Source: an optimization exercise on an open RTL-to-GDS flow (aim: small area). Production flows keep margins and buffers that such runs may drop.
At most, simulation tests tie the RTL to the original design; equivalence was not proved.
Some runs may be left out. An edit can pass the tests and still lose a function that they never use.
Function not checked in runs 2, 4 to 6 and 12: the RTL went through the layout flow alone.

===== design/flow/run.sh =====
#!/bin/bash
# synth_recipe.tcl (not shown) runs the flow's synth.tcl, then flattens the netlist and writes it again
# the make line also repeats each setting of config.mk as NAME=value (left out here)
make -C /OpenROAD-flow-scripts/flow DESIGN_CONFIG=/design/flow/config.mk WORK_HOME=/design/flow/orfs CLKGATE_MAP_FILE= SYNTH_SCRIPT=/design/flow/synth_recipe.tcl finish

===== design/flow/constraint.sdc =====
create_clock -name core_clock -period 20.0 [get_ports {clk}]
set_input_delay 4.0000 -clock core_clock [delete_from_list [all_inputs] [get_ports {clk}]]
set_output_delay 4.0000 -clock core_clock [all_outputs]
set_load 0.01 [all_outputs]

===== design/flow/design.v =====
module ALU
    #(parameter DATA_WIDTH = 32)
    (
        i_Operand1,
        i_Operand2,
        i_ALU_OpCode,
        o_CPSR,
        o_ALU_Result
    );
    input  logic [DATA_WIDTH - 1:0] i_Operand1;
    input  logic [DATA_WIDTH - 1:0] i_Operand2;
    input  logic [2:0] i_ALU_OpCode;
    output logic [3:0] o_CPSR;
    output logic [DATA_WIDTH - 1:0] o_ALU_Result;
    logic Negative;
    logic Zero;
    logic Carry;
    logic Overflow;
    logic throwaway;
    logic [DATA_WIDTH - 1:0] ALU_Result;
    logic SUB_Enable;
    assign SUB_Enable = i_ALU_OpCode[0] & ^i_ALU_OpCode;
    assign o_ALU_Result = ALU_Result;
    assign Negative = ALU_Result[DATA_WIDTH - 1:0];
    assign Zero = &~ALU_Result;
    assign Overflow = &~i_ALU_OpCode[2:1] & (i_Operand1[DATA_WIDTH - 1:0] ^ ALU_Result[DATA_WIDTH - 1:0]) & ( (i_Operand1[DATA_WIDTH - 1:0] & i_Operand2[DATA_WIDTH - 1:0] & &~i_ALU_OpCode) | ((i_Operand1[DATA_WIDTH - 1:0] ^ i_Operand2[DATA_WIDTH - 1:0]) & SUB_Enable) );
    assign o_CPSR = { Negative, Zero, Carry, Overflow };
    logic [DATA_WIDTH + 1:0] Op1_ADD_SUB;
    logic [DATA_WIDTH + 1:0] Op2_ADD_SUB;
    assign Op1_ADD_SUB = { 1'b0, i_Operand1, SUB_Enable };
    assign Op2_ADD_SUB = { 1'b0, SUB_Enable ? ~i_Operand2 : i_Operand2, SUB_Enable };
    always_comb begin
        throwaway <= 1'b0;
        casex (i_ALU_OpCode)
            3'b00x:  
                { Carry, ALU_Result, throwaway } <= Op1_ADD_SUB + Op2_ADD_SUB;
            3'b010:  
                begin
                    Carry <= 1'b0;
                    ALU_Result <= i_Operand1 & i_Operand2;
                end
            3'b011:  
                begin
                    Carry <= 1'b0;
                    ALU_Result <= i_Operand1 | i_Operand2;
                end
            3'b100:  
                begin
                    Carry <= 1'b0;
                    ALU_Result <= i_Operand1 ^ i_Operand2;
                end
            3'b101:  
                begin
                    Carry <= 1'b0;
                    ALU_Result <= ~i_Operand1;
                end
            3'b110:  
                begin
                    Carry <= 1'b0;
                    ALU_Result <= i_Operand1;
                end
            3'b111:  
                begin
                    Carry <= 1'b0;
                    ALU_Result <= i_Operand2;
                end
            default
                begin
                    Carry <= 1'b0;
                    ALU_Result <= 32'bx;
                end
        endcase
    end
endmodule
module ALU_Decoder
    (
        clk,
        reset,
        i_OpCode,
        i_Set_Condition,
        i_CPSR,
        i_IfCondition,
        i_IfDP,
        o_ALU_OpCode,
        o_CPSR
    );
    input  logic clk;
    input  logic reset;
    input  logic [3:0] i_OpCode;
    input  logic i_Set_Condition;
    input logic [3:0] i_CPSR;
    input  logic i_IfCondition;
    input  logic i_IfDP;
    output logic [2:0] o_ALU_OpCode;
    output logic [3:0] o_CPSR;
    always_comb begin
        if (~i_IfDP)
            o_ALU_OpCode <= 3'b000;
        else
            case (i_OpCode)
            4'b0100:
                o_ALU_OpCode <= 3'b000;
            4'b0010:
                o_ALU_OpCode <= 3'b001;
            4'b0000:
                o_ALU_OpCode <= 3'b010;
            4'b1100:
                o_ALU_OpCode <= 3'b011;
            4'b0001:
                o_ALU_OpCode <= 3'b100;
            4'b1111:
                o_ALU_OpCode <= 3'b101;
            4'b1101:
                o_ALU_OpCode <= 3'b111;
            default:
                o_ALU_OpCode <= 3'b0;
            endcase
    end
    always_ff @(posedge clk) begin
        if (reset)
            o_CPSR <= 4'b0;
        else if (i_Set_Condition & i_IfCondition)
            o_CPSR <= i_CPSR;
    end
endmodule
module Check_Condition
    (
        i_Cond,
        i_CPSR,
        o_IfCondition
    );
    input  logic [3:0] i_Cond;
    input  logic [3:0] i_CPSR;
    output logic o_IfCondition;
    logic N, Z, C, V;
    assign { N, Z, C, V } = i_CPSR;
    always_comb begin
        case (i_Cond)
            4'b0000:
                o_IfCondition <= Z;
            4'b0001:
                o_IfCondition <= ~Z;
            4'b0010:
                o_IfCondition <= C;
            4'b0011:
                o_IfCondition <= ~C;
            4'b0100:
                o_IfCondition <= N;
            4'b0101:
                o_IfCondition <= ~N;
            4'b0110:
                o_IfCondition <= V;
            4'b0111:
                o_IfCondition <= ~V;
            4'b1000:
                o_IfCondition <= C & ~Z;
            4'b1001:
                o_IfCondition <= ~C | Z;
            4'b1010:
                o_IfCondition <= N & V;
            4'b1011:
                o_IfCondition <= N ^ V;
            4'b1100:
                o_IfCondition <= ~Z & (N & V);
            4'b1101:
                o_IfCondition <= Z | (N ^ V);
            4'b1110:
                o_IfCondition <= 1'b1;
            default:
                o_IfCondition <= 1'b0;
        endcase
    end
endmodule
module Main_Decoder
    (
        i_Op,
        i_Immediate_Enable,
        i_Set_Condition,
        o_Port3_Write_Enable,
        o_Memory_Write_Enable,
        o_Memory_to_Port3_Write_Enable,
        o_Operand2_Src,
        o_Immediate_Src,
        o_Port1_Read_Address_Src,
        o_Port2_Read_Address_Src,
        o_IfBranch,
        o_IfDP
    );
    input  logic [1:0] i_Op;
    input  logic i_Immediate_Enable;
    input  logic i_Set_Condition;
    output logic o_Port3_Write_Enable;
    output logic o_Memory_Write_Enable;
    output logic o_Memory_to_Port3_Write_Enable;
    output logic o_Operand2_Src;
    output logic [1:0] o_Immediate_Src;
    output logic o_Port1_Read_Address_Src;
    output logic o_Port2_Read_Address_Src;
    output logic o_IfBranch;
    output logic o_IfDP;
    assign o_Port3_Write_Enable = &~i_Op | (~i_Op[1] & i_Op[0] & i_Set_Condition);
    assign o_Memory_Write_Enable = ~i_Op[1] & i_Op[0] & ~i_Set_Condition;  
    assign o_Memory_to_Port3_Write_Enable = ~i_Op[1] & i_Op[0] & i_Set_Condition;  
    assign o_Operand2_Src = |{ i_Op, i_Immediate_Enable, i_Set_Condition };  
    assign o_Immediate_Src = i_Op;
    assign o_Port1_Read_Address_Src = i_Op[1];
    assign o_Port2_Read_Address_Src = i_Op[0];
    assign o_IfBranch = i_Op[1] & ~i_Op[0];
    assign o_IfDP = &~i_Op;
endmodule
module Control_Unit
    #(parameter DATA_WIDTH = 32)
    (
        clk,
        reset,
        i_Cond,
        i_Op,
        i_Funct,
        i_Rd,
        i_CPSR,
        o_PC_Src,
        o_Port3_Write_Enable,
        o_Memory_Write_Enable,
        o_Memory_to_Port3_Write_Enable,
        o_Port1_Read_Address_Src,
        o_Port2_Read_Address_Src,
        o_Immediate_Src,
        o_Operand2_Src,
        o_ALU_OpCode
    );
    input  logic clk;
    input  logic reset;
    input  logic [3:0] i_Cond;
    input  logic [1:0] i_Op;
    input  logic [5:0] i_Funct;
    input  logic [3:0] i_Rd;
    input  logic [3:0] i_CPSR;
    output logic o_PC_Src;
    output logic o_Port3_Write_Enable;
    output logic o_Memory_Write_Enable;
    output logic o_Memory_to_Port3_Write_Enable;
    output logic o_Port1_Read_Address_Src;
    output logic o_Port2_Read_Address_Src;
    output logic [1:0] o_Immediate_Src;
    output logic o_Operand2_Src;
    output logic [2:0] o_ALU_OpCode;
    logic Immediate_Enable;
    logic [3:0] OpCode;
    logic Set_Condition;
    assign Immediate_Enable = i_Funct[5];
    assign OpCode = i_Funct[4:1];
    assign Set_Condition = i_Funct[0];
    logic IfBranch;
    logic Port3_Write_Enable;
    logic Memory_to_Port3_Write_Enable;
    logic IfDP;
    Main_Decoder md(
        .i_Op(i_Op),
        .i_Immediate_Enable(Immediate_Enable),
        .i_Set_Condition(Set_Condition),
        .o_Port3_Write_Enable(Port3_Write_Enable),
        .o_Memory_Write_Enable(o_Memory_Write_Enable),
        .o_Memory_to_Port3_Write_Enable(Memory_to_Port3_Write_Enable),
        .o_Operand2_Src(o_Operand2_Src),
        .o_Immediate_Src(o_Immediate_Src),
        .o_Port1_Read_Address_Src(o_Port1_Read_Address_Src),
        .o_Port2_Read_Address_Src(o_Port2_Read_Address_Src),
        .o_IfBranch(IfBranch),
        .o_IfDP(IfDP)
    );
    logic IfCondition;
    logic [3:0] CPSR;
    Check_Condition check(
        .i_Cond(i_Cond),
        .i_CPSR(CPSR),
        .o_IfCondition(IfCondition)
    );
    ALU_Decoder alu_decoder(
        .clk(clk),
        .reset(reset),
        .i_OpCode(OpCode),
        .i_Set_Condition(Set_Condition),
        .i_CPSR(i_CPSR),
        .i_IfCondition(IfCondition),
        .i_IfDP(IfDP),
        .o_ALU_OpCode(o_ALU_OpCode),
        .o_CPSR(CPSR)
    );
    assign o_PC_Src = IfCondition & (((i_Rd == 15) & Port3_Write_Enable) | IfBranch);
    assign o_Port3_Write_Enable = IfCondition & Port3_Write_Enable;
    assign o_Memory_to_Port3_Write_Enable = IfCondition & Memory_to_Port3_Write_Enable;
endmodule
module Immediate_Select
    (
        i_Immediate_24,
        i_Immediate_Src,
        o_Immediate_32
    );
    input  logic [23:0] i_Immediate_24;
    input  logic [1:0] i_Immediate_Src;
    output logic [31:0] o_Immediate_32;
    always_comb begin
        case (i_Immediate_Src)
            2'b00:
                o_Immediate_32 <= { 24'b0, i_Immediate_24[7:0] };
            2'b01:
                o_Immediate_32 <= { 20'b0, i_Immediate_24[11:0] };
            2'b10:
                o_Immediate_32 <= { 6'b0, i_Immediate_24[23:0], 2'b0 };
            default:
                o_Immediate_32 <= 32'b0;
        endcase
    end
endmodule
module Register_File
    #(parameter DATA_WIDTH = 32)
    (  
        clk,
        reset,
        i_Port1_Read_Address,
        i_Port2_Read_Address,
        i_Port3_Write_Enable,
        i_Port3_Write_Address,
        i_Port3_Write_Data,
        i_PC,
        o_Port1_Read_Data,
        o_Port2_Read_Data,
        o_Register_Bus
    );
    input  logic clk;
    input  logic reset;
    input  logic [3:0] i_Port1_Read_Address;
    input  logic [3:0] i_Port2_Read_Address;
    input  logic i_Port3_Write_Enable;
    input  logic [3:0]i_Port3_Write_Address;
    input  logic [DATA_WIDTH - 1:0] i_Port3_Write_Data;
    input  logic [DATA_WIDTH - 1:0] i_PC;
    output logic [DATA_WIDTH - 1:0] o_Port1_Read_Data;
    output logic [DATA_WIDTH - 1:0] o_Port2_Read_Data;
    output logic [(DATA_WIDTH * 16) - 1:0] o_Register_Bus;
    logic [DATA_WIDTH - 1:0] memory [0:14];
    integer j;
    always_comb begin
        for (j = 0; j < 15; j = j + 1) o_Register_Bus[32*j +: 32] <= memory[j]; 
        o_Register_Bus[32*15 + 31 : 32*15] <= i_PC;
    end
    assign o_Port1_Read_Data = i_Port1_Read_Address == 15 ? i_PC : memory[i_Port1_Read_Address];
    assign o_Port2_Read_Data = i_Port2_Read_Address == 15 ? i_PC : memory[i_Port2_Read_Address];
    integer i;
    always_ff @(posedge clk, posedge reset) begin
        if (reset) begin
            for (i = 0; i < 15; i = i + 1)
                memory[i] <= 32'b0;
        end
        else if (i_Port3_Write_Enable && i_Port3_Write_Address != 4'd15) begin
            memory[i_Port3_Write_Address] <= i_Port3_Write_Data;
        end
    end
endmodule
module DECODE
    #(parameter DATA_WIDTH = 32)
    (
        clk,
        reset,
        i_Instruction,
        i_Port3_Write_Data,
        i_PC,
        i_CPSR,
        o_PC_Src,
        o_Operand1,
        o_Operand2,
        o_ALU_OpCode,
        o_Memory_Write_Enable,
        o_Memory_Write_Data,
        o_Memory_to_Port3_Write_Enable,
        o_Register_Bus
    );
    input  logic clk;
    input  logic reset;
    input  logic [31:0] i_Instruction;
    input  logic [31:0] i_Port3_Write_Data;
    input  logic [31:0] i_PC;
    input  logic [3:0] i_CPSR;
    output logic o_PC_Src;
    output logic [31:0] o_Operand1;
    output logic [31:0] o_Operand2;
    output logic [2:0] o_ALU_OpCode;
    output logic o_Memory_Write_Enable;
    output logic [31:0] o_Memory_Write_Data;
    output logic o_Memory_to_Port3_Write_Enable;
    output logic [(DATA_WIDTH * 16) - 1:0] o_Register_Bus;
    logic [3:0] Cond;
    logic [1:0] Op;
    logic [5:0] Funct;
    logic [3:0] Rn;
    logic [3:0] Rd;
    logic [3:0] Rm;
    logic [23:0] Immediate_24;
    assign Cond = i_Instruction[31:28];
    assign Op = i_Instruction[27:26];
    assign Funct = i_Instruction[25:20];
    assign Rn = i_Instruction[19:16];
    assign Rd = i_Instruction[15:12];
    assign Rm = i_Instruction[3:0];
    assign Immediate_24 = i_Instruction[23:0];
    logic Port3_Write_Enable;
    logic Port1_Read_Address_Src;
    logic Port2_Read_Address_Src;
    logic [1:0] Immediate_Src;
    logic Operand2_Src;
    logic [31:0] Immediate_32;
    logic [3:0] Port1_Read_Address;
    logic [3:0] Port2_Read_Address;
    assign Port1_Read_Address = Port1_Read_Address_Src ? 15 : Rn;
    assign Port2_Read_Address = Port2_Read_Address_Src ? Rd : Rm;
    logic [DATA_WIDTH - 1:0] PC_Plus4;
    assign PC_Plus4 = i_PC + 4;
    logic [DATA_WIDTH - 1:0] Operand2;
    assign o_Operand2 = Operand2_Src ? Immediate_32 : Operand2;
    assign o_Memory_Write_Data = Operand2;
    Control_Unit #(.DATA_WIDTH(DATA_WIDTH)) control_unit (
        .clk(clk),
        .reset(reset),
        .i_Cond(Cond),
        .i_Op(Op),
        .i_Funct(Funct),
        .i_Rd(Rd),
        .i_CPSR(i_CPSR),
        .o_PC_Src(o_PC_Src),
        .o_Port3_Write_Enable(Port3_Write_Enable),
        .o_Memory_Write_Enable(o_Memory_Write_Enable),
        .o_Memory_to_Port3_Write_Enable(o_Memory_to_Port3_Write_Enable),
        .o_Port1_Read_Address_Src(Port1_Read_Address_Src),
        .o_Port2_Read_Address_Src(Port2_Read_Address_Src),
        .o_Immediate_Src(Immediate_Src),
        .o_Operand2_Src(Operand2_Src),
        .o_ALU_OpCode(o_ALU_OpCode)
    );
    Immediate_Select imm_select(
        .i_Immediate_24(Immediate_24),
        .i_Immediate_Src(Immediate_Src),
        .o_Immediate_32(Immediate_32)
    );
    Register_File #(.DATA_WIDTH(DATA_WIDTH)) register_file (
        .clk(clk),
        .reset(reset),
        .i_Port1_Read_Address(Port1_Read_Address),
        .i_Port2_Read_Address(Port2_Read_Address),
        .i_Port3_Write_Enable(Port3_Write_Enable),
        .i_Port3_Write_Address(Rd),
        .i_Port3_Write_Data(i_Port3_Write_Data),
        .i_PC(PC_Plus4),
        .o_Port1_Read_Data(o_Operand1),
        .o_Port2_Read_Data(Operand2),
        .o_Register_Bus(o_Register_Bus)
    );
endmodule
module FETCH
    #(parameter DATA_WIDTH = 32)
    (
        clk,
        reset,
        i_PC_Src,
        i_Branch_Address,
        i_Instruction,
        o_PC,
        o_Fetch_Address,
        o_Instruction
    );
    input  clk;
    input  reset;
    input  i_PC_Src;
    input  [DATA_WIDTH - 1:0] i_Branch_Address;
    input  [DATA_WIDTH - 1:0] i_Instruction;
    output [DATA_WIDTH - 1:0] o_PC;
    output [DATA_WIDTH - 1:0] o_Fetch_Address;
    output [DATA_WIDTH - 1:0] o_Instruction;
    logic [DATA_WIDTH - 1:0] PC_write;
    logic [DATA_WIDTH - 1:0] PC_read;
    logic [DATA_WIDTH - 1:0] PC_Plus4;
    assign PC_Plus4 = PC_read + 4;
    assign PC_write = i_PC_Src ? i_Branch_Address : PC_Plus4;
    assign o_PC = PC_Plus4;
    assign o_Fetch_Address = PC_read;
    assign o_Instruction = i_Instruction;
    PC #(.DATA_WIDTH(DATA_WIDTH)) pc (.clk(clk), .reset(reset), .i_PC_write(PC_write), .o_PC_read(PC_read));
endmodule
module PC
    #(parameter DATA_WIDTH = 32)
    (
        clk,
        reset,
        i_PC_write,
        o_PC_read
    );
    input  logic clk;
    input  logic reset;
    input  logic [DATA_WIDTH - 1:0] i_PC_write;
    output logic [DATA_WIDTH - 1:0] o_PC_read;
    always_ff @(posedge clk, posedge reset) begin
        if (reset)
            o_PC_read <= 32'b0;
        else
            o_PC_read <= i_PC_write;
    end
endmodule
module DATA_MEMORY
    #(parameter DATA_WIDTH = 32, parameter DATA_CAPACITY = 16)
    (
        clk,
        reset,
        i_Memory_Write_Enable,
        i_Memory_Address,
        i_Memory_Write_Data,
        i_Memory_to_Port3_Write_Enable,
        o_Output,
        o_Data_Bus
    );
    input  logic clk;
    input  logic reset;
    input  logic i_Memory_Write_Enable;
    input  logic [DATA_WIDTH - 1:0] i_Memory_Address;
    input  logic [DATA_WIDTH - 1:0] i_Memory_Write_Data;
    input  logic i_Memory_to_Port3_Write_Enable;
    output logic [DATA_WIDTH - 1:0] o_Output;
    output logic [(DATA_WIDTH * DATA_CAPACITY) - 1:0] o_Data_Bus;
    logic [DATA_WIDTH - 1:0] m_Memory_Read_Data;
    assign o_Output = i_Memory_to_Port3_Write_Enable ? m_Memory_Read_Data : i_Memory_Address;
    Memory #(.DATA_WIDTH(DATA_WIDTH), .DATA_CAPACITY(DATA_CAPACITY)) memory (
        .clk(clk),
        .reset(reset),
        .i_Memory_Write_Enable(i_Memory_Write_Enable),
        .i_Memory_Address(i_Memory_Address),
        .i_Memory_Write_Data(i_Memory_Write_Data),
        .o_Memory_Read_Data(m_Memory_Read_Data),
        .o_Data_Bus(o_Data_Bus)
    );
endmodule
module Memory
    #(parameter DATA_WIDTH = 32, parameter DATA_CAPACITY = 16)
    (
        clk,
        reset,
        i_Memory_Write_Enable,
        i_Memory_Address,
        i_Memory_Write_Data,
        o_Memory_Read_Data,
        o_Data_Bus
    );
    input  logic clk;
    input  logic reset;
    input  logic i_Memory_Write_Enable;
    input  logic [DATA_WIDTH - 1:0] i_Memory_Address;
    input  logic [DATA_WIDTH - 1:0] i_Memory_Write_Data;
    output logic [DATA_WIDTH - 1:0] o_Memory_Read_Data;
    output logic [(DATA_WIDTH * DATA_CAPACITY) - 1:0] o_Data_Bus;
    logic [DATA_WIDTH - 1:0] memory [0:DATA_CAPACITY - 1];
    assign o_Memory_Read_Data = memory[i_Memory_Address[3:0]];
    integer o;
    always @(*) begin
        for (o = 0; o < DATA_CAPACITY; o = o + 1) begin
            o_Data_Bus[o*DATA_WIDTH +: DATA_WIDTH] <= memory[o];
        end
    end
    integer i;
    always_ff @(posedge clk, posedge reset) begin
        if (reset)
            for (i = 0; i < DATA_CAPACITY; i++)
                memory[i] <= {DATA_WIDTH{1'b0}};
        else if (i_Memory_Write_Enable)
            memory[i_Memory_Address[3:0]] <= i_Memory_Write_Data;
    end
endmodule
module arm
    #(parameter DATA_WIDTH = 32, parameter DATA_CAPACITY = 16)  
    (
        clk,
        reset,
        i_Instruction,
        o_PC,
        o_Output,
        o_R0,
        o_R1,
        o_R2,
        o_R3,
        o_R4,
        o_R5,
        o_R6,
        o_R7,
        o_R8,
        o_R9,
        o_R10,
        o_R11,
        o_R12,
        o_R13,
        o_R14,
        o_R15,
        o_D0,
        o_D1,
        o_D2,
        o_D3,
        o_D4,
        o_D5,
        o_D6,
        o_D7,
        o_D8,
        o_D9,
        o_D10,
        o_D11,
        o_D12,
        o_D13,
        o_D14,
        o_D15
    );
    input  logic clk;
    input  logic reset;
    input  logic [DATA_WIDTH - 1:0] i_Instruction;
    output logic [DATA_WIDTH - 1:0] o_PC;
    output logic [DATA_WIDTH - 1:0] o_Output;
    output logic [DATA_WIDTH - 1:0] o_R0;
    output logic [DATA_WIDTH - 1:0] o_R1;
    output logic [DATA_WIDTH - 1:0] o_R2;
    output logic [DATA_WIDTH - 1:0] o_R3;
    output logic [DATA_WIDTH - 1:0] o_R4;
    output logic [DATA_WIDTH - 1:0] o_R5;
    output logic [DATA_WIDTH - 1:0] o_R6;
    output logic [DATA_WIDTH - 1:0] o_R7;
    output logic [DATA_WIDTH - 1:0] o_R8;
    output logic [DATA_WIDTH - 1:0] o_R9;
    output logic [DATA_WIDTH - 1:0] o_R10;
    output logic [DATA_WIDTH - 1:0] o_R11;
    output logic [DATA_WIDTH - 1:0] o_R12;
    output logic [DATA_WIDTH - 1:0] o_R13;
    output logic [DATA_WIDTH - 1:0] o_R14;
    output logic [DATA_WIDTH - 1:0] o_R15;
    output logic [DATA_WIDTH - 1:0] o_D0;
    output logic [DATA_WIDTH - 1:0] o_D1;
    output logic [DATA_WIDTH - 1:0] o_D2;
    output logic [DATA_WIDTH - 1:0] o_D3;
    output logic [DATA_WIDTH - 1:0] o_D4;
    output logic [DATA_WIDTH - 1:0] o_D5;
    output logic [DATA_WIDTH - 1:0] o_D6;
    output logic [DATA_WIDTH - 1:0] o_D7;
    output logic [DATA_WIDTH - 1:0] o_D8;
    output logic [DATA_WIDTH - 1:0] o_D9;
    output logic [DATA_WIDTH - 1:0] o_D10;
    output logic [DATA_WIDTH - 1:0] o_D11;
    output logic [DATA_WIDTH - 1:0] o_D12;
    output logic [DATA_WIDTH - 1:0] o_D13;
    output logic [DATA_WIDTH - 1:0] o_D14;
    output logic [DATA_WIDTH - 1:0] o_D15;
    logic [DATA_WIDTH - 1:0] m_PC;
    logic [DATA_WIDTH - 1:0] m_Instruction;
    logic m_PC_Src;
    logic [DATA_WIDTH - 1:0] Operand1;
    logic [DATA_WIDTH - 1:0] Operand2;
    logic [2:0] ALU_OpCode;
    logic [3:0] CPSR;
    logic [DATA_WIDTH - 1:0] ALU_Result;
    logic Memory_Write_Enable;
    logic [DATA_WIDTH - 1:0] Memory_Write_Data;
    logic Memory_to_Port3_Write_Enable;
    logic [DATA_WIDTH - 1:0] Output;
    logic [(DATA_WIDTH*16) - 1:0] m_Register_Bus;
    logic [(DATA_WIDTH * DATA_CAPACITY) - 1:0] m_Data_Bus;
    assign o_R0 = m_Register_Bus[31 : 0];
    assign o_R1 = m_Register_Bus[63 : 32];
    assign o_R2 = m_Register_Bus[95 : 64];
    assign o_R3 = m_Register_Bus[127 : 96];
    assign o_R4 = m_Register_Bus[159 : 128];
    assign o_R5 = m_Register_Bus[191 : 160];
    assign o_R6 = m_Register_Bus[223 : 192];
    assign o_R7 = m_Register_Bus[255 : 224];
    assign o_R8 = m_Register_Bus[287 : 256];
    assign o_R9 = m_Register_Bus[319 : 288];
    assign o_R10 = m_Register_Bus[351 : 320];
    assign o_R11 = m_Register_Bus[383 : 352];
    assign o_R12 = m_Register_Bus[415 : 384];
    assign o_R13 = m_Register_Bus[447 : 416];
    assign o_R14 = m_Register_Bus[479 : 448];
    assign o_R15 = m_Register_Bus[511 : 480];
    assign o_D0 = m_Data_Bus[31:0];
    assign o_D1 = m_Data_Bus[63:32];
    assign o_D2 = m_Data_Bus[95:64];
    assign o_D3 = m_Data_Bus[127:96];
    assign o_D4 = m_Data_Bus[159:128];
    assign o_D5 = m_Data_Bus[191:160];
    assign o_D6 = m_Data_Bus[223:192];
    assign o_D7 = m_Data_Bus[255:224];
    assign o_D8 = m_Data_Bus[287:256];
    assign o_D9 = m_Data_Bus[319:288];
    assign o_D10 = m_Data_Bus[351:320];
    assign o_D11 = m_Data_Bus[383:352];
    assign o_D12 = m_Data_Bus[415:384];
    assign o_D13 = m_Data_Bus[447:416];
    assign o_D14 = m_Data_Bus[479:448];
    assign o_D15 = m_Data_Bus[511:480];
    assign o_Output = Output;
    FETCH #(.DATA_WIDTH(DATA_WIDTH)) fetch (
        .clk(clk),
        .reset(reset),
        .i_PC_Src(m_PC_Src),
        .i_Branch_Address(Output),
        .i_Instruction(i_Instruction),
        .o_PC(m_PC),
        .o_Fetch_Address(o_PC),
        .o_Instruction(m_Instruction)
    );
    DECODE #(.DATA_WIDTH(DATA_WIDTH)) decode(
        .clk(clk),
        .reset(reset),
        .i_Instruction(m_Instruction),
        .i_Port3_Write_Data(o_Output),
        .i_PC(m_PC),
        .i_CPSR(CPSR),
        .o_PC_Src(m_PC_Src),
        .o_Operand1(Operand1),
        .o_Operand2(Operand2),
        .o_ALU_OpCode(ALU_OpCode),
        .o_Memory_Write_Enable(Memory_Write_Enable),
        .o_Memory_Write_Data(Memory_Write_Data),
        .o_Memory_to_Port3_Write_Enable(Memory_to_Port3_Write_Enable),
        .o_Register_Bus(m_Register_Bus)
    );
    ALU #(.DATA_WIDTH(DATA_WIDTH)) alu(
        .i_Operand1(Operand1),
        .i_Operand2(Operand2),
        .i_ALU_OpCode(ALU_OpCode),
        .o_CPSR(CPSR),
        .o_ALU_Result(ALU_Result)
    );
    DATA_MEMORY #(.DATA_WIDTH(DATA_WIDTH)) data_memory(
        .clk(clk),
        .reset(reset),
        .i_Memory_Write_Enable(Memory_Write_Enable),
        .i_Memory_Address(ALU_Result),
        .i_Memory_Write_Data(Memory_Write_Data),
        .i_Memory_to_Port3_Write_Enable(Memory_to_Port3_Write_Enable),
        .o_Output(Output),
        .o_Data_Bus(m_Data_Bus)
    );
endmodule

===== design/flow/config.mk =====
export PLATFORM = sky130hd
export DESIGN_NAME = arm
export DESIGN_NICKNAME = arm
export VERILOG_FILES = /design/flow/design.v
export SDC_FILE = /design/flow/constraint.sdc
export NUM_CORES = 8
export LEC_CHECK = 0
export CAP_MARGIN = 20
export CORE_MARGIN = 2
export CORE_UTILIZATION = 40
export SETUP_SLACK_MARGIN = 0.5
export SLEW_MARGIN = 20

==> run_1/m1.png <==
Drawn at 1 px/um.
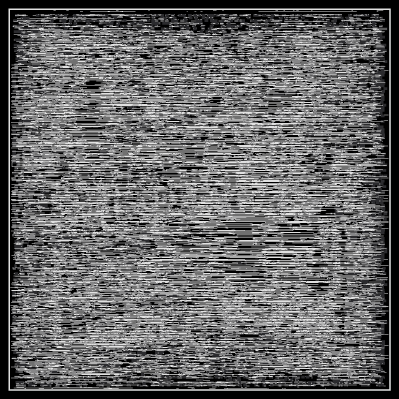
main direction: horizontal
share of all routed wire: 37%
nets with wire on the layer: 6866
longest straight run: 139 um
met1 GRT Util: 65.2%
DR vias: 64.7k
drt total wl: 379000 um

==> run_1/m2.png <==
Drawn at 1 px/um.
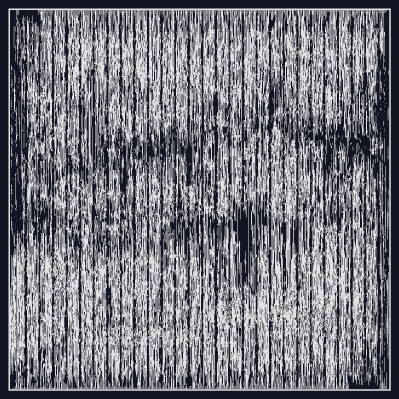
nets with wire on the layer: 6096
main direction: vertical
wire length on this layer: 152 mm
grt met2 use: 70.3%

==> run_1/m3.png <==
Drawn at 1 px/um.
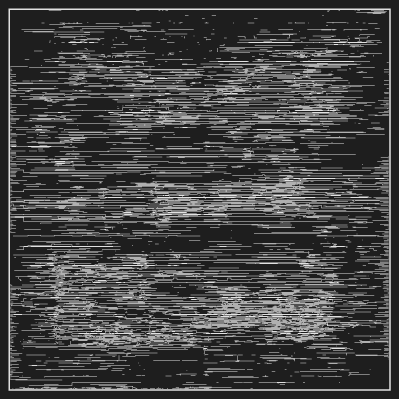
share of all routed wire: 15%
wire length on this layer: 55.4 mm
main direction: horizontal

==> run_1/m4.png <==
Drawn at 1 px/um.
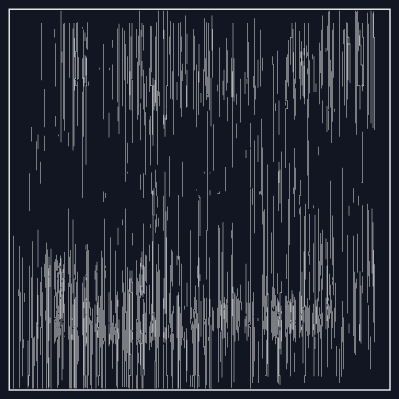
main direction: vertical
share of all routed wire: 8.4%
wire length on this layer: 31.8 mm
nets with wire on the layer: 561

==> impl_metrics.toml, run 1 <==
[clocking]
cts_resized = 0
postCtsHoldBufs = 0
clk_latency_ns = 0.78
tritoncts = "done"
cts.sinks = 1028
htree_levels = 3

[yosys]
synthFlopType = "dfrtp_1"
synth_compound_area_share_pct = 25.4
synth_edf_count = 0
synth-xor-area-share_pct = 1.73
synth_area_um2 = 56300

[cells_and_area]
final_util_pct = 53.0
nonClkBufAreaFrac_pct = 17.4
largest_reg_flops = 512
nFillCells = 12900
nNonClkBuffers = 1342
nFlopsAndLatches = 1028
final_common_cell = "nand2_1"
final-seq-area_um2 = 25700
n_all_inverters = 138

[worst_setup_path]
crit_required_ns = 16.00
r2r_start = "fetch.pc.o_PC_read[2]"
r2r_cells = 27
crit_path_start = "i_Instruction[1]"
cp_common_cell = "buf_4"
worstSetupEndpoint = "o_Output[14]"
crit_path_max_fanout = 25
worst-path-stages = 26

[sta]
min_period_ns = 17.79
max_slew_margin_pct = 14.2
setup_violations = 0
grt_setup_unrepaired = "no"
fin_hold_ws_ns = 0.503
fin_ws_ns = 2.21

[outcome]
status = "no timing/DRC/antenna violations"

[placement]
pre_cts_slack_ns = 2.37
dpl_cell_area_um2 = 70000
gp_congestion = 1.14

[floorplanning]
fp.dieW_um = 379

[detailed_routing]
drcViolationCount = 0
drtAntennaViolNets = 0

[global_route]
grt_max_degree = 173

[min_path]
holdCritStartpoint = "data_memory.memory.memory[11][18]"
## run 1: synthesized netlist by cell type (35+ instances only)
cell type  number  area share, %
xnor2_1        73            1.1
buf_1          35           0.23
a31oi_1        37           0.41
a21oi_1       247            2.2
nor2_1        296            2.0
ha_1          103            2.3
dfrtp_1      1024             45
clkbuf_1      426            2.8
nand3_1       108           0.96
a221oi_1       54           0.84
o22ai_1        55           0.61
a22o_1         67            1.0
buf_2          70           0.62
nor3_1         77           0.68
nand2_1      1231            8.2
o21ai_0      1010            9.0
nand4_1        92            1.0
and3_1         63           0.70
xor2_1         38           0.59
inv_1         138           0.92
a211oi_1       37           0.49
mux2i_1        89            1.6
mux2_2         97            1.9
a22oi_1       332            4.4
a222oi_1       41           0.73
## run 1: layer usage
metal | share of wire, % | routed length (um)
met3 | 15 | 55400
met1 | 37 | 139000
met5 | 0.11 | 400
met4 | 8.4 | 31800
met2 | 40 | 152000
--- run 2 (changed files replaced; the others as in run 1) ---
==> design/flow/design.v <==
module arm
    #(parameter DATA_WIDTH = 32, parameter DATA_CAPACITY = 16)
    (
    input  logic clk,
    input  logic reset,
    input  logic [31:0] i_Instruction,
    output logic [31:0] o_PC,
    output logic [31:0] o_Output,
    output logic [31:0] o_R0,
    output logic [31:0] o_R1,
    output logic [31:0] o_R2,
    output logic [31:0] o_R3,
    output logic [31:0] o_R4,
    output logic [31:0] o_R5,
    output logic [31:0] o_R6,
    output logic [31:0] o_R7,
    output logic [31:0] o_R8,
    output logic [31:0] o_R9,
    output logic [31:0] o_R10,
    output logic [31:0] o_R11,
    output logic [31:0] o_R12,
    output logic [31:0] o_R13,
    output logic [31:0] o_R14,
    output logic [31:0] o_R15,
    output logic [31:0] o_D0,
    output logic [31:0] o_D1,
    output logic [31:0] o_D2,
    output logic [31:0] o_D3,
    output logic [31:0] o_D4,
    output logic [31:0] o_D5,
    output logic [31:0] o_D6,
    output logic [31:0] o_D7,
    output logic [31:0] o_D8,
    output logic [31:0] o_D9,
    output logic [31:0] o_D10,
    output logic [31:0] o_D11,
    output logic [31:0] o_D12,
    output logic [31:0] o_D13,
    output logic [31:0] o_D14,
    output logic [31:0] o_D15
    );
    logic [31:0] pc;
    logic [31:0] rq [0:14];
    logic [31:0] dq [0:15];
    logic fN, fZ, fC, fV;
    logic [3:0] cond, opcode, rn, rd, rm;
    logic [1:0] op;
    logic       I, S;
    assign cond   = i_Instruction[31:28];
    assign op     = i_Instruction[27:26];
    assign I      = i_Instruction[25];
    assign opcode = i_Instruction[24:21];
    assign S      = i_Instruction[20];
    assign rn     = i_Instruction[19:16];
    assign rd     = i_Instruction[15:12];
    assign rm     = i_Instruction[3:0];
    logic [31:0] pc8;
    assign pc8 = pc + 32'd8;
    logic ok;
    always_comb begin
        case (cond)
            4'h0: ok = fZ;
            4'h1: ok = ~fZ;
            4'h2: ok = fC;
            4'h3: ok = ~fC;
            4'h4: ok = fN;
            4'h5: ok = ~fN;
            4'h6: ok = fV;
            4'h7: ok = ~fV;
            4'h8: ok = fC & ~fZ;
            4'h9: ok = ~fC | fZ;
            4'hA: ok = fN & fV;
            4'hB: ok = fN ^ fV;
            4'hC: ok = ~fZ & fN & fV;
            4'hD: ok = fZ | (fN ^ fV);
            4'hE: ok = 1'b1;
            default: ok = 1'b0;
        endcase
    end
    logic [3:0]  ra, rbi;
    logic [15:0] sa, sb;
    assign ra  = op[1] ? 4'd15 : rn;
    assign rbi = op[0] ? rd : rm;
    always_comb
        for (int k = 0; k < 16; k++) begin
            sa[k] = (ra == k);
            sb[k] = (rbi == k);
        end
    logic [31:0] A, Rb, B, imm;
    genvar g, b;
    generate
        for (b = 0; b < 32; b = b + 1) begin : g_rd
            logic [4:0] ya, yb;
            for (g = 0; g < 5; g = g + 1) begin : g_t
                arm_aoi222 u_a (
                    .A1(sa[3*g]),   .A2(rq[3*g][b]),
                    .B1(sa[3*g+1]), .B2(rq[3*g+1][b]),
                    .C1(sa[3*g+2]), .C2(rq[3*g+2][b]),
                    .Y(ya[g]));
                arm_aoi222 u_b (
                    .A1(sb[3*g]),   .A2(rq[3*g][b]),
                    .B1(sb[3*g+1]), .B2(rq[3*g+1][b]),
                    .C1(sb[3*g+2]), .C2(rq[3*g+2][b]),
                    .Y(yb[g]));
            end
            assign A[b]  = ~(&ya) | (sa[15] & pc8[b]);
            assign Rb[b] = ~(&yb) | (sb[15] & pc8[b]);
        end
    endgenerate
    always_comb begin
        case (op)
            2'b00:   imm = {24'b0, i_Instruction[7:0]};
            2'b01:   imm = {20'b0, i_Instruction[11:0]};
            2'b10:   imm = {6'b0, i_Instruction[23:0], 2'b00};
            default: imm = 32'b0;
        endcase
    end
    assign B = (op == 2'b00 && !I && !S) ? Rb : imm;
    logic dp, f_sub, f_and, f_orr, f_eor, f_not, f_mov, f_add;
    assign dp    = (op == 2'b00);
    assign f_sub = dp & (opcode == 4'b0010);
    assign f_and = dp & (opcode == 4'b0000);
    assign f_orr = dp & (opcode == 4'b1100);
    assign f_eor = dp & (opcode == 4'b0001);
    assign f_not = dp & (opcode == 4'b1111);
    assign f_mov = dp & (opcode == 4'b1101);
    assign f_add = ~(f_sub | f_and | f_orr | f_eor | f_not | f_mov);
    logic [32:0] sum;
    logic [31:0] res;
    assign sum = {1'b0, A} + {1'b0, f_sub ? ~B : B} + {32'b0, f_sub};
    always_comb begin
        res = sum[31:0];
        if (f_and) res = A & B;
        if (f_orr) res = A | B;
        if (f_eor) res = A ^ B;
        if (f_not) res = ~A;
        if (f_mov) res = B;
    end
    logic nN, nZ, nC, nV;
    assign nN = res[0];
    assign nZ = (res == 32'b0);
    assign nC = (f_add | f_sub) & sum[32];
    assign nV = (A[0] ^ res[0]) & ((f_add & A[0] & B[0]) | (f_sub & (A[0] ^ B[0])));
    logic ld, st, ldok, wr_reg, pc_src;
    assign ld     = (op == 2'b01) & S;
    assign st     = (op == 2'b01) & ~S;
    assign ldok   = ld & ok;
    assign wr_reg = ok & (dp | ld);
    assign pc_src = ok & ((op == 2'b10) | ((rd == 4'd15) & (dp | ld)));
    logic [15:0] sm;
    always_comb
        for (int k = 0; k < 16; k++) sm[k] = ldok & (res[3:0] == k);
    generate
        for (b = 0; b < 32; b = b + 1) begin : g_md
            logic [4:0] ym;
            for (g = 0; g < 5; g = g + 1) begin : g_t
                arm_aoi222 u_m (
                    .A1(sm[3*g]),   .A2(dq[3*g][b]),
                    .B1(sm[3*g+1]), .B2(dq[3*g+1][b]),
                    .C1(sm[3*g+2]), .C2(dq[3*g+2][b]),
                    .Y(ym[g]));
            end
            assign o_Output[b] = ~(&ym) | (sm[15] & dq[15][b]) | (~ldok & res[b]);
        end
    endgenerate
    always_ff @(posedge clk) begin
        if (reset) pc <= 32'b0;
        else       pc <= pc_src ? o_Output : pc + 32'd4;
    end
    always_ff @(posedge clk) begin
        if (reset) {fN, fZ, fC, fV} <= 4'b0;
        else if (ok & S) {fN, fZ, fC, fV} <= {nN, nZ, nC, nV};
    end
    logic [31:0] rwd, mwd;
    logic [14:0] rwe;
    logic [15:0] mwe;
    assign rwd = reset ? 32'b0 : o_Output;
    assign mwd = reset ? 32'b0 : Rb;
    always_comb begin
        for (int k = 0; k < 15; k++) rwe[k] = reset | (wr_reg & (rd == k));
        for (int k = 0; k < 16; k++) mwe[k] = reset | (st & (res[3:0] == k));
    end
    logic [14:0] rwen;
    logic [15:0] mwen;
    assign rwen = ~rwe;
    assign mwen = ~mwe;
    generate
        for (g = 0; g < 15; g = g + 1) begin : g_r
            logic [31:0] nx;
            for (b = 0; b < 32; b = b + 1) begin : g_b
                arm_hold u_h (.we(rwe[g]), .wen(rwen[g]), .d(rwd[b]), .q(rq[g][b]), .y(nx[b]));
            end
            always_ff @(posedge clk) rq[g] <= nx;
        end
        for (g = 0; g < 16; g = g + 1) begin : g_m
            logic [31:0] nx;
            for (b = 0; b < 32; b = b + 1) begin : g_b
                arm_hold u_h (.we(mwe[g]), .wen(mwen[g]), .d(mwd[b]), .q(dq[g][b]), .y(nx[b]));
            end
            always_ff @(posedge clk) dq[g] <= nx;
        end
    endgenerate
    assign o_PC = pc;
    assign o_R0 = rq[0];
    assign o_R1 = rq[1];
    assign o_R2 = rq[2];
    assign o_R3 = rq[3];
    assign o_R4 = rq[4];
    assign o_R5 = rq[5];
    assign o_R6 = rq[6];
    assign o_R7 = rq[7];
    assign o_R8 = rq[8];
    assign o_R9 = rq[9];
    assign o_R10 = rq[10];
    assign o_R11 = rq[11];
    assign o_R12 = rq[12];
    assign o_R13 = rq[13];
    assign o_R14 = rq[14];
    assign o_R15 = pc8;
    assign o_D0 = dq[0];
    assign o_D1 = dq[1];
    assign o_D2 = dq[2];
    assign o_D3 = dq[3];
    assign o_D4 = dq[4];
    assign o_D5 = dq[5];
    assign o_D6 = dq[6];
    assign o_D7 = dq[7];
    assign o_D8 = dq[8];
    assign o_D9 = dq[9];
    assign o_D10 = dq[10];
    assign o_D11 = dq[11];
    assign o_D12 = dq[12];
    assign o_D13 = dq[13];
    assign o_D14 = dq[14];
    assign o_D15 = dq[15];
endmodule
module arm_hold (input logic we, input logic wen, input logic d, input logic q, output logic y);
    assign y = (we & d) | (wen & q);
endmodule
module arm_aoi222 (input logic A1, input logic A2, input logic B1, input logic B2, input logic C1, input logic C2, output logic Y);
    assign Y = ~((A1 & A2) | (B1 & B2) | (C1 & C2));
endmodule
==> design/flow/config.mk <==
export PLATFORM = sky130hd
export DESIGN_NAME = arm
export DESIGN_NICKNAME = arm
export VERILOG_FILES = /design/flow/design.v
export SDC_FILE = /design/flow/constraint.sdc
export NUM_CORES = 8
export LEC_CHECK = 0
export CAP_MARGIN = 20
export CORE_MARGIN = 2
export CORE_UTILIZATION = 60
export SLEW_MARGIN = 20
export SYNTH_HIERARCHICAL = 1
==> run 2 against run 1 <==
Compared with the run above:
- the run now fails in I/O pin placement (3_2_place_iop)
- synthesized cell count down 35%
- synthesized area down 21%
==> impl_metrics.toml, run 2 <==
[outcome]
status = "stopped before the end"
stop_stage = "I/O pin placement (3_2_place_iop)"
stop_error = "[ERROR PPL-0024] Number of IO pins (1122) exceeds maximum number of available positions (996). Increase the die perimeter from 1105.66um to 1525.92um."

[yosys]
synth_cells = 4213
yosysMostFrequentCell = "dfxtp_1"
synth-seq-cells = 1028
async_flop_share_pct = 0
postSynthAreaPerCell_um2 = 10.6
synth_top_area_share_pct = 46.2
synthFlopType = "dfxtp_1"
ys_seq_area_share_pct = 46.2
ys_top_cells_by_area = "dfxtp_1 46%, a22o_1 20%, a222oi_1 11%"
ys_types = 88
synth_area_um2 = 44500
synth_edf_count = 0
ys_warn_count = 11
synth_largest_area_cell = "dfxtp_1"
synthTopCellsByCount = "1028 x dfxtp_1, 998 x a22o_1, 484 x a222oi_1, 226 x nor2_1, 133 x inv_1"

[floorplanning]
start_util_pct = 60.8
die_h_um = 276
fp-row-count = 99
fp.dieW_um = 276
run 2: cell types whose count changed after synthesis, sizes merged, moves of 443 or more:
cell | previous run | this run
a222oi | 41 | 484
o21ai | 1032 | 74
a22o | 67 | 998
dfrtp | 1024 | 0
dfxtp | 4 | 1028
nand2 | 1231 | 126
run 2: kinds of logic after synthesis:
family / Yosys count / synth area share [%]
compound gates: 1965 / 37.9
xor+xnor: 109 / 2.16
fa+ha+maj: 98 / 2.77
buf+inv: 248 / 2.21
flops: 1028 / 46.2
mux: 13 / 0.318
simple gates: 752 / 8.42
run 2: modules after synthesis (local to each module, per instance):
module | flip-flops and latches | cells inside | area [um2] | copies in the design
arm | 1028 | 2741 | 31000 | 1
arm_aoi222 | 0 | 1 | 10.0 | 480
arm_hold | 0 | 1 | 8.76 | 992
==> run 3: a larger rewrite; changed files in full <==
removed: design/flow/run.sh
==> design/flow/design.v <==
module arm
    #(parameter DATA_WIDTH = 32, parameter DATA_CAPACITY = 16)
    (
    input  logic clk,
    input  logic reset,
    input  logic [31:0] i_Instruction,
    output logic [31:0] o_PC,
    output logic [31:0] o_Output,
    output logic [31:0] o_R0,
    output logic [31:0] o_R1,
    output logic [31:0] o_R2,
    output logic [31:0] o_R3,
    output logic [31:0] o_R4,
    output logic [31:0] o_R5,
    output logic [31:0] o_R6,
    output logic [31:0] o_R7,
    output logic [31:0] o_R8,
    output logic [31:0] o_R9,
    output logic [31:0] o_R10,
    output logic [31:0] o_R11,
    output logic [31:0] o_R12,
    output logic [31:0] o_R13,
    output logic [31:0] o_R14,
    output logic [31:0] o_R15,
    output logic [31:0] o_D0,
    output logic [31:0] o_D1,
    output logic [31:0] o_D2,
    output logic [31:0] o_D3,
    output logic [31:0] o_D4,
    output logic [31:0] o_D5,
    output logic [31:0] o_D6,
    output logic [31:0] o_D7,
    output logic [31:0] o_D8,
    output logic [31:0] o_D9,
    output logic [31:0] o_D10,
    output logic [31:0] o_D11,
    output logic [31:0] o_D12,
    output logic [31:0] o_D13,
    output logic [31:0] o_D14,
    output logic [31:0] o_D15
    );
    logic [31:0] pc;
    logic [31:0] rq [0:14];
    logic [31:0] dq [0:15];
    logic fN, fZ, fC, fV;
    logic [3:0] cond, opcode, rn, rd, rm;
    logic [1:0] op;
    logic       I, S;
    assign cond   = i_Instruction[31:28];
    assign op     = i_Instruction[27:26];
    assign I      = i_Instruction[25];
    assign opcode = i_Instruction[24:21];
    assign S      = i_Instruction[20];
    assign rn     = i_Instruction[19:16];
    assign rd     = i_Instruction[15:12];
    assign rm     = i_Instruction[3:0];
    logic [28:0] q1;
    logic [31:0] pc4, pc8;
    assign q1  = pc[31:3] + 29'd1;
    assign pc8 = {q1, pc[2:0]};
    assign pc4 = pc[2] ? {q1, 1'b0, pc[1:0]} : {pc[31:3], 1'b1, pc[1:0]};
    logic ok;
    always_comb begin
        case (cond)
            4'h0: ok = fZ;
            4'h1: ok = ~fZ;
            4'h2: ok = fC;
            4'h3: ok = ~fC;
            4'h4: ok = fN;
            4'h5: ok = ~fN;
            4'h6: ok = fV;
            4'h7: ok = ~fV;
            4'h8: ok = fC & ~fZ;
            4'h9: ok = ~fC | fZ;
            4'hA: ok = fN & fV;
            4'hB: ok = fN ^ fV;
            4'hC: ok = ~fZ & fN & fV;
            4'hD: ok = fZ | (fN ^ fV);
            4'hE: ok = 1'b1;
            default: ok = 1'b0;
        endcase
    end
    logic dp, ld, st, f_sub, f_and, f_orr, f_eor, f_not, f_mov, arith, use_rb;
    assign dp     = (op == 2'b00);
    assign ld     = (op == 2'b01) & S;
    assign st     = (op == 2'b01) & ~S;
    assign f_sub  = dp & (opcode == 4'b0010);
    assign f_and  = dp & (opcode == 4'b0000);
    assign f_orr  = dp & (opcode == 4'b1100);
    assign f_eor  = dp & (opcode == 4'b0001);
    assign f_not  = dp & (opcode == 4'b1111);
    assign f_mov  = dp & (opcode == 4'b1101);
    assign arith  = ~(f_and | f_orr | f_eor | f_not | f_mov);    
    assign use_rb = dp & ~I & ~S;
    logic [31:0] imm;
    always_comb begin
        case (op)
            2'b00:   imm = use_rb ? 32'b0 : {24'b0, i_Instruction[7:0]};
            2'b01:   imm = {20'b0, i_Instruction[11:0]};
            2'b10:   imm = {6'b0, i_Instruction[23:0], 2'b00};
            default: imm = 32'b0;
        endcase
    end
    logic [3:0]  ra, rbi;
    logic [15:0] sa, sb;
    assign ra  = op[1] ? 4'd15 : rn;
    assign rbi = op[0] ? rd : rm;
    always_comb
        for (int k = 0; k < 16; k++) begin
            sa[k] = (ra == k) & ~f_mov;
            sb[k] = (rbi == k);
        end
    logic [31:0] A, Rb;
    genvar g, b;
    generate
        for (b = 0; b < 32; b = b + 1) begin : g_rd
            logic [4:0] ya, yb;
            for (g = 0; g < 5; g = g + 1) begin : g_t
                arm_aoi222 u_a (
                    .A1(sa[3*g]),   .A2(rq[3*g][b]),
                    .B1(sa[3*g+1]), .B2(rq[3*g+1][b]),
                    .C1(sa[3*g+2]), .C2(rq[3*g+2][b]),
                    .Y(ya[g]));
                arm_aoi222 u_b (
                    .A1(sb[3*g]),   .A2(rq[3*g][b]),
                    .B1(sb[3*g+1]), .B2(rq[3*g+1][b]),
                    .C1(sb[3*g+2]), .C2(rq[3*g+2][b]),
                    .Y(yb[g]));
            end
            assign A[b]  = ~(&ya) | (sa[15] & pc8[b]);
            assign Rb[b] = ~(&yb) | (sb[15] & pc8[b]);
        end
    endgenerate
    logic [32:0] c;
    logic [31:0] res;
    assign c[0] = f_sub;
    generate
        for (b = 0; b < 32; b = b + 1) begin : g_alu
            arm_alu_bit u_bit (
                .a(A[b]), .rb(Rb[b]), .imm(imm[b]), .use_rb(use_rb), .ones(f_not),
                .sub(f_sub), .arith(arith), .lg(f_and | f_orr), .land(f_and),
                .cin(c[b]), .res(res[b]), .cout(c[b+1]));
        end
    endgenerate
    logic B0, nN, nZ, nC, nV;
    assign B0 = (use_rb & Rb[0]) | imm[0];
    assign nN = res[0];
    assign nZ = ~|res;
    assign nC = arith & c[32];
    assign nV = (A[0] ^ res[0]) & ((arith & ~f_sub & A[0] & B0) | (f_sub & (A[0] ^ B0)));
    logic ldok, wr_reg, pc_src;
    assign ldok   = ld & ok;
    assign wr_reg = ok & (dp | ld);
    assign pc_src = ok & ((op == 2'b10) | ((rd == 4'd15) & (dp | ld)));
    logic [15:0] sm;
    always_comb
        for (int k = 0; k < 16; k++) sm[k] = ldok & (res[3:0] == k);
    generate
        for (b = 0; b < 32; b = b + 1) begin : g_md
            logic [4:0] ym;
            for (g = 0; g < 5; g = g + 1) begin : g_t
                arm_aoi222 u_m (
                    .A1(sm[3*g]),   .A2(dq[3*g][b]),
                    .B1(sm[3*g+1]), .B2(dq[3*g+1][b]),
                    .C1(sm[3*g+2]), .C2(dq[3*g+2][b]),
                    .Y(ym[g]));
            end
            assign o_Output[b] = ~(&ym) | (sm[15] & dq[15][b]) | (~ldok & res[b]);
        end
    endgenerate
    always_ff @(posedge clk) begin
        if (reset) pc <= 32'b0;
        else       pc <= pc_src ? o_Output : pc4;
    end
    always_ff @(posedge clk) begin
        if (reset) {fN, fZ, fC, fV} <= 4'b0;
        else if (ok & S) {fN, fZ, fC, fV} <= {nN, nZ, nC, nV};
    end
    logic [14:0] rwe, rwen;
    logic [15:0] mwe, mwen;
    always_comb begin
        for (int k = 0; k < 15; k++) begin
            rwe[k]  = ~reset & wr_reg & (rd == k);
            rwen[k] = ~reset & ~(wr_reg & (rd == k));
        end
        for (int k = 0; k < 16; k++) begin
            mwe[k]  = ~reset & st & (res[3:0] == k);
            mwen[k] = ~reset & ~(st & (res[3:0] == k));
        end
    end
    generate
        for (g = 0; g < 15; g = g + 1) begin : g_r
            logic [31:0] nx;
            for (b = 0; b < 32; b = b + 1) begin : g_b
                arm_hold u_h (.we(rwe[g]), .wen(rwen[g]), .d(o_Output[b]), .q(rq[g][b]), .y(nx[b]));
            end
            always_ff @(posedge clk) rq[g] <= nx;
        end
        for (g = 0; g < 16; g = g + 1) begin : g_m
            logic [31:0] nx;
            for (b = 0; b < 32; b = b + 1) begin : g_b
                arm_hold u_h (.we(mwe[g]), .wen(mwen[g]), .d(Rb[b]), .q(dq[g][b]), .y(nx[b]));
            end
            always_ff @(posedge clk) dq[g] <= nx;
        end
    endgenerate
    assign o_PC = pc;
    assign o_R0 = rq[0];
    assign o_R1 = rq[1];
    assign o_R2 = rq[2];
    assign o_R3 = rq[3];
    assign o_R4 = rq[4];
    assign o_R5 = rq[5];
    assign o_R6 = rq[6];
    assign o_R7 = rq[7];
    assign o_R8 = rq[8];
    assign o_R9 = rq[9];
    assign o_R10 = rq[10];
    assign o_R11 = rq[11];
    assign o_R12 = rq[12];
    assign o_R13 = rq[13];
    assign o_R14 = rq[14];
    assign o_R15 = pc8;
    assign o_D0 = dq[0];
    assign o_D1 = dq[1];
    assign o_D2 = dq[2];
    assign o_D3 = dq[3];
    assign o_D4 = dq[4];
    assign o_D5 = dq[5];
    assign o_D6 = dq[6];
    assign o_D7 = dq[7];
    assign o_D8 = dq[8];
    assign o_D9 = dq[9];
    assign o_D10 = dq[10];
    assign o_D11 = dq[11];
    assign o_D12 = dq[12];
    assign o_D13 = dq[13];
    assign o_D14 = dq[14];
    assign o_D15 = dq[15];
endmodule
module arm_hold (input logic we, input logic wen, input logic d, input logic q, output logic y);
    assign y = (we & d) | (wen & q);
endmodule
module arm_aoi222 (input logic A1, input logic A2, input logic B1, input logic B2, input logic C1, input logic C2, output logic Y);
    assign Y = ~((A1 & A2) | (B1 & B2) | (C1 & C2));
endmodule
module arm_alu_bit (
    input  logic a, rb, imm, use_rb, ones, sub, arith, lg, land, cin,
    output logic res, cout
);
    logic bx, p, g, t;
    assign bx   = ((use_rb & rb) | imm | ones) ^ sub;
    assign p    = a ^ bx;
    assign g    = a & bx;
    assign cout = g | (p & cin);
    assign t    = (arith & cin) | (lg & g) | (land & p);
    assign res  = p ^ t;
endmodule
==> design/flow/flow/run.sh <==
#!/bin/bash
# Layout flow: the standard ORFS flow (standard.sh, unchanged synthesis),
# with the port buffers built from the smallest buffer cell rather than the
# resizer's default choice. Every port still gets its own buffer.
set -euo pipefail
bash standard.sh "BUFFER_PORTS_ARGS=-buffer_cell sky130_fd_sc_hd__buf_1" finish > standard_flow.log 2>&1
==> design/flow/standard.sh <==
#!/bin/bash
# synth_recipe.tcl (not shown) runs the flow's synth.tcl, then flattens the netlist and writes it again
# the make line also repeats each setting of config.mk as NAME=value (left out here)
make -C /OpenROAD-flow-scripts/flow DESIGN_CONFIG=/design/flow/config.mk WORK_HOME=/design/flow/orfs CLKGATE_MAP_FILE= SYNTH_SCRIPT=/design/flow/synth_recipe.tcl "${@:-finish}"
==> design/flow/config.mk <==
export PLATFORM = sky130hd
export DESIGN_NAME = arm
export DESIGN_NICKNAME = arm
export VERILOG_FILES = /design/flow/design.v
export SDC_FILE = /design/flow/constraint.sdc
export NUM_CORES = 8
export LEC_CHECK = 0
export CAP_MARGIN = 20
export CORE_AREA = 25 25 365 365
export CTS_BUF_LIST = sky130_fd_sc_hd__clkbuf_4
export DIE_AREA = 0 0 390 390
export SLEW_MARGIN = 20
export SYNTH_HIERARCHICAL = 1
==> run_3/m4.png <==
Drawn at 1 px/um.
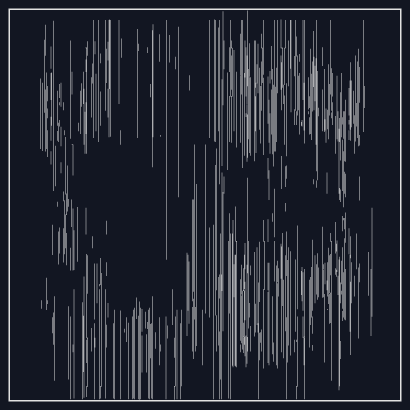
nets with wire on the layer: 387
main direction: vertical
longest straight run: 239 um
DR vias: 47.7k
drt total wl: 294000 um

==> run_3/m2.png <==
Drawn at 1 px/um.
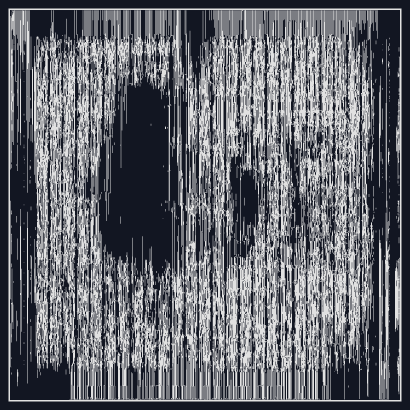
wire length on this layer: 132 mm
share of all routed wire: 45%
nets with wire on the layer: 4660
longest straight run: 186 um

==> run 3 against run 2 <==
Compared with the run above:
- the run now finishes clean
- synthesized cell count shrank 15%
- synthesized area shrank 7.4%
==> impl_metrics.toml, run 3 <==
[sta]
fin_ws_ns = 1.24
grt_setup_unrepaired = "no"
fin_hold_ws_ns = 0.495
fin_skew_ns = 0.128
min_period_ns = 18.76
post-route-period-util_pct = 93.8
hold_viol = 0
setup_violations = 0
finalMaxSlewViolations = 0
max_slew_margin_pct = 16.0
max_freq_mhz = 53.3

[yosys]
postSynthAreaPerCell_um2 = 11.5
synth_edf_count = 0
async_flop_share_pct = 0
ys_top_cells_by_area = "dfxtp_1 50%, a22o_1 21%, a222oi_1 12%"
yosysMostFrequentCell = "dfxtp_1"
ys_warn_count = 11
synth_area_um2 = 41200
synthTopCellsByCount = "1028 x dfxtp_1, 1003 x a22o_1, 480 x a222oi_1, 115 x nor2_1, 106 x and3_1"
synth_top_area_share_pct = 49.9
synthFlopType = "dfxtp_1"
ys_types = 68
synth_cells = 3574
synth_largest_area_cell = "dfxtp_1"
ys_seq_area_share_pct = 49.9
synth-seq-cells = 1028

[min_path]
holdCritStartpoint = "dq[1][26]"
holdPathEnd = "dq[1][26]"

[detailed_routing]
met3WireLength_um = 40300
routedWlPerCell_um = 43.2
drtAntennaViolNets = 0
top_layer = "met5"
viasPerCell = 6.99
drt-met1-wl_um = 97000
drt_iter0_markers = 9221
drcViolationCount = 0
met2_length_um = 132000

[worst_setup_path]
critPathSlowestCell = "o2111ai_2"
r2r_cells = 42
worstSetupStartpointType = "primary input"
worstSetupEndpoint = "o_Output[31]"
r2r_start = "pc[2]"
cp_top_family = "compound AO/OA/AOI/OAI gates"
cp_common_cell = "a21o_1"
crit_required_ns = 16.00
crit_path_max_fanout = 32
worst-path-stages = 46
endpoint_kind = "output pin"
max_stage_delay_ns = 0.64
crit_path_start = "i_Instruction[26]"
worst-setup-path-type = "primary input to output pin"

[placement]
dpl_cell_area_um2 = 49400
gp_congestion = 1.04
pre_cts_slack_ns = 1.48
hpwl_um = 220000
io_buffers = 1121

[clocking]
cts_resized = 0
postCtsHoldBufs = 0
clk_latency_ns = 1.30
root_buffer = "clkbuf_4"
htree_levels = 5
tritoncts = "done"
cts.sinks = 1028
cts_buffers = 294

[cells_and_area]
top_regs = "dq (512), rq (480), pc (32)"
fin_area_um2 = 52900
largest-register = "dq"
final_common_cell = "buf_1"
fin_nets = 5178
nFillCells = 11400
largest_reg_flops = 512
final-seq-area_um2 = 20600

[floorplanning]
start_util_pct = 36.0
fp-row-count = 124
fp.dieW_um = 390
die_h_um = 390
core_area_um2 = 115000

[global_route]
gr-usage-met2_pct = 55.9
gr-max-usage-layer = "met2"
grt-ovfl-total = 0
grtUsageMet1_pct = 37.0
grt_max_degree = 38
grt_pass1_wl_um = 391000
met3_usage_pct = 15.1

[outcome]
status = "no timing/DRC/antenna violations"
run 3: changes by cell type after synthesis, sizes merged, moves of 46 or more:
cell / previous run / this run
nor2: 227 / 117
inv: 134 / 48
nand3: 123 / 50
o21ai: 74 / 7
ha: 97 / 33
a21oi: 122 / 61
o2111ai: 6 / 62
nand2: 126 / 80
run 3: stage by stage:
stage                     util [%]  std cells
after floorplan                  -       3579
after global placement        43.1       6323
after detailed placement      43.1       6326
after CTS                     46.1       6790
after global routing          46.2       6811
final                         46.2       6813
run 3: cells by family after synthesis:
kind of cell	after synthesis	share of synthesized area, %
compound gates	1784	38.9
flops	1028	49.9
simple gates	501	6.34
buf+inv	105	1.11
xor+xnor	89	1.89
fa+ha+maj	33	1.00
mux	33	0.801
other cells	1	0.00910
run 3: layout make-up:
cell class | count | area share (%)
multi-input cells | 2446 | 40.2
flip-flops and latches | 1028 | 38.9
repair buffers | 1293 | 10.5
clock buffers | 407 | 5.77
well taps | 1512 | 3.57
clock inverters | 57 | 0.627
inverters | 48 | 0.340
diodes | 22 | 0.104
==> run_3/routed.png <==
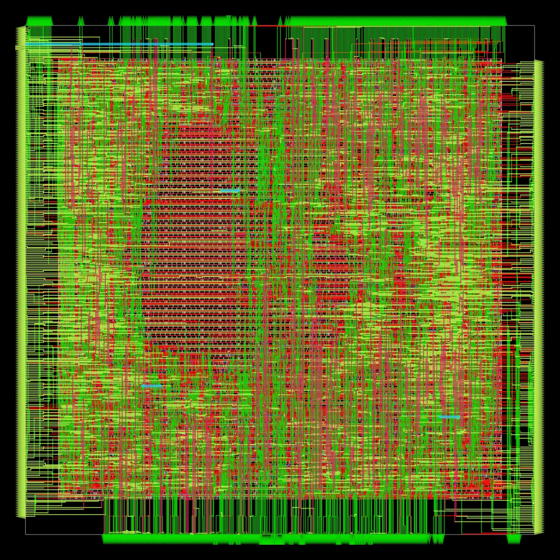

==> run 4, diff against run 3 <==
--- a/design/flow/design.v
+++ b/design/flow/design.v
@@ -131,15 +131,34 @@
             assign Rb[b] = ~(&yb) | (sb[15] & pc8[b]);
         end
     endgenerate
-    logic [32:0] c;
-    logic [31:0] res;
-    assign c[0] = f_sub;
+    logic [31:0] bx, res;
+    logic [32:0] c;           
+    logic lg, narith, nlg, nland;
+    assign lg     = f_and | f_orr;
+    assign narith = ~arith;
+    assign nlg    = ~lg;
+    assign nland  = ~f_and;
+    assign c[0]   = f_sub;
     generate
         for (b = 0; b < 32; b = b + 1) begin : g_alu
-            arm_alu_bit u_bit (
-                .a(A[b]), .rb(Rb[b]), .imm(imm[b]), .use_rb(use_rb), .ones(f_not),
-                .sub(f_sub), .arith(arith), .lg(f_and | f_orr), .land(f_and),
-                .cin(c[b]), .res(res[b]), .cout(c[b+1]));
+            logic bsel_n;
+            arm_a21oi u_bs (.A1(use_rb), .A2(Rb[b]), .B1(imm[b] | f_not), .Y(bsel_n));
+            arm_xnor2 u_bx (.A(bsel_n), .B(f_sub), .Y(bx[b]));
+            if (b % 2 == 0) begin : g_even
+                logic p, g, t_n;
+                arm_ha     u_pg (.A(A[b]), .B(bx[b]), .SUM(p), .COUT(g));
+                arm_a21oi  u_c  (.A1(p), .A2(c[b]), .B1(g), .Y(c[b+1]));
+                arm_aoi222 u_t  (.A1(arith), .A2(c[b]), .B1(lg), .B2(g), .C1(f_and), .C2(p), .Y(t_n));
+                arm_xnor2  u_r  (.A(p), .B(t_n), .Y(res[b]));
+            end else begin : g_odd
+                logic p_n, g_n, u, t;
+                arm_xnor2  u_p  (.A(A[b]), .B(bx[b]), .Y(p_n));
+                arm_nand2  u_g  (.A(A[b]), .B(bx[b]), .Y(g_n));
+                arm_o21ai  u_c  (.A1(p_n), .A2(c[b]), .B1(g_n), .Y(c[b+1]));
+                arm_o22a   u_u  (.A1(narith), .A2(c[b]), .B1(nlg), .B2(g_n), .X(u));
+                arm_o21ai  u_t  (.A1(nland), .A2(p_n), .B1(u), .Y(t));
+                arm_xnor2  u_r  (.A(p_n), .B(t), .Y(res[b]));
+            end
         end
     endgenerate
     logic B0, nN, nZ, nC, nV;
@@ -244,15 +263,22 @@
 module arm_aoi222 (input logic A1, input logic A2, input logic B1, input logic B2, input logic C1, input logic C2, output logic Y);
     assign Y = ~((A1 & A2) | (B1 & B2) | (C1 & C2));
 endmodule
-module arm_alu_bit (
-    input  logic a, rb, imm, use_rb, ones, sub, arith, lg, land, cin,
-    output logic res, cout
-);
-    logic bx, p, g, t;
-    assign bx   = ((use_rb & rb) | imm | ones) ^ sub;
-    assign p    = a ^ bx;
-    assign g    = a & bx;
-    assign cout = g | (p & cin);
-    assign t    = (arith & cin) | (lg & g) | (land & p);
-    assign res  = p ^ t;
-endmodule
+module arm_ha (input logic A, input logic B, output logic SUM, output logic COUT);
+    assign SUM  = A ^ B;
+    assign COUT = A & B;
+endmodule
+module arm_xnor2 (input logic A, input logic B, output logic Y);
+    assign Y = ~(A ^ B);
+endmodule
+module arm_nand2 (input logic A, input logic B, output logic Y);
+    assign Y = ~(A & B);
+endmodule
+module arm_a21oi (input logic A1, input logic A2, input logic B1, output logic Y);
+    assign Y = ~((A1 & A2) | B1);
+endmodule
+module arm_o21ai (input logic A1, input logic A2, input logic B1, output logic Y);
+    assign Y = ~((A1 | A2) & B1);
+endmodule
+module arm_o22a (input logic A1, input logic A2, input logic B1, input logic B2, output logic X);
+    assign X = (A1 | A2) & (B1 | B2);
+endmodule
==> design/flow/flow/run.sh (replaced) <==
#!/bin/bash
# Layout flow: the standard ORFS flow (standard.sh, unchanged synthesis)
# with two layout options changed:
#  - the port buffers use the smallest buffer cell instead of the resizer's
#    default choice (every port still gets its own buffer);
#  - the resizer's power recovery after global routing downsizes gates that
#    have timing slack to spare.
set -euo pipefail
bash standard.sh "BUFFER_PORTS_ARGS=-buffer_cell sky130_fd_sc_hd__buf_1" RECOVER_POWER=100 finish > standard_flow.log 2>&1
--- a/design/flow/config.mk
+++ b/design/flow/config.mk
@@ -7,7 +7,7 @@
 export LEC_CHECK = 0
 export CAP_MARGIN = 20
 export CORE_AREA = 25 25 365 365
-export CTS_BUF_LIST = sky130_fd_sc_hd__clkbuf_4
+export CTS_BUF_LIST = sky130_fd_sc_hd__clkbuf_8
 export DIE_AREA = 0 0 390 390
 export SLEW_MARGIN = 20
 export SYNTH_HIERARCHICAL = 1
==> run_4/routed.png <==
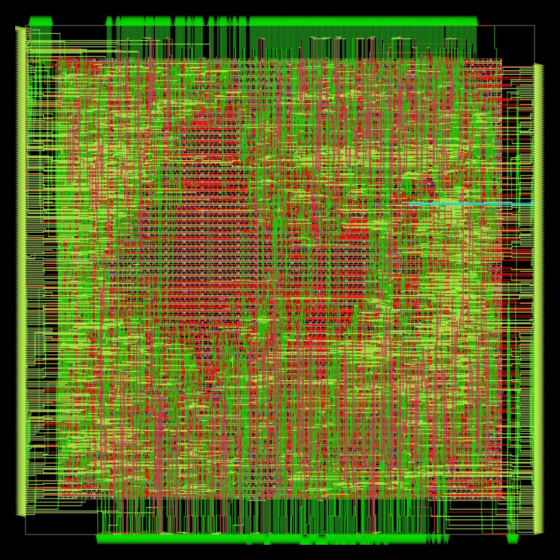
DR vias: 47.3k
met2 wire length: 131000 um

==> run 4 against run 3 <==
Compared with the run above:
- now fails the layout checks on capacitance limit, slew limit
- synthesized cell count rose by 2.5%
- die area unchanged
- sequential share of layout area decreased by 0.19 points
- cell area is 0.49% higher
- non-clock buffer count rose by 7
- synthesized area up 0.50%
- flip-flop and latch count is the same
- largest cell class unchanged
==> impl_metrics.toml, run 4 <==
[outcome]
status = "complete, but fails checks"
violations = "capacitance limit, slew limit"

[clocking]
cts_resized = 0
htree_levels = 4
postCtsHoldBufs = 0
root_buffer = "clkbuf_8"
clk_latency_ns = 0.91
cts_buffers = 177

[cells_and_area]
largest_class = "multi-input combinational cells"
final_common_cell = "dfxtp_1"
multi_input_gates = 2514
n_all_inverters = 46
nNonClkBuffers = 1300
nonClkBufAreaFrac_pct = 10.1
n_antenna_cell = 13
fin_cells = 6732
nFlopsAndLatches = 1028
largest-register = "dq"
final_util_pct = 46.4
fin_area_um2 = 53200
multi_input_area_share_pct = 40.1
final-seq-area_um2 = 20600
largest_reg_flops = 512

[sta]
setup_violations = 0
max_slew_margin_pct = -140
post-route-period-util_pct = 95.1
finalMaxSlewViolations = 593
fin_skew_ns = 0.0670
grt_setup_unrepaired = "no"
fin_ws_ns = 0.970
min_period_ns = 19.03

[yosys]
synth_area_um2 = 41400
synth-simple-area-share_pct = 6.20
synthFlopType = "dfxtp_1"
ys_top_cells_by_area = "dfxtp_1 50%, a22o_1 21%, a222oi_1 12%"
synth_cells = 3664
ys_types = 64
synth-xor-area-share_pct = 2.90
synthTopCellsByCount = "1028 x dfxtp_1, 993 x a22o_1, 496 x a222oi_1, 123 x nor2_1, 115 x nand2_1"
synthMuxAreaShare_pct = 0.0725
ys_warn_count = 11
ys_seq_area_share_pct = 49.7
async_flop_share_pct = 0
yosysMostFrequentCell = "dfxtp_1"
synth_edf_count = 0
synth_compound_area_share_pct = 39.3

[detailed_routing]
viasPerCell = 7.03
drtAntennaViolNets = 0
routedWlPerCell_um = 42.8
drcViolationCount = 0
top_layer = "met5"

[placement]
post-place-cells = 6400
pre_cts_slack_ns = 1.97
hpwl_um = 214000
dpl_cell_area_um2 = 49600

[run]
drv_cap = 19

[worst_setup_path]
r2r_cells = 42
max_stage_delay_ns = 1.70
cp_common_cell = "clkbuf_1"
endpoint_kind = "output pin"
worstSetupStartpointType = "primary input"
cp_top_family = "simple AND/OR/NAND/NOR gates"
worst-setup-path-type = "primary input to output pin"
worstSetupEndpoint = "o_Output[19]"
critPathSlowestCell = "clkbuf_1"
crit_required_ns = 16.00
crit_path_max_fanout = 32
crit_path_start = "i_Instruction[15]"
r2r_start = "pc[2]"

[floorplanning]
start_util_pct = 36.2
fp-row-count = 124
die_h_um = 390
core_area_um2 = 115000
fp.dieW_um = 390

[global_route]
gr-max-usage-layer = "met2"
met3_usage_pct = 13.5
==> run_4/m1.png <==
Drawn at 1 px/um.
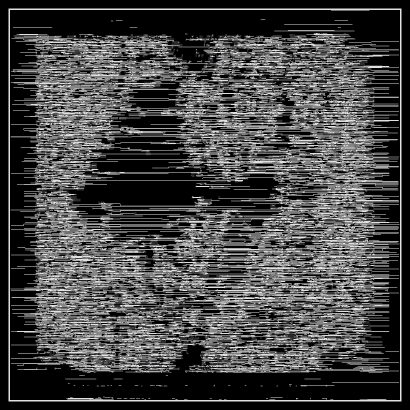
share of all routed wire: 34%
wire length on this layer: 97.0 mm
met1 GRT Util: 37.2%
drt total wl: 288000 um

## run 4: cell count changes after synthesis, moves of 29 or more
cell      before  now
nand2b_1      37    8
nand2_1       80  115
a31oi_1        2   31
a211oi_2      32    0
xnor2_1       62  113
a22oi_1       35    4
a21oi_2        1   48
o21ai_1        1   37
mux2i_1       33    3
## run 4: how the worst min path moves through the flow
stage	from	endpoint	slack, ns	cells past startpoint
after floorplan	fC	fC	0.49	2
after global placement	dq[3][17]	dq[3][17]	0.47	1
after detailed placement	dq[7][13]	dq[7][13]	0.48	1
after CTS	dq[7][13]	dq[7][13]	0.50	1
after global routing	dq[4][5]	dq[4][5]	0.51	1
final	dq[15][29]	dq[15][29]	0.50	1
==> run_4/m3.png <==
Drawn at 1 px/um.
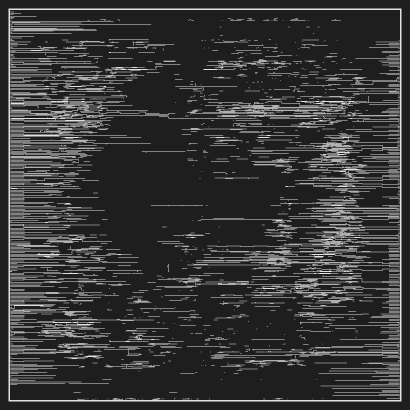

==> run 5, diff against run 4 <==
==> design/flow/flow/run.sh (replaced) <==
#!/bin/bash
# Layout flow: the standard ORFS flow (standard.sh, unchanged synthesis)
# with these layout options changed:
#  - the port buffers use the smallest buffer cell instead of the resizer's
#    default choice (every port still gets its own buffer);
#  - clock tree synthesis uses small clock buffers with bounded sink clusters
#    and inserts no dummy load cells.
# make's output goes to standard_flow.log; each ORFS step logs under orfs/logs.
set -euo pipefail
bash standard.sh \
  "BUFFER_PORTS_ARGS=-buffer_cell sky130_fd_sc_hd__buf_1" \
  "CTS_ARGS=-sink_clustering_enable -repair_clock_nets -buf_list sky130_fd_sc_hd__clkbuf_4 -sink_clustering_size 9 -sink_clustering_max_diameter 45 -dont_use_dummy_load" \
  finish > standard_flow.log 2>&1
--- a/design/flow/config.mk
+++ b/design/flow/config.mk
@@ -7,7 +7,6 @@
 export LEC_CHECK = 0
 export CAP_MARGIN = 20
 export CORE_AREA = 25 25 365 365
-export CTS_BUF_LIST = sky130_fd_sc_hd__clkbuf_8
 export DIE_AREA = 0 0 390 390
 export SLEW_MARGIN = 20
 export SYNTH_HIERARCHICAL = 1
==> run_5/m3.png <==
Drawn at 1 px/um.
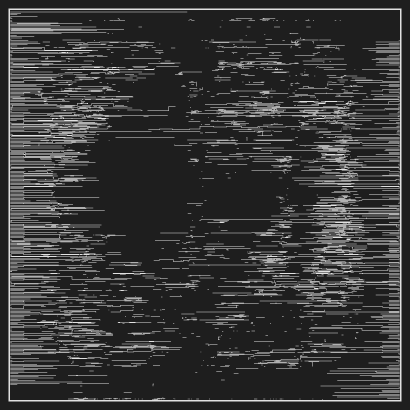
wire length on this layer: 37.4 mm
nets with wire on the layer: 1360
longest straight run: 177 um
drt total wl: 287000 um
met3 Use GR: 13.2%
DR vias: 46.9k

==> run 5 against run 4 <==
Compared with the run above:
- the run now finishes clean
- wire length fell by 0.59%
- non-clock buffer count up 1
- cell count shrank 2.4%
- synthesized area unchanged
- global-route usage shrank 0.17 points
- maximum frequency increased by 3.7%
- clock skew rose by 0.10 ns
- sequential share of layout area grew 1.8 points
- critical endpoint is now o_Output[31]
==> impl_metrics.toml, run 5 <==
[global_route]
grt_pass1_wl_um = 383000
gr-max-usage-layer = "met2"
grtUsageMet1_pct = 37.3
gr-usage-met2_pct = 55.5
grt_max_degree = 60

[yosys]
ys_warn_count = 11
ys_top_cells_by_area = "dfxtp_1 50%, a22o_1 21%, a222oi_1 12%"
synth_compound_area_share_pct = 39.3
synth-seq-cells = 1028
postSynthAreaPerCell_um2 = 11.3
synth_cells = 3664
synth_edf_count = 0
async_flop_share_pct = 0
synthFlopType = "dfxtp_1"
ys_types = 64
synth_largest_area_cell = "dfxtp_1"
synth_area_um2 = 41400
ys_seq_area_share_pct = 49.7
synthMuxAreaShare_pct = 0.0725
yosys.area_share.adder_pct = 0.514
synth-xor-area-share_pct = 2.90
synth_top_family_by_area = "compound AO/OA/AOI/OAI gates"
synth_top_area_share_pct = 49.7
synth-simple-area-share_pct = 6.20

[detailed_routing]
drtAntennaViolNets = 0
drt-met1-wl_um = 96700
drt_iter0_markers = 9971
viasPerCell = 7.14
drcViolationCount = 0
routedWlPerCell_um = 43.6
met2_length_um = 130000
top_layer = "met5"

[cells_and_area]
nFillCells = 11400
fin_nets = 5094
final_common_cell = "buf_1"
largest_reg_flops = 512
largest-register = "dq"
final-seq-area_um2 = 20600
fin_cells = 6572

[worst_setup_path]
cp_top_family = "compound AO/OA/AOI/OAI gates"
worst-setup-path-type = "primary input to output pin"
max_stage_delay_ns = 0.83
cp_common_cell = "a21oi_2"
worstSetupStartpointType = "primary input"
crit_path_max_fanout = 17
crit_required_ns = 16.00

[floorplanning]
start_util_pct = 36.2
fp-row-count = 124
die_h_um = 390
core_area_um2 = 115000

[sta]
min_period_ns = 18.35
fin_hold_ws_ns = 0.502
max_slew_margin_pct = 15.6
max_freq_mhz = 54.5
setup_violations = 0
grt_setup_unrepaired = "no"
hold_viol = 0
post-route-period-util_pct = 91.7
finalMaxSlewViolations = 0
fin_ws_ns = 1.65
fin_skew_ns = 0.169

[min_path]
hold_path_class = "flop to flop"

[outcome]
status = "no timing/DRC/antenna violations"

[placement]
gp_congestion = 0.995
pre_cts_slack_ns = 1.97
hpwl_um = 214000

[clocking]
cts.sinks = 1028
postCtsHoldBufs = 0
htree_levels = 4
cts_resized = 0
cts_buffers = 152
tritoncts = "done"
root_buffer = "clkbuf_4"
clk_latency_ns = 1.19
==> run_5/m1.png <==
Drawn at 1 px/um.
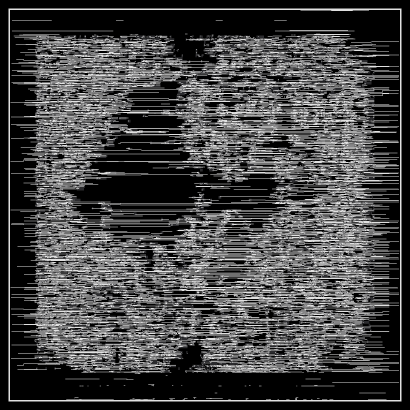
nets with wire on the layer: 4859
longest straight run: 137 um
main direction: horizontal

## run 5: cell counts after synthesis
Identical to the previous run, type by type.
## run 5: layout make-up
class | instances | area share (%)
antenna | 19 | 0.0936
clock buffer | 152 | 2.25
timing repair buffer | 1301 | 11.0
inverter | 46 | 0.340
sequential | 1028 | 40.5
tap | 1512 | 3.72
multi-input combinational | 2514 | 42.1
## run 5: final timing paths
path                     start      endpoint  slack [ns]  cells past startpoint
min                  dq[3][24]     dq[3][24]        0.50                      1
min reg2reg          dq[3][24]     dq[3][24]        0.50                      1
max reg2reg           rq[9][0]    rq[14][31]       11.06                     45
max          i_Instruction[15]  o_Output[31]        1.65                     48
## run 5: per-stage QoR
stage	area [um2]	utilization, %
after global routing	50800	44.4
final	50800	44.4
after CTS	50700	44.3
after global placement	49500	43.2
after detailed placement	49600	43.3
after floorplan	41400	-
==> run_5/m4.png <==
Drawn at 1 px/um.
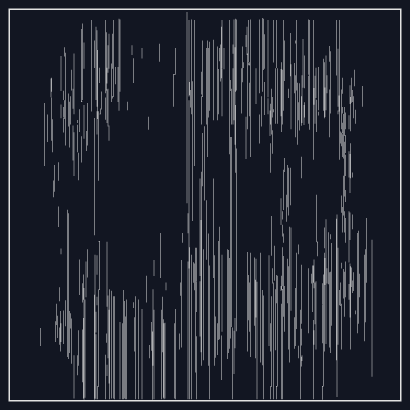

==> run 6, diff against run 5 <==
==> design/flow/flow/run.sh (replaced) <==
#!/bin/bash
# Layout flow: the standard ORFS flow (standard.sh) with these changes:
#  - synthesis runs my_synth.tcl, which is synth_recipe.tcl with ABC mapping
#    the logic by abc_map.script (area-oriented) instead of the speed script;
#    the flip-flops are mapped exactly as in the standard synthesis;
#  - the port buffers use the smallest buffer cell instead of the resizer's
#    default choice (every port still gets its own buffer);
#  - clock tree synthesis uses small clock buffers with bounded sink clusters
#    and inserts no dummy load cells.
# make's output goes to standard_flow.log; each ORFS step logs under orfs/logs.
set -euo pipefail
export MY_ABC_SCRIPT="$PWD/flow/abc_map.script"
bash standard.sh \
  "SYNTH_SCRIPT=$PWD/flow/my_synth.tcl" \
  "BUFFER_PORTS_ARGS=-buffer_cell sky130_fd_sc_hd__buf_1" \
  "CTS_ARGS=-sink_clustering_enable -repair_clock_nets -buf_list sky130_fd_sc_hd__clkbuf_4 -sink_clustering_size 9 -sink_clustering_max_diameter 45 -dont_use_dummy_load" \
  finish > standard_flow.log 2>&1
==> design/flow/flow/abc_map.script (new file) <==
&get -n
&st
&dch
&nf -R 1000
&st
&syn2
&if -g -K 6
&synch2
&nf -R 1000
&st
&syn2
&if -g -K 6
&synch2
&nf -R 1000
&put
==> design/flow/flow/my_synth.tcl (new file) <==
# synth_recipe.tcl (the standard synthesis script) with one change: Yosys's
# abc call uses abc_map.script (ABC mapping with relaxed delay, so that it
# favours area) instead of ORFS's speed script. Everything else, including the
# flip-flop mapping, the flattening and the renaming, is as in synth_recipe.tcl.
proc synth {args} { yosys synth -nofsm -noshare {*}$args }
proc abc {args} {
  set i [lsearch -exact $args -script]
  if {$i >= 0} { lset args [expr {$i + 1}] $::env(MY_ABC_SCRIPT) }
  yosys abc {*}$args
}
source $::env(SCRIPTS_DIR)/synth.tcl
# left out here: clear keep_hierarchy, flatten, clean up, hide names made inside functions, write 1_2_yosys.v
==> run_6/m4.png <==
Drawn at 1 px/um.
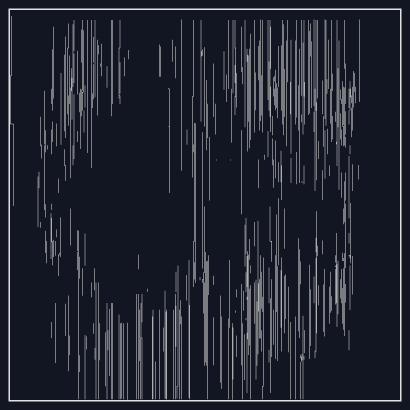
main direction: vertical
wire length on this layer: 20.1 mm
drt total wl: 286000 um
DR vias: 46.6k

==> run 6 against run 5 <==
Compared with the run above:
- sequential share of layout area up 0.54 points
- first-iteration DRC count up 2.5%
- global-route usage shrank 0.17 points
- worst setup slack got worse by 0.43 ns
- clock skew is 0.018 ns lower
- non-clock buffer count is 8 higher
- maximum frequency decreased by 2.3%
- critical endpoint unchanged
==> impl_metrics.toml, run 6 <==
[outcome]
status = "no timing/DRC/antenna violations"

[yosys]
async_flop_share_pct = 0
yosysMostFrequentCell = "dfxtp_1"
ys_seq_area_share_pct = 51.1
synthTopCellsByCount = "1028 x dfxtp_1, 992 x a22o_1, 496 x a222oi_1, 151 x nor2_1"
synth_area_um2 = 40300
synth_top_area_share_pct = 51.1
synth_cells = 3473
synth-seq-cells = 1028
ys_types = 41
synthFlopType = "dfxtp_1"
postSynthAreaPerCell_um2 = 11.6
synth_edf_count = 0
ys_top_cells_by_area = "dfxtp_1 51%, a22o_1 22%, a222oi_1 12%"
ys_warn_count = 11
synth_largest_area_cell = "dfxtp_1"

[placement]
io_buffers = 1121
dpl_cell_area_um2 = 48800
hpwl_um = 213000
gp_congestion = 0.989
post-place-cells = 6286
pre_cts_slack_ns = 1.51

[cells_and_area]
fin_area_um2 = 50200
seq_share_pct = 41.0
nFlopsAndLatches = 1028
nNonClkBuffers = 1309
fin_cells = 6471
multi_input_area_share_pct = 41.0
top_regs = "dq (512), rq (480), pc (32)"
multi_input_area_um2 = 20600
n_antenna_cell = 26
final_common_cell = "buf_1"
clkbuf_count = 154
n_all_inverters = 39
clkCellAreaFrac_pct = 2.31
final-seq-area_um2 = 20600
largest-register = "dq"
nFillCells = 11400
largest_class = "registers"
drive_above_1_share_pct = 9.93
multi_input_gates = 2403
largest_reg_flops = 512
nonClkBufAreaFrac_pct = 11.5
fin_nets = 4986
final_util_pct = 43.8

[sta]
fin_ws_ns = 1.23
max_freq_mhz = 53.3
max_slew_margin_pct = 18.0
fin_skew_ns = 0.151
hold_viol = 0
finalMaxSlewViolations = 0
grt_setup_unrepaired = "no"
post-route-period-util_pct = 93.9
setup_violations = 0
fin_hold_ws_ns = 0.495
min_period_ns = 18.77

[global_route]
grt-ovfl-total = 0
grt_pass1_wl_um = 379000
met3_usage_pct = 13.8
grt_usage_pct = 34.2
gr-max-usage-layer = "met2"
gr-usage-met2_pct = 54.5
grt_max_degree = 56

[detailed_routing]
drtAntennaViolNets = 0
first_pass_iters = 14
met3WireLength_um = 39500
drt-met1-wl_um = 97300
viasPerCell = 7.21
top_layer = "met5"
drt_iter0_markers = 10200
drcViolationCount = 0
met2_length_um = 129000
routedWlPerCell_um = 44.3

[floorplanning]
well_tap_count = 1512
start_util_pct = 35.2
dieArea_um2 = 152000
fp.dieW_um = 390
ioPinCount = 1122
core_area_um2 = 115000
fp-row-count = 124
die_h_um = 390

[worst_setup_path]
crit_arrival_ns = 14.77
worstSetupStartpointType = "primary input"
crit_path_max_fanout = 32
max_stage_delay_ns = 0.65
critPathSlowestCell = "o2111ai_2"
cp_common_cell = "a21oi_1"
worst-setup-path-type = "primary input to output pin"
endpoint_kind = "output pin"
crit_required_ns = 16.00

[clocking]
tritoncts = "done"
post_cts_buffers = 0
postCtsHoldBufs = 0
cts.sinks = 1028
clk_latency_ns = 1.15
cts_resized = 0
htree_levels = 4
root_buffer = "clkbuf_4"
cts_buffers = 154

[min_path]
hold_path_class = "flop to flop"

[run]
drv_cap = 0
==> run_6/m1.png <==
Drawn at 1 px/um.
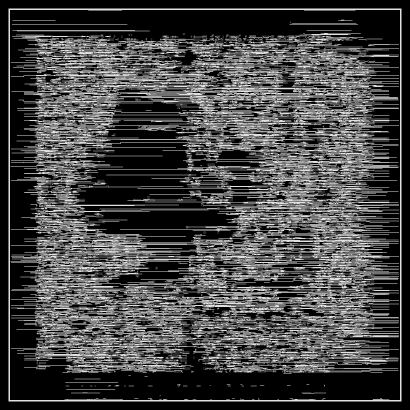
nets with wire on the layer: 4750
main direction: horizontal
longest straight run: 139 um
met1 GRT Util: 37.8%

[run 6: cells by family (layout without fill, tap and decap cells)]
kind of cell             count (synthesis)  count (layout)  share of synthesized area (%)
other                                    0              26                              0
multiplexers                             6               6                          0.152
AND/OR/NAND/NOR                        449             449                           5.61
AO/OA/AOI/OAI                         1797            1797                           39.3
XOR/XNOR                               134             134                           2.92
adder cells (fa/ha/maj)                 17              17                          0.528
flip-flops                            1028            1028                           51.1
buffers and inverters                   42            1502                          0.420
[run 6: path summary, 6_finish.rpt]
check	startpoint	to	slack [ns]	cells after the start
worst max-delay path	i_Instruction[15]	o_Output[31]	1.23	47
worst min-delay path	dq[15][16]	dq[15][16]	0.50	1
worst max register to register	pc[2]	fZ	10.26	44
worst min register to register	dq[15][16]	dq[15][16]	0.50	1
[run 6: critical path: cells and delay by family]
kind | cells | cell delay, ns
fa+ha+maj | 1 | 0.35
xor+xnor | 2 | 0.27
simple gates | 4 | 0.91
buf+inv | 4 | 1.33
compound gates | 36 | 7.84
==> run_6/m2.png <==
Drawn at 1 px/um.
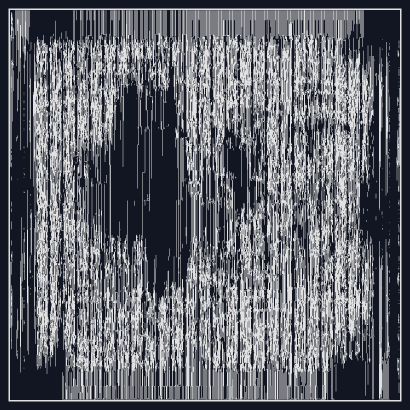

==> run 7, diff against run 6 <==
--- a/design/flow/design.v
+++ b/design/flow/design.v
@@ -54,11 +54,16 @@
     assign rn     = i_Instruction[19:16];
     assign rd     = i_Instruction[15:12];
     assign rm     = i_Instruction[3:0];
-    logic [28:0] q1;
-    logic [31:0] pc4, pc8;
-    assign q1  = pc[31:3] + 29'd1;
-    assign pc8 = {q1, pc[2:0]};
-    assign pc4 = pc[2] ? {q1, 1'b0, pc[1:0]} : {pc[31:3], 1'b1, pc[1:0]};
+    logic [29:0] ic;          
+    logic [31:0] pc8;
+    assign ic[0] = 1'b1;
+    assign pc8[2:0] = pc[2:0];
+    genvar gi;
+    generate
+        for (gi = 3; gi < 32; gi = gi + 1) begin : g_inc
+            arm_ha u_i (.A(pc[gi]), .B(ic[gi-3]), .SUM(pc8[gi]), .COUT(ic[gi-2]));
+        end
+    endgenerate
     logic ok;
     always_comb begin
         case (cond)
@@ -187,10 +192,21 @@
             assign o_Output[b] = ~(&ym) | (sm[15] & dq[15][b]) | (~ldok & res[b]);
         end
     endgenerate
-    always_ff @(posedge clk) begin
-        if (reset) pc <= 32'b0;
-        else       pc <= pc_src ? o_Output : pc4;
-    end
+    logic s_o, s_8, s_p;
+    logic [31:0] pc_d;
+    assign s_o = ~reset & pc_src;
+    assign s_8 = ~reset & ~pc_src & pc[2];
+    assign s_p = ~reset & ~pc_src & ~pc[2];
+    assign pc_d[1:0] = reset ? 2'b0 : pc_src ? o_Output[1:0] : pc[1:0];
+    assign pc_d[2]   = ~reset & (pc_src ? o_Output[2] : ~pc[2]);
+    generate
+        for (gi = 3; gi < 32; gi = gi + 1) begin : g_npc
+            logic n;
+            arm_aoi222 u_n (.A1(s_o), .A2(o_Output[gi]), .B1(s_8), .B2(pc8[gi]), .C1(s_p), .C2(pc[gi]), .Y(n));
+            assign pc_d[gi] = ~n;
+        end
+    endgenerate
+    always_ff @(posedge clk) pc <= pc_d;
     always_ff @(posedge clk) begin
         if (reset) {fN, fZ, fC, fV} <= 4'b0;
         else if (ok & S) {fN, fZ, fC, fV} <= {nN, nZ, nC, nV};
--- a/design/flow/flow/run.sh
+++ b/design/flow/flow/run.sh
@@ -13,5 +13,5 @@
 bash standard.sh \
   "SYNTH_SCRIPT=$PWD/flow/my_synth.tcl" \
   "BUFFER_PORTS_ARGS=-buffer_cell sky130_fd_sc_hd__buf_1" \
-  "CTS_ARGS=-sink_clustering_enable -repair_clock_nets -buf_list sky130_fd_sc_hd__clkbuf_4 -sink_clustering_size 9 -sink_clustering_max_diameter 45 -dont_use_dummy_load" \
+  "CTS_ARGS=-sink_clustering_enable -repair_clock_nets -buf_list sky130_fd_sc_hd__clkbuf_4 -sink_clustering_size 8 -sink_clustering_max_diameter 40 -dont_use_dummy_load" \
   finish > standard_flow.log 2>&1
==> design/flow/config.mk (replaced) <==
export PLATFORM = sky130hd
export DESIGN_NAME = arm
export DESIGN_NICKNAME = arm
export VERILOG_FILES = /design/flow/design.v
export SDC_FILE = /design/flow/constraint.sdc
export NUM_CORES = 8
export LEC_CHECK = 0
export CAP_MARGIN = 5
export CORE_AREA = 25 25 365 365
export DIE_AREA = 0 0 390 390
export SLEW_MARGIN = 5
export SYNTH_HIERARCHICAL = 1
==> run_7/m2.png <==
Drawn at 1 px/um.
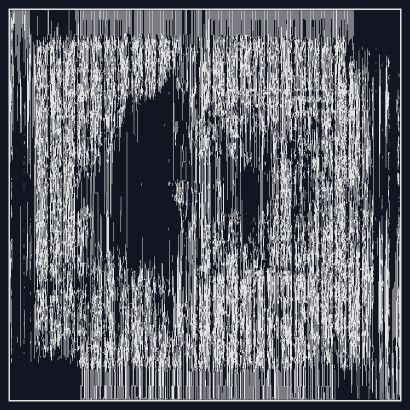
main direction: vertical
wire length on this layer: 127 mm
drt total wl: 284000 um
DR vias: 45.6k
grt met2 use: 54.0%

==> run 7 against run 6 <==
Compared with the run above:
- synthesized cell count shrank 1.8%
- largest cell class unchanged
- worst setup slack got worse by 0.14 ns
- global-route usage is 0.17 points lower
- cell area shrank 1.5%
- highest routed layer unchanged
- non-clock buffer count down 21
- worst hold slack is essentially flat
- clock skew down 0.012 ns
- flip-flop and latch count unchanged
- via count down 2.3%
==> impl_metrics.toml, run 7 <==
[outcome]
status = "no timing/DRC/antenna violations"

[global_route]
grtUsageMet1_pct = 36.9
gr-max-usage-layer = "met2"
grt_max_degree = 37
grt_usage_pct = 34.1
grt_pass1_wl_um = 377000
grt-ovfl-total = 0

[clocking]
tritoncts = "done"
cts.sinks = 1028
post_cts_buffers = 0
htree_levels = 4
postCtsHoldBufs = 0
clockBufferDepth = 3
root_buffer = "clkbuf_4"
cts_buffers = 170
clk_latency_ns = 1.11
cts_resized = 0

[yosys]
postSynthAreaPerCell_um2 = 11.7
synthFlopType = "dfxtp_1"
yosysMostFrequentCell = "dfxtp_1"
ys_seq_area_share_pct = 51.7
synth-xor-area-share_pct = 1.87
synth_edf_count = 0
synth_top_area_share_pct = 51.7
synth_compound_area_share_pct = 38.5
synthTopCellsByCount = "1028 x dfxtp_1, 992 x a22o_1, 525 x a222oi_1, 114 x nand2_1, 104 x nor2_1"
synth-simple-area-share_pct = 5.98
synth_area_um2 = 39800
async_flop_share_pct = 0
ys_warn_count = 11
synth_largest_area_cell = "dfxtp_1"
ys_types = 38
synth_top_family_by_area = "compound AO/OA/AOI/OAI gates"
ys_top_cells_by_area = "dfxtp_1 52%, a22o_1 22%, a222oi_1 13%"
synth_cells = 3410
synthMuxAreaShare_pct = 0.126

[min_path]
holdPathEnd = "dq[10][0]"
min_path_cells = 1
hold_path_class = "flop to flop"
holdCritStartpoint = "dq[10][0]"

[detailed_routing]
first_pass_iters = 12
drt-met1-wl_um = 95000
met3WireLength_um = 39600
drt_iter0_markers = 9364
drtAntennaViolNets = 0
top_layer = "met5"
met2_length_um = 127000
routedWlPerCell_um = 44.4
viasPerCell = 7.13
drcViolationCount = 0

[worst_setup_path]
cp_common_cell = "a21oi_1"
r2r-end = "pc[31]"
max_stage_delay_ns = 0.47
critPathSlowestCell = "o21ai_0"
r2r_start = "pc[3]"
crit_path_max_fanout = 32
r2r_cells = 41
worst-setup-path-type = "primary input to output pin"
worstSetupStartpointType = "primary input"
r2r_slack_ns = 8.80
endpoint_kind = "output pin"
crit_arrival_ns = 14.92

[cells_and_area]
fin_cells = 6394
final_common_cell = "buf_1"
largest_reg_flops = 512
final_util_pct = 43.2
nFillCells = 11400
final-seq-area_um2 = 20600
fin_nets = 4946
multi_input_area_um2 = 20000
fin_area_um2 = 49400
top_regs = "dq (512), rq (480), pc (32)"
drive_above_1_share_pct = 9.60
largest-register = "dq"

[sta]
fin_ws_ns = 1.08
fin_skew_ns = 0.139
setup_violations = 0
finalMaxSlewViolations = 0
hold_viol = 0
post-route-period-util_pct = 94.6
max_freq_mhz = 52.9
min_period_ns = 18.92
grt_setup_unrepaired = "no"
fin_hold_ws_ns = 0.495
max_slew_margin_pct = 14.3

[placement]
post-place-cells = 6207
hpwl_um = 213000
io_buffers = 1121
gp_congestion = 1.03
pre_cts_slack_ns = 0.993
dpl_cell_area_um2 = 48000

[floorplanning]
dieArea_um2 = 152000
die_h_um = 390
start_util_pct = 34.8
core_area_um2 = 115000

[run]
drv_cap = 0
==> run_7/m3.png <==
Drawn at 1 px/um.
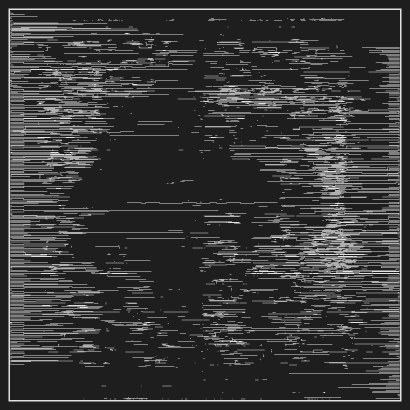
longest straight run: 173 um
nets with wire on the layer: 1323
main direction: horizontal
met3 Use GR: 14.2%

-- run 7: layout make-up --
class	instances	share of cell area, %
inverters	38	0.289
diodes	17	0.0861
well taps	1512	3.83
flip-flops and latches	1028	41.6
multi-input cells	2341	40.5
repair buffers	1288	11.1
clock buffers	170	2.58
-- run 7: logic make-up after synthesis --
family                   count (synthesis)
multiplexers                             5
AO/OA/AOI/OAI                         1727
buffers and inverters                   41
other                                    1
XOR/XNOR                                85
AND/OR/NAND/NOR                        478
adder cells (fa/ha/maj)                 45
flip-flops                            1028
-- run 7: worst max-delay path by stage --
stage,from,endpoint,slack [ns],depth (start not counted)
after floorplan,i_Instruction[27],o_Output[31],2.82,39
after global placement,i_Instruction[14],o_Output[31],1.12,48
after detailed placement,i_Instruction[23],o_Output[31],0.99,49
after CTS,i_Instruction[23],o_Output[31],0.97,49
after global routing,i_Instruction[26],o_Output[31],0.06,49
final,i_Instruction[26],o_Output[31],1.08,49
-- run 7: critical path: cells and delay by family --
family	cells	cell delay, ns
compound gates	37	8.33
xor+xnor	2	0.25
fa+ha+maj	1	0.35
buf+inv	5	1.45
simple gates	4	0.53
==> run_7/m1.png <==
Drawn at 1 px/um.
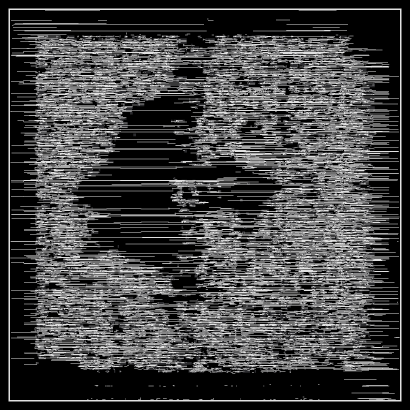

==> run 8, diff against run 7 <==
==> design/flow/config.mk (replaced) <==
export PLATFORM = sky130hd
export DESIGN_NAME = arm
export DESIGN_NICKNAME = arm
export VERILOG_FILES = /design/flow/design.v
export SDC_FILE = /design/flow/constraint.sdc
export NUM_CORES = 8
export LEC_CHECK = 0
export CAP_MARGIN = 20
export CORE_AREA = 25 25 365 365
export DIE_AREA = 0 0 390 390
export SLEW_MARGIN = 20
export SYNTH_HIERARCHICAL = 1
==> run_8/m1.png <==
Drawn at 1 px/um.
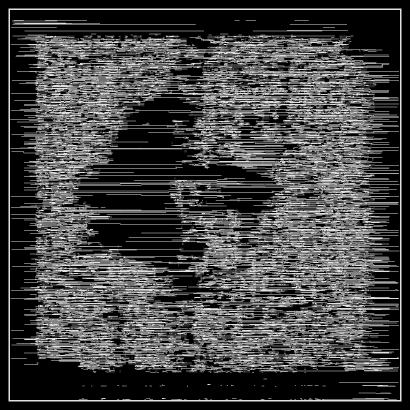
main direction: horizontal
wire length on this layer: 94.5 mm
share of all routed wire: 33%
longest straight run: 183 um
DR vias: 45.7k
met1 GRT Util: 36.6%

==> run_8/m3.png <==
Drawn at 1 px/um.
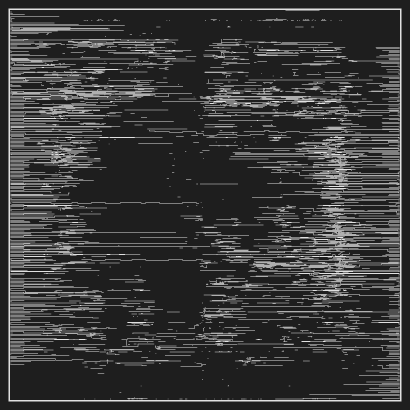
longest straight run: 165 um
share of all routed wire: 14%
nets with wire on the layer: 1296
wire length on this layer: 40.1 mm
main direction: horizontal
met3 Use GR: 14.9%
drt total wl: 284000 um

==> run 8 against run 7 <==
Compared with the run above:
- wire length is 0.11% higher
- worst hold slack about the same
- clock skew rose by 0.032 ns
- utilization grew 0.12 points
- non-clock buffer count up 11
- sequential share of layout area is 0.12 points lower
- register-to-register slack better by 0.51 ns
- global-route usage rose by 0.076 points
- worst setup slack improved by 0.059 ns
- critical endpoint unchanged
- first-iteration DRC count down 2.9%
- flip-flop and latch count is the same
- largest cell class unchanged
==> impl_metrics.toml, run 8 <==
[yosys]
ys_warn_count = 11
ys_types = 38
ys_top_cells_by_area = "dfxtp_1 52%, a22o_1 22%, a222oi_1 13%"
yosysMostFrequentCell = "dfxtp_1"
ys_seq_area_share_pct = 51.7
synth_top_area_share_pct = 51.7
synth_area_um2 = 39800
postSynthAreaPerCell_um2 = 11.7
synth-seq-cells = 1028

[detailed_routing]
drtAntennaViolNets = 0
first_pass_iters = 14
viasPerCell = 7.12
drt_iter0_markers = 9090

[worst_setup_path]
endpoint_kind = "output pin"
critPathSlowestCell = "a21oi_1"
crit_required_ns = 16.00
crit_arrival_ns = 14.86
r2r_start = "pc[3]"
crit_path_max_fanout = 32
r2r_slack_ns = 9.31
max_stage_delay_ns = 0.64
cp_common_cell = "a21oi_1"
worst-path-buf-inv = 5
worst-path-stages = 49
r2r_cells = 41
worst-setup-path-type = "primary input to output pin"
worstSetupEndpoint = "o_Output[31]"
r2r-end = "pc[31]"
worstSetupStartpointType = "primary input"

[global_route]
grt_max_degree = 37
grt_usage_pct = 34.1

[sta]
hold_viol = 0
fin_ws_ns = 1.14
setup_violations = 0
finalMaxSlewViolations = 0
fin_skew_ns = 0.171
max_slew_margin_pct = 18.5
max_freq_mhz = 53.0

[clocking]
htree_levels = 4
clockBufferDepth = 3
cts_buffers = 170
root_buffer = "clkbuf_4"
tritoncts = "done"
post_cts_buffers = 0
clk_latency_ns = 1.19

[cells_and_area]
fin_cells = 6410
nFillCells = 11400
largest-register = "dq"
top_regs = "dq (512), rq (480), pc (32)"
fin_area_um2 = 49600
fin_nets = 4957
largest_reg_flops = 512
final_util_pct = 43.3
drive_above_1_share_pct = 9.78

[placement]
dpl_cell_area_um2 = 48100
hpwl_um = 213000
io_buffers = 1121

[floorplanning]
die_h_um = 390
core_area_um2 = 115000
fp-row-count = 124
dieArea_um2 = 152000
start_util_pct = 34.8

[outcome]
status = "no timing/DRC/antenna violations"

[min_path]
holdCritStartpoint = "dq[10][0]"
holdPathEnd = "dq[10][0]"

[run]
drv_cap = 0
run 8: cell counts after synthesis:
Identical to the previous run, type by type.
run 8: timing repair:
| item | 4_1_cts | 5_1_grt |
|---|---|---|
| gates resized for setup | 0 | 10 |
| hold endpoints to repair | 0 | 0 |
| endpoints found under the setup margin | 0 | 3 |
run 8: logic make-up (layout without fill, tap and decap cells):
family / count (synthesis) / after routing / share of synthesized area, %
AO/OA/AOI/OAI: 1727 / 1727 / 38.5
XOR/XNOR: 85 / 85 / 1.87
adder cells (fa/ha/maj): 45 / 45 / 1.41
buffers and inverters: 41 / 1507 / 0.415
flip-flops: 1028 / 1028 / 51.7
multiplexers: 5 / 5 / 0.126
other: 1 / 23 / 0.00941
AND/OR/NAND/NOR: 478 / 478 / 5.98
run 8: final cells by class:
class                      instances  area (um2)  area share, %
inverter                          38         143          0.288
clock buffer                     170        1280           2.58
timing repair buffer            1299        5600           11.3
sequential                      1028       20600           41.5
tap                             1512        1890           3.82
multi-input combinational       2341       20000           40.4
antenna                           22        55.1          0.111
run 8: layer usage:
metal	GRT usage [%]	up-vias	routed length (um)
li1	-	18200	-
met1	36.6	22600	94500
met2	54.4	3925	127000
met3	14.9	920	40100
met4	21.5	4	22500
met5	0	-	23
==> run_8/routed.png <==
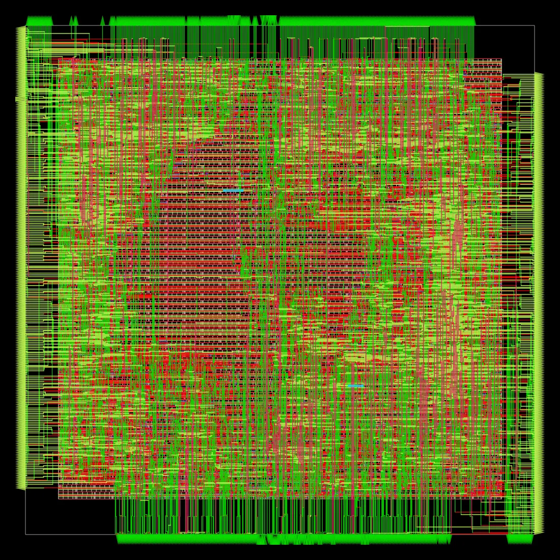

==> run 9, diff against run 8 <==
--- a/design/flow/config.mk
+++ b/design/flow/config.mk
@@ -6,7 +6,7 @@
 export NUM_CORES = 8
 export LEC_CHECK = 0
 export CAP_MARGIN = 20
-export CORE_AREA = 25 25 365 365
+export CORE_AREA = 50 50 340 340
 export DIE_AREA = 0 0 390 390
 export SLEW_MARGIN = 20
 export SYNTH_HIERARCHICAL = 1
==> run_9/routed.png <==
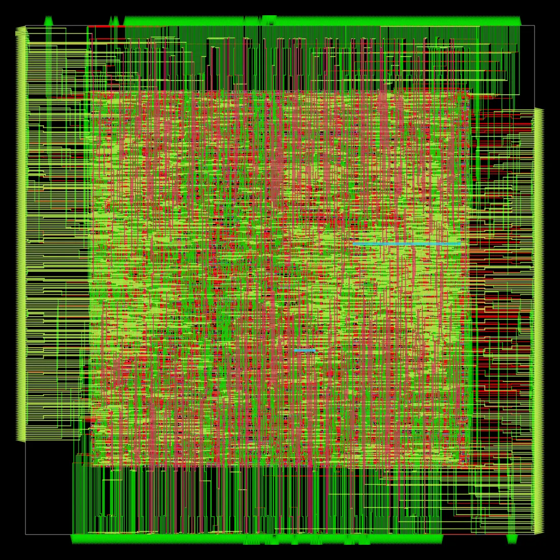
met2 wire length: 137000 um
top sig layer: met5

==> run 9 against run 8 <==
Compared with the run above:
- cell count shrank 7.3%
- critical endpoint unchanged
- synthesized cell count is the same
- critical path depth increased by 2
- still clean
- die area did not move
- highest routed layer unchanged
- cell area decreased by 1.4%
- first-iteration DRC count rose by 19%
- utilization is 15 points higher
- count of clock-buffer cells in the layout fell by 10
==> impl_metrics.toml, run 9 <==
[yosys]
synth_compound_area_share_pct = 38.5
synth_largest_area_cell = "dfxtp_1"
ys_types = 38
synthTopCellsByCount = "1028 x dfxtp_1, 992 x a22o_1, 525 x a222oi_1, 114 x nand2_1, 104 x nor2_1"
synth_top_area_share_pct = 51.7
postSynthAreaPerCell_um2 = 11.7
synth-simple-area-share_pct = 5.98
synth_top_family_by_area = "compound AO/OA/AOI/OAI gates"
synth_area_um2 = 39800
async_flop_share_pct = 0

[sta]
hold_viol = 0
setup_violations = 0
grt_setup_unrepaired = "no"
max_slew_margin_pct = 18.5

[detailed_routing]
first_pass_iters = 17
num_vias = 46900
drtAntennaViolNets = 0
routedWlPerCell_um = 52.4

[worst_setup_path]
cp_common_cell = "a21oi_1"
worstSetupStartpointType = "primary input"
cp_top_family = "compound AO/OA/AOI/OAI gates"
crit_required_ns = 16.00
crit_path_max_fanout = 32
worst-path-buf-inv = 6

[cells_and_area]
drive_above_1_share_pct = 9.06
fin_area_um2 = 48800
largest_reg_flops = 512
largest-register = "dq"

[floorplanning]
start_util_pct = 47.7
dieArea_um2 = 152000
core_area_um2 = 83600
ioPinCount = 1122
fp-row-count = 106

[clocking]
postCtsHoldBufs = 0
root_buffer = "clkbuf_4"
cts_resized = 0
clockBufferDepth = 3
tritoncts = "done"
cts_buffers = 160

[global_route]
grt_max_degree = 37

[min_path]
holdCritStartpoint = "dq[3][19]"
min_path_cells = 1
holdPathEnd = "dq[3][19]"

[outcome]
status = "no timing/DRC/antenna violations"
==> run_9/m2.png <==
Drawn at 1 px/um.
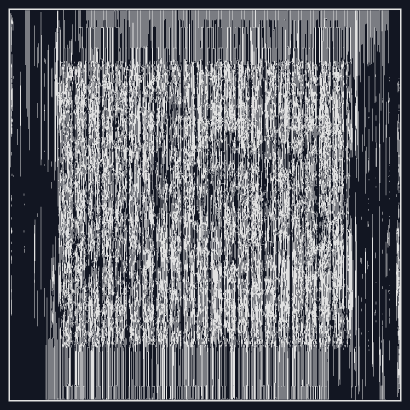
share of all routed wire: 44%
nets with wire on the layer: 4462

[run 9: cell counts after synthesis]
No cell type changed its count.
[run 9: metrics by stage]
step,worst slack [ns]
final,0.903
after global routing,0.0359
after CTS,1.05
after detailed placement,1.10
after global placement,1.23
after floorplan,2.82
[run 9: final cells by class]
type / instances / area (um2) / share of cell area [%]
flip-flops and latches: 1028 / 20600 / 42.1
diodes: 15 / 37.5 / 0.0768
well taps: 1080 / 1350 / 2.77
inverters: 38 / 143 / 0.292
repair buffers: 1278 / 5490 / 11.2
multi-input cells: 2341 / 20000 / 41.0
clock buffers: 160 / 1200 / 2.46
[run 9: worst max path at each step]
stage / startpoint / cells past startpoint / endpoint
detailed placement: i_Instruction[23] / 51 / o_Output[31]
finish: i_Instruction[23] / 51 / o_Output[31]
floorplan: i_Instruction[27] / 39 / o_Output[31]
CTS: i_Instruction[23] / 51 / o_Output[31]
global placement: i_Instruction[23] / 51 / o_Output[31]
global route: i_Instruction[23] / 51 / o_Output[31]
[run 9: routing by layer]
layer / track usage, % / part of all wire (%)
met1: 34.3 / 29
met4: 26.8 / 9.8
met3: 20.7 / 17
met5: 0 / 0.031
met2: 55.9 / 44
==> run_9/m4.png <==
Drawn at 1 px/um.
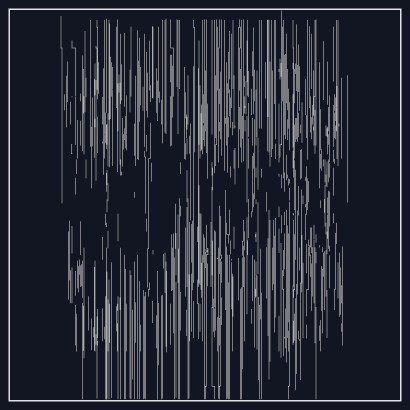

==> run 10, diff against run 9 <==
==> design/flow/config.mk (replaced) <==
export PLATFORM = sky130hd
export DESIGN_NAME = arm
export DESIGN_NICKNAME = arm
export VERILOG_FILES = /design/flow/design.v
export SDC_FILE = /design/flow/constraint.sdc
export NUM_CORES = 8
export LEC_CHECK = 0
export CAP_MARGIN = 10
export CORE_AREA = 50 50 340 340
export DIE_AREA = 0 0 390 390
export SLEW_MARGIN = 10
export SYNTH_HIERARCHICAL = 1
==> run_10/m4.png <==
Drawn at 1 px/um.
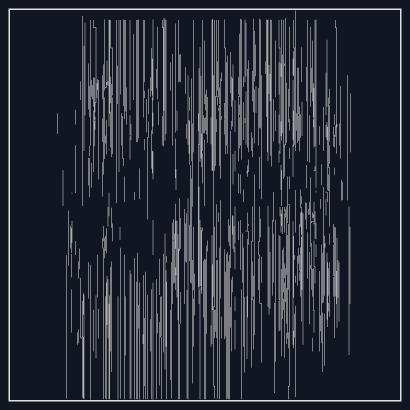
main direction: vertical
share of all routed wire: 9.8%

==> run_10/m1.png <==
Drawn at 1 px/um.
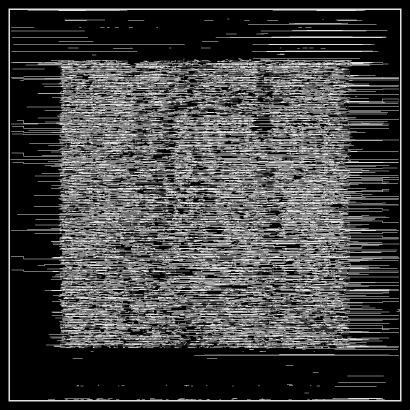
longest straight run: 205 um
share of all routed wire: 30%

==> run 10 against run 9 <==
Compared with the run above:
- still clean on timing, DRC and antenna
- global-route usage hardly changed
- synthesized cell count stayed put
- wire length hardly changed
- largest cell class unchanged
==> impl_metrics.toml, run 10 <==
[clocking]
clockBufferDepth = 3
root_buffer = "clkbuf_4"
clk_latency_ns = 1.21

[sta]
max_slew_margin_pct = 15.0
min_period_ns = 19.26
max_freq_mhz = 51.9

[global_route]
grt_max_degree = 37
grtUsageMet1_pct = 34.8
met3_usage_pct = 20.0
grt_pass1_wl_um = 404000
grt-ovfl-total = 0
grt_usage_pct = 35.8

[yosys]
synth_top_area_share_pct = 51.7
synth_area_um2 = 39800
synthTopCellsByCount = "1028 x dfxtp_1, 992 x a22o_1, 525 x a222oi_1, 114 x nand2_1, 104 x nor2_1"
yosysMostFrequentCell = "dfxtp_1"
synth_cells = 3410
postSynthAreaPerCell_um2 = 11.7

[placement]
io_buffers = 1121
post-place-cells = 5752
pre_cts_slack_ns = 1.10
hpwl_um = 238000

[detailed_routing]
routedWlPerCell_um = 52.4
wl_um = 311000
met2_length_um = 136000
first_pass_iters = 15
top_layer = "met5"

[floorplanning]
fp.dieW_um = 390
fp-row-count = 106
ioPinCount = 1122
start_util_pct = 47.7
die_h_um = 390

[worst_setup_path]
max_stage_delay_ns = 0.58
worst-path-stages = 51
worst-path-buf-inv = 6
worst-setup-path-type = "primary input to output pin"
crit_path_max_fanout = 32
cp_common_cell = "a21oi_1"

[cells_and_area]
multi_input_area_um2 = 20000
largest_reg_flops = 512
final-seq-area_um2 = 20600
largest-register = "dq"
top_regs = "dq (512), rq (480), pc (32)"

[min_path]
hold_path_class = "flop to flop"

[outcome]
status = "no timing/DRC/antenna violations"
## run 10: repair_timing
action | in CTS | in global routing
setup buffers | 0 | 0
setup endpoints to repair | 0 | 1
gates resized for setup | 0 | 1
## run 10: cells by family (layout without fill, tap and decap cells)
logic type,after synthesis,count (layout),synth area share [%]
other,1,22,0.00941
AO/OA/AOI/OAI,1727,1727,38.5
buffers and inverters,41,1465,0.415
AND/OR/NAND/NOR,478,478,5.98
multiplexers,5,5,0.126
XOR/XNOR,85,85,1.87
adder cells (fa/ha/maj),45,45,1.41
flip-flops,1028,1028,51.7
## run 10: cell type report
class                   count  share of cell area, %
flip-flops and latches   1028                   42.3
repair buffers           1265                   10.9
inverters                  38                  0.293
multi-input cells        2341                   41.2
diodes                     21                  0.108
clock buffers             162                   2.50
well taps                1080                   2.78
## run 10: worst paths after layout
kind | startpoint | endpoint
max | i_Instruction[23] | o_Output[31]
min | dq[10][26] | dq[10][26]
max reg2reg | pc[3] | pc[30]
min reg2reg | dq[10][26] | dq[10][26]
==> run 11, diff against run 10 <==
--- a/design/flow/flow/run.sh
+++ b/design/flow/flow/run.sh
@@ -6,7 +6,9 @@
 #  - the port buffers use the smallest buffer cell instead of the resizer's
 #    default choice (every port still gets its own buffer);
 #  - clock tree synthesis uses small clock buffers with bounded sink clusters
-#    and inserts no dummy load cells.
+#    and inserts no dummy load cells;
+#  - the resizer may not use the buffers larger than buf_2 (the platform's
+#    own don't-use cells stay don't-use).
 # make's output goes to standard_flow.log; each ORFS step logs under orfs/logs.
 set -euo pipefail
 export MY_ABC_SCRIPT="$PWD/flow/abc_map.script"
@@ -14,4 +16,5 @@
   "SYNTH_SCRIPT=$PWD/flow/my_synth.tcl" \
   "BUFFER_PORTS_ARGS=-buffer_cell sky130_fd_sc_hd__buf_1" \
   "CTS_ARGS=-sink_clustering_enable -repair_clock_nets -buf_list sky130_fd_sc_hd__clkbuf_4 -sink_clustering_size 8 -sink_clustering_max_diameter 40 -dont_use_dummy_load" \
+  "DONT_USE_CELLS=sky130_fd_sc_hd__probe_p_8 sky130_fd_sc_hd__probec_p_8 sky130_fd_sc_hd__lpflow_bleeder_1 sky130_fd_sc_hd__lpflow_clkbufkapwr_1 sky130_fd_sc_hd__lpflow_clkbufkapwr_16 sky130_fd_sc_hd__lpflow_clkbufkapwr_2 sky130_fd_sc_hd__lpflow_clkbufkapwr_4 sky130_fd_sc_hd__lpflow_clkbufkapwr_8 sky130_fd_sc_hd__lpflow_clkinvkapwr_1 sky130_fd_sc_hd__lpflow_clkinvkapwr_16 sky130_fd_sc_hd__lpflow_clkinvkapwr_2 sky130_fd_sc_hd__lpflow_clkinvkapwr_4 sky130_fd_sc_hd__lpflow_clkinvkapwr_8 sky130_fd_sc_hd__lpflow_decapkapwr_12 sky130_fd_sc_hd__lpflow_decapkapwr_3 sky130_fd_sc_hd__lpflow_decapkapwr_4 sky130_fd_sc_hd__lpflow_decapkapwr_6 sky130_fd_sc_hd__lpflow_decapkapwr_8 sky130_fd_sc_hd__lpflow_inputiso0n_1 sky130_fd_sc_hd__lpflow_inputiso0p_1 sky130_fd_sc_hd__lpflow_inputiso1n_1 sky130_fd_sc_hd__lpflow_inputiso1p_1 sky130_fd_sc_hd__lpflow_inputisolatch_1 sky130_fd_sc_hd__lpflow_isobufsrc_1 sky130_fd_sc_hd__lpflow_isobufsrc_16 sky130_fd_sc_hd__lpflow_isobufsrc_2 sky130_fd_sc_hd__lpflow_isobufsrc_4 sky130_fd_sc_hd__lpflow_isobufsrc_8 sky130_fd_sc_hd__lpflow_isobufsrckapwr_16 sky130_fd_sc_hd__lpflow_lsbuf_lh_hl_isowell_tap_1 sky130_fd_sc_hd__lpflow_lsbuf_lh_hl_isowell_tap_2 sky130_fd_sc_hd__lpflow_lsbuf_lh_hl_isowell_tap_4 sky130_fd_sc_hd__lpflow_lsbuf_lh_isowell_4 sky130_fd_sc_hd__lpflow_lsbuf_lh_isowell_tap_1 sky130_fd_sc_hd__lpflow_lsbuf_lh_isowell_tap_2 sky130_fd_sc_hd__lpflow_lsbuf_lh_isowell_tap_4 sky130_fd_sc_hd__buf_4 sky130_fd_sc_hd__buf_6 sky130_fd_sc_hd__buf_8 sky130_fd_sc_hd__buf_12 sky130_fd_sc_hd__buf_16" \
   finish > standard_flow.log 2>&1
==> design/flow/config.mk (replaced) <==
export PLATFORM = sky130hd
export DESIGN_NAME = arm
export DESIGN_NICKNAME = arm
export VERILOG_FILES = /design/flow/design.v
export SDC_FILE = /design/flow/constraint.sdc
export NUM_CORES = 8
export LEC_CHECK = 0
export CAP_MARGIN = 20
export CORE_AREA = 25 25 365 365
export DIE_AREA = 0 0 390 390
export SLEW_MARGIN = 20
export SYNTH_HIERARCHICAL = 1
==> run 11 against run 10 <==
Compared with the run above:
- the run now fails in synthesis (1_2_yosys)
==> impl_metrics.toml, run 11 <==
[outcome]
status = "stopped before the end"
stop_stage = "synthesis (1_2_yosys)"
stop_error = "ERROR: TCL interpreter returned an error: The step that buffers pass-through wires placed cells that are on DONT_USE_CELLS: 3 sky130_fd_sc_hd__buf_4 (a module's cells ..."

[yosys]
ys_warn_count = 5
==> run 12, diff against run 11 <==
--- a/design/flow/design.v
+++ b/design/flow/design.v
@@ -107,14 +107,27 @@
         endcase
     end
     logic [3:0]  ra, rbi;
-    logic [15:0] sa, sb;
+    logic [3:0]  ah_n, al_n, bh_n, bl_n;
+    logic [15:0] sa [0:1];
+    logic [15:0] sb [0:1];
     assign ra  = op[1] ? 4'd15 : rn;
     assign rbi = op[0] ? rd : rm;
     always_comb
-        for (int k = 0; k < 16; k++) begin
-            sa[k] = (ra == k) & ~f_mov;
-            sb[k] = (rbi == k);
+        for (int k = 0; k < 4; k++) begin
+            ah_n[k] = ~((ra[3:2] == k) & ~f_mov);
+            al_n[k] = ~(ra[1:0] == k);
+            bh_n[k] = ~(rbi[3:2] == k);
+            bl_n[k] = ~(rbi[1:0] == k);
         end
+    genvar gh, gk;
+    generate
+        for (gh = 0; gh < 2; gh = gh + 1) begin : g_sh
+            for (gk = 0; gk < 16; gk = gk + 1) begin : g_sk
+                arm_nor2 u_sa (.A(ah_n[gk/4]), .B(al_n[gk%4]), .Y(sa[gh][gk]));
+                arm_nor2 u_sb (.A(bh_n[gk/4]), .B(bl_n[gk%4]), .Y(sb[gh][gk]));
+            end
+        end
+    endgenerate
     logic [31:0] A, Rb;
     genvar g, b;
     generate
@@ -122,18 +135,18 @@
             logic [4:0] ya, yb;
             for (g = 0; g < 5; g = g + 1) begin : g_t
                 arm_aoi222 u_a (
-                    .A1(sa[3*g]),   .A2(rq[3*g][b]),
-                    .B1(sa[3*g+1]), .B2(rq[3*g+1][b]),
-                    .C1(sa[3*g+2]), .C2(rq[3*g+2][b]),
+                    .A1(sa[b/16][3*g]),   .A2(rq[3*g][b]),
+                    .B1(sa[b/16][3*g+1]), .B2(rq[3*g+1][b]),
+                    .C1(sa[b/16][3*g+2]), .C2(rq[3*g+2][b]),
                     .Y(ya[g]));
                 arm_aoi222 u_b (
-                    .A1(sb[3*g]),   .A2(rq[3*g][b]),
-                    .B1(sb[3*g+1]), .B2(rq[3*g+1][b]),
-                    .C1(sb[3*g+2]), .C2(rq[3*g+2][b]),
+                    .A1(sb[b/16][3*g]),   .A2(rq[3*g][b]),
+                    .B1(sb[b/16][3*g+1]), .B2(rq[3*g+1][b]),
+                    .C1(sb[b/16][3*g+2]), .C2(rq[3*g+2][b]),
                     .Y(yb[g]));
             end
-            assign A[b]  = ~(&ya) | (sa[15] & pc8[b]);
-            assign Rb[b] = ~(&yb) | (sb[15] & pc8[b]);
+            assign A[b]  = ~(&ya) | (sa[b/16][15] & pc8[b]);
+            assign Rb[b] = ~(&yb) | (sb[b/16][15] & pc8[b]);
         end
     endgenerate
     logic [31:0] bx, res;
@@ -176,20 +189,31 @@
     assign ldok   = ld & ok;
     assign wr_reg = ok & (dp | ld);
     assign pc_src = ok & ((op == 2'b10) | ((rd == 4'd15) & (dp | ld)));
-    logic [15:0] sm;
+    logic [3:0]  mh_n, ml_n;
+    logic [15:0] sm [0:1];
     always_comb
-        for (int k = 0; k < 16; k++) sm[k] = ldok & (res[3:0] == k);
+        for (int k = 0; k < 4; k++) begin
+            mh_n[k] = ~(ldok & (res[3:2] == k));
+            ml_n[k] = ~(res[1:0] == k);
+        end
+    generate
+        for (gh = 0; gh < 2; gh = gh + 1) begin : g_mh
+            for (gk = 0; gk < 16; gk = gk + 1) begin : g_mk
+                arm_nor2 u_sm (.A(mh_n[gk/4]), .B(ml_n[gk%4]), .Y(sm[gh][gk]));
+            end
+        end
+    endgenerate
     generate
         for (b = 0; b < 32; b = b + 1) begin : g_md
             logic [4:0] ym;
             for (g = 0; g < 5; g = g + 1) begin : g_t
                 arm_aoi222 u_m (
-                    .A1(sm[3*g]),   .A2(dq[3*g][b]),
-                    .B1(sm[3*g+1]), .B2(dq[3*g+1][b]),
-                    .C1(sm[3*g+2]), .C2(dq[3*g+2][b]),
+                    .A1(sm[b/16][3*g]),   .A2(dq[3*g][b]),
+                    .B1(sm[b/16][3*g+1]), .B2(dq[3*g+1][b]),
+                    .C1(sm[b/16][3*g+2]), .C2(dq[3*g+2][b]),
                     .Y(ym[g]));
             end
-            assign o_Output[b] = ~(&ym) | (sm[15] & dq[15][b]) | (~ldok & res[b]);
+            assign o_Output[b] = ~(&ym) | (sm[b/16][15] & dq[15][b]) | (~ldok & res[b]);
         end
     endgenerate
     logic s_o, s_8, s_p;
@@ -211,30 +235,46 @@
         if (reset) {fN, fZ, fC, fV} <= 4'b0;
         else if (ok & S) {fN, fZ, fC, fV} <= {nN, nZ, nC, nV};
     end
-    logic [14:0] rwe, rwen;
-    logic [15:0] mwe, mwen;
-    always_comb begin
-        for (int k = 0; k < 15; k++) begin
-            rwe[k]  = ~reset & wr_reg & (rd == k);
-            rwen[k] = ~reset & ~(wr_reg & (rd == k));
-        end
-        for (int k = 0; k < 16; k++) begin
-            mwe[k]  = ~reset & st & (res[3:0] == k);
-            mwen[k] = ~reset & ~(st & (res[3:0] == k));
+    logic [3:0] wh, whr_n, wl, wl_n, mh, mhr_n, ml, ml2_n;
+    always_comb
+        for (int k = 0; k < 4; k++) begin
+            wh[k]    = wr_reg & (rd[3:2] == k);
+            whr_n[k] = ~(~reset & wh[k]);
+            wl[k]    = (rd[1:0] == k);
+            wl_n[k]  = ~wl[k];
+            mh[k]    = st & (res[3:2] == k);
+            mhr_n[k] = ~(~reset & mh[k]);
+            ml[k]    = (res[1:0] == k);
+            ml2_n[k] = ~ml[k];
+        end
+    logic [14:0] rwe [0:1];
+    logic [14:0] rwen [0:1];
+    logic [15:0] mwe [0:1];
+    logic [15:0] mwen [0:1];
+    generate
+        for (gh = 0; gh < 2; gh = gh + 1) begin : g_eh
+            for (gk = 0; gk < 16; gk = gk + 1) begin : g_ek
+                if (gk < 15) begin : g_re
+                    arm_nor2  u_we  (.A(whr_n[gk/4]), .B(wl_n[gk%4]), .Y(rwe[gh][gk]));
+                    arm_a21oi u_wen (.A1(wh[gk/4]), .A2(wl[gk%4]), .B1(reset), .Y(rwen[gh][gk]));
+                end
+                arm_nor2  u_me  (.A(mhr_n[gk/4]), .B(ml2_n[gk%4]), .Y(mwe[gh][gk]));
+                arm_a21oi u_men (.A1(mh[gk/4]), .A2(ml[gk%4]), .B1(reset), .Y(mwen[gh][gk]));
+            end
         end
-    end
+    endgenerate
     generate
         for (g = 0; g < 15; g = g + 1) begin : g_r
             logic [31:0] nx;
             for (b = 0; b < 32; b = b + 1) begin : g_b
-                arm_hold u_h (.we(rwe[g]), .wen(rwen[g]), .d(o_Output[b]), .q(rq[g][b]), .y(nx[b]));
+                arm_hold u_h (.we(rwe[b/16][g]), .wen(rwen[b/16][g]), .d(o_Output[b]), .q(rq[g][b]), .y(nx[b]));
             end
             always_ff @(posedge clk) rq[g] <= nx;
         end
         for (g = 0; g < 16; g = g + 1) begin : g_m
             logic [31:0] nx;
             for (b = 0; b < 32; b = b + 1) begin : g_b
-                arm_hold u_h (.we(mwe[g]), .wen(mwen[g]), .d(Rb[b]), .q(dq[g][b]), .y(nx[b]));
+                arm_hold u_h (.we(mwe[b/16][g]), .wen(mwen[b/16][g]), .d(Rb[b]), .q(dq[g][b]), .y(nx[b]));
             end
             always_ff @(posedge clk) dq[g] <= nx;
         end
@@ -292,6 +332,9 @@
 module arm_a21oi (input logic A1, input logic A2, input logic B1, output logic Y);
     assign Y = ~((A1 & A2) | B1);
 endmodule
+module arm_nor2 (input logic A, input logic B, output logic Y);
+    assign Y = ~(A | B);
+endmodule
 module arm_o21ai (input logic A1, input logic A2, input logic B1, output logic Y);
     assign Y = ~((A1 | A2) & B1);
 endmodule
==> design/flow/flow/run.sh (replaced) <==
#!/bin/bash
# Layout flow: the standard ORFS flow (standard.sh) with these changes:
#  - synthesis runs my_synth.tcl, which is synth_recipe.tcl with ABC mapping
#    the logic by abc_map.script (area-oriented) instead of the speed script;
#    the flip-flops are mapped exactly as in the standard synthesis;
#  - the port buffers use the smallest buffer cell instead of the resizer's
#    default choice (every port still gets its own buffer);
#  - clock tree synthesis uses small clock buffers with bounded sink clusters
#    and inserts no dummy load cells.
# make's output goes to standard_flow.log; each ORFS step logs under orfs/logs.
set -euo pipefail
export MY_ABC_SCRIPT="$PWD/flow/abc_map.script"
bash standard.sh \
  "SYNTH_SCRIPT=$PWD/flow/my_synth.tcl" \
  "BUFFER_PORTS_ARGS=-buffer_cell sky130_fd_sc_hd__buf_1" \
  "CTS_ARGS=-sink_clustering_enable -repair_clock_nets -buf_list sky130_fd_sc_hd__clkbuf_4 -sink_clustering_size 8 -sink_clustering_max_diameter 40 -dont_use_dummy_load" \
  finish > standard_flow.log 2>&1
==> run_12/m3.png <==
Drawn at 1 px/um.
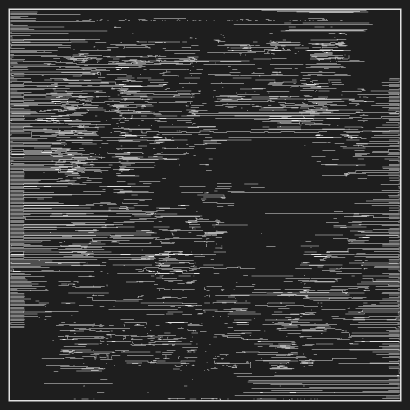
longest straight run: 168 um
nets with wire on the layer: 1412
share of all routed wire: 13%
wire length on this layer: 36.6 mm
main direction: horizontal

==> run 12 against run 11 <==
Compared with the run above:
- now clean on timing, DRC and antenna
==> impl_metrics.toml, run 12 <==
[detailed_routing]
wl_um = 283000
routedWlPerCell_um = 42.6
viasPerCell = 6.99

[floorplanning]
fp.dieW_um = 390
fp-row-count = 124
core_area_um2 = 115000
die_h_um = 390
start_util_pct = 35.2
ioPinCount = 1122
dieArea_um2 = 152000

[min_path]
holdPathEnd = "fZ"
holdCritStartpoint = "fZ"

[global_route]
grt_usage_pct = 33.9
grt_max_degree = 44

[yosys]
ys_types = 44
synth-seq-cells = 1028
synth_largest_area_cell = "dfxtp_1"
synth_area_um2 = 40300
ys_warn_count = 18
synth_cells = 3555

[worst_setup_path]
max_stage_delay_ns = 0.76
r2r-end = "pc[31]"
worstSetupStartpointType = "primary input"
endpoint_kind = "output pin"
crit_arrival_ns = 14.86
crit_path_start = "i_Instruction[12]"
cp_top_family = "compound AO/OA/AOI/OAI gates"

[placement]
hpwl_um = 217000
post-place-cells = 6457
dpl_cell_area_um2 = 48500
pre_cts_slack_ns = 1.44

[clocking]
root_buffer = "clkbuf_4"
cts_resized = 0
htree_levels = 4
tritoncts = "done"
clockBufferDepth = 3

[cells_and_area]
drive_above_1_share_pct = 9.43
top_regs = "dq (512), rq (480), pc (32)"
multi_input_area_um2 = 19600
fin_area_um2 = 49800
largest_reg_flops = 512
clkCellAreaFrac_pct = 2.52
final-seq-area_um2 = 20600
final_util_pct = 43.5
n_all_inverters = 47

[sta]
finalMaxSlewViolations = 0
min_period_ns = 18.86
fin_ws_ns = 1.14
fin_hold_ws_ns = 0.481

[outcome]
status = "no timing/DRC/antenna violations"
==> run_12/routed.png <==
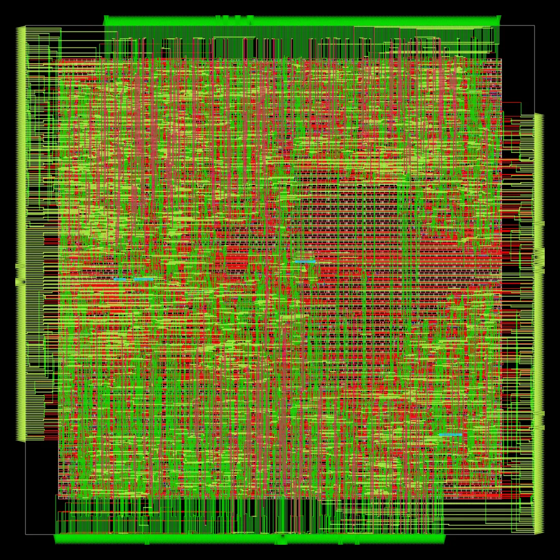
M1 WL: 98600 um
met2 wire length: 129000 um

-- run 12: worst max path at each step --
stage / to / slack (ns) / depth (start not counted)
5_1_grt: o_Output[31] / 0.35 / 50
3_5_place_dp: o_Output[31] / 1.44 / 50
3_3_place_gp: o_Output[31] / 1.72 / 50
6_report: o_Output[31] / 1.14 / 50
4_1_cts: o_Output[31] / 1.39 / 50
2_1_floorplan: o_Output[31] / 3.53 / 40
-- run 12: cell families after synthesis --
family / synth area share [%]
AOI/OAI and AO/OA: 39.2
DFF: 51.1
and+or+nand+nor: 5.82
xor gates and xnor gates: 1.83
buffers and inverters: 0.494
adders and majority gates: 1.40
muxes: 0.0995
other: 0.00932
-- run 12: layer usage --
| layer | GRT usage [%] | routed length (um) |
|---|---|---|
| met4 | 19.4 | 19400 |
| met5 | 0 | 49 |
| met2 | 54.2 | 129000 |
| met1 | 38.2 | 98600 |
| met3 | 12.7 | 36600 |

[port drivers added, routing unchanged]
Ports are ideal in the flow. The routed layouts listed here were re-timed in OpenROAD. Step 1, drivers: a clkbuf_16 drives clk and a buf_2 each remaining input, both assumed. Step 2 also shifts input and output timing later by t, the mid clock arrival at the registers, as if the neighbouring blocks saw the same clock. Three values: no drivers, after step 1, after step 2; two values: the first two.
| run | shift t [ns] | setup slack, ns | worst setup path at the end | clock arrival spread, ns |
|---|---|---|---|---|
| run 1 | 0.845 | 2.209 / 2.098 / 2.098 | input to output | 0.061 / 0.061 |
| run 3 | 1.317 | 1.243 / 1.151 / 1.151 | input to output | 0.128 / 0.128 |
| run 4 | 0.961 | 0.970 / 0.906 / 0.906 | input to output | 0.067 / 0.067 |
| run 5 | 1.188 | 1.654 / 1.592 / 1.592 | input to output | 0.180 / 0.179 |
| run 6 | 1.153 | 1.226 / 1.078 / 1.078 | input to output | 0.151 / 0.152 |
| run 7 | 1.122 | 1.082 / 1.045 / 1.045 | input to output | 0.160 / 0.160 |
| run 8 | 1.169 | 1.141 / 1.104 / 1.104 | input to output | 0.177 / 0.177 |
| run 9 | 1.153 | 0.903 / 0.843 / 0.843 | input to output | 0.169 / 0.169 |
| run 10 | 1.224 | 0.736 / 0.669 / 0.669 | input to output | 0.131 / 0.131 |
| run 12 | 1.226 | 1.141 / 1.046 / 1.046 | input to output | 0.161 / 0.162 |
For run 6, which loses most, drivers alone change the setup slack by -0.148 ns; drivers and shift together by -0.148 ns.
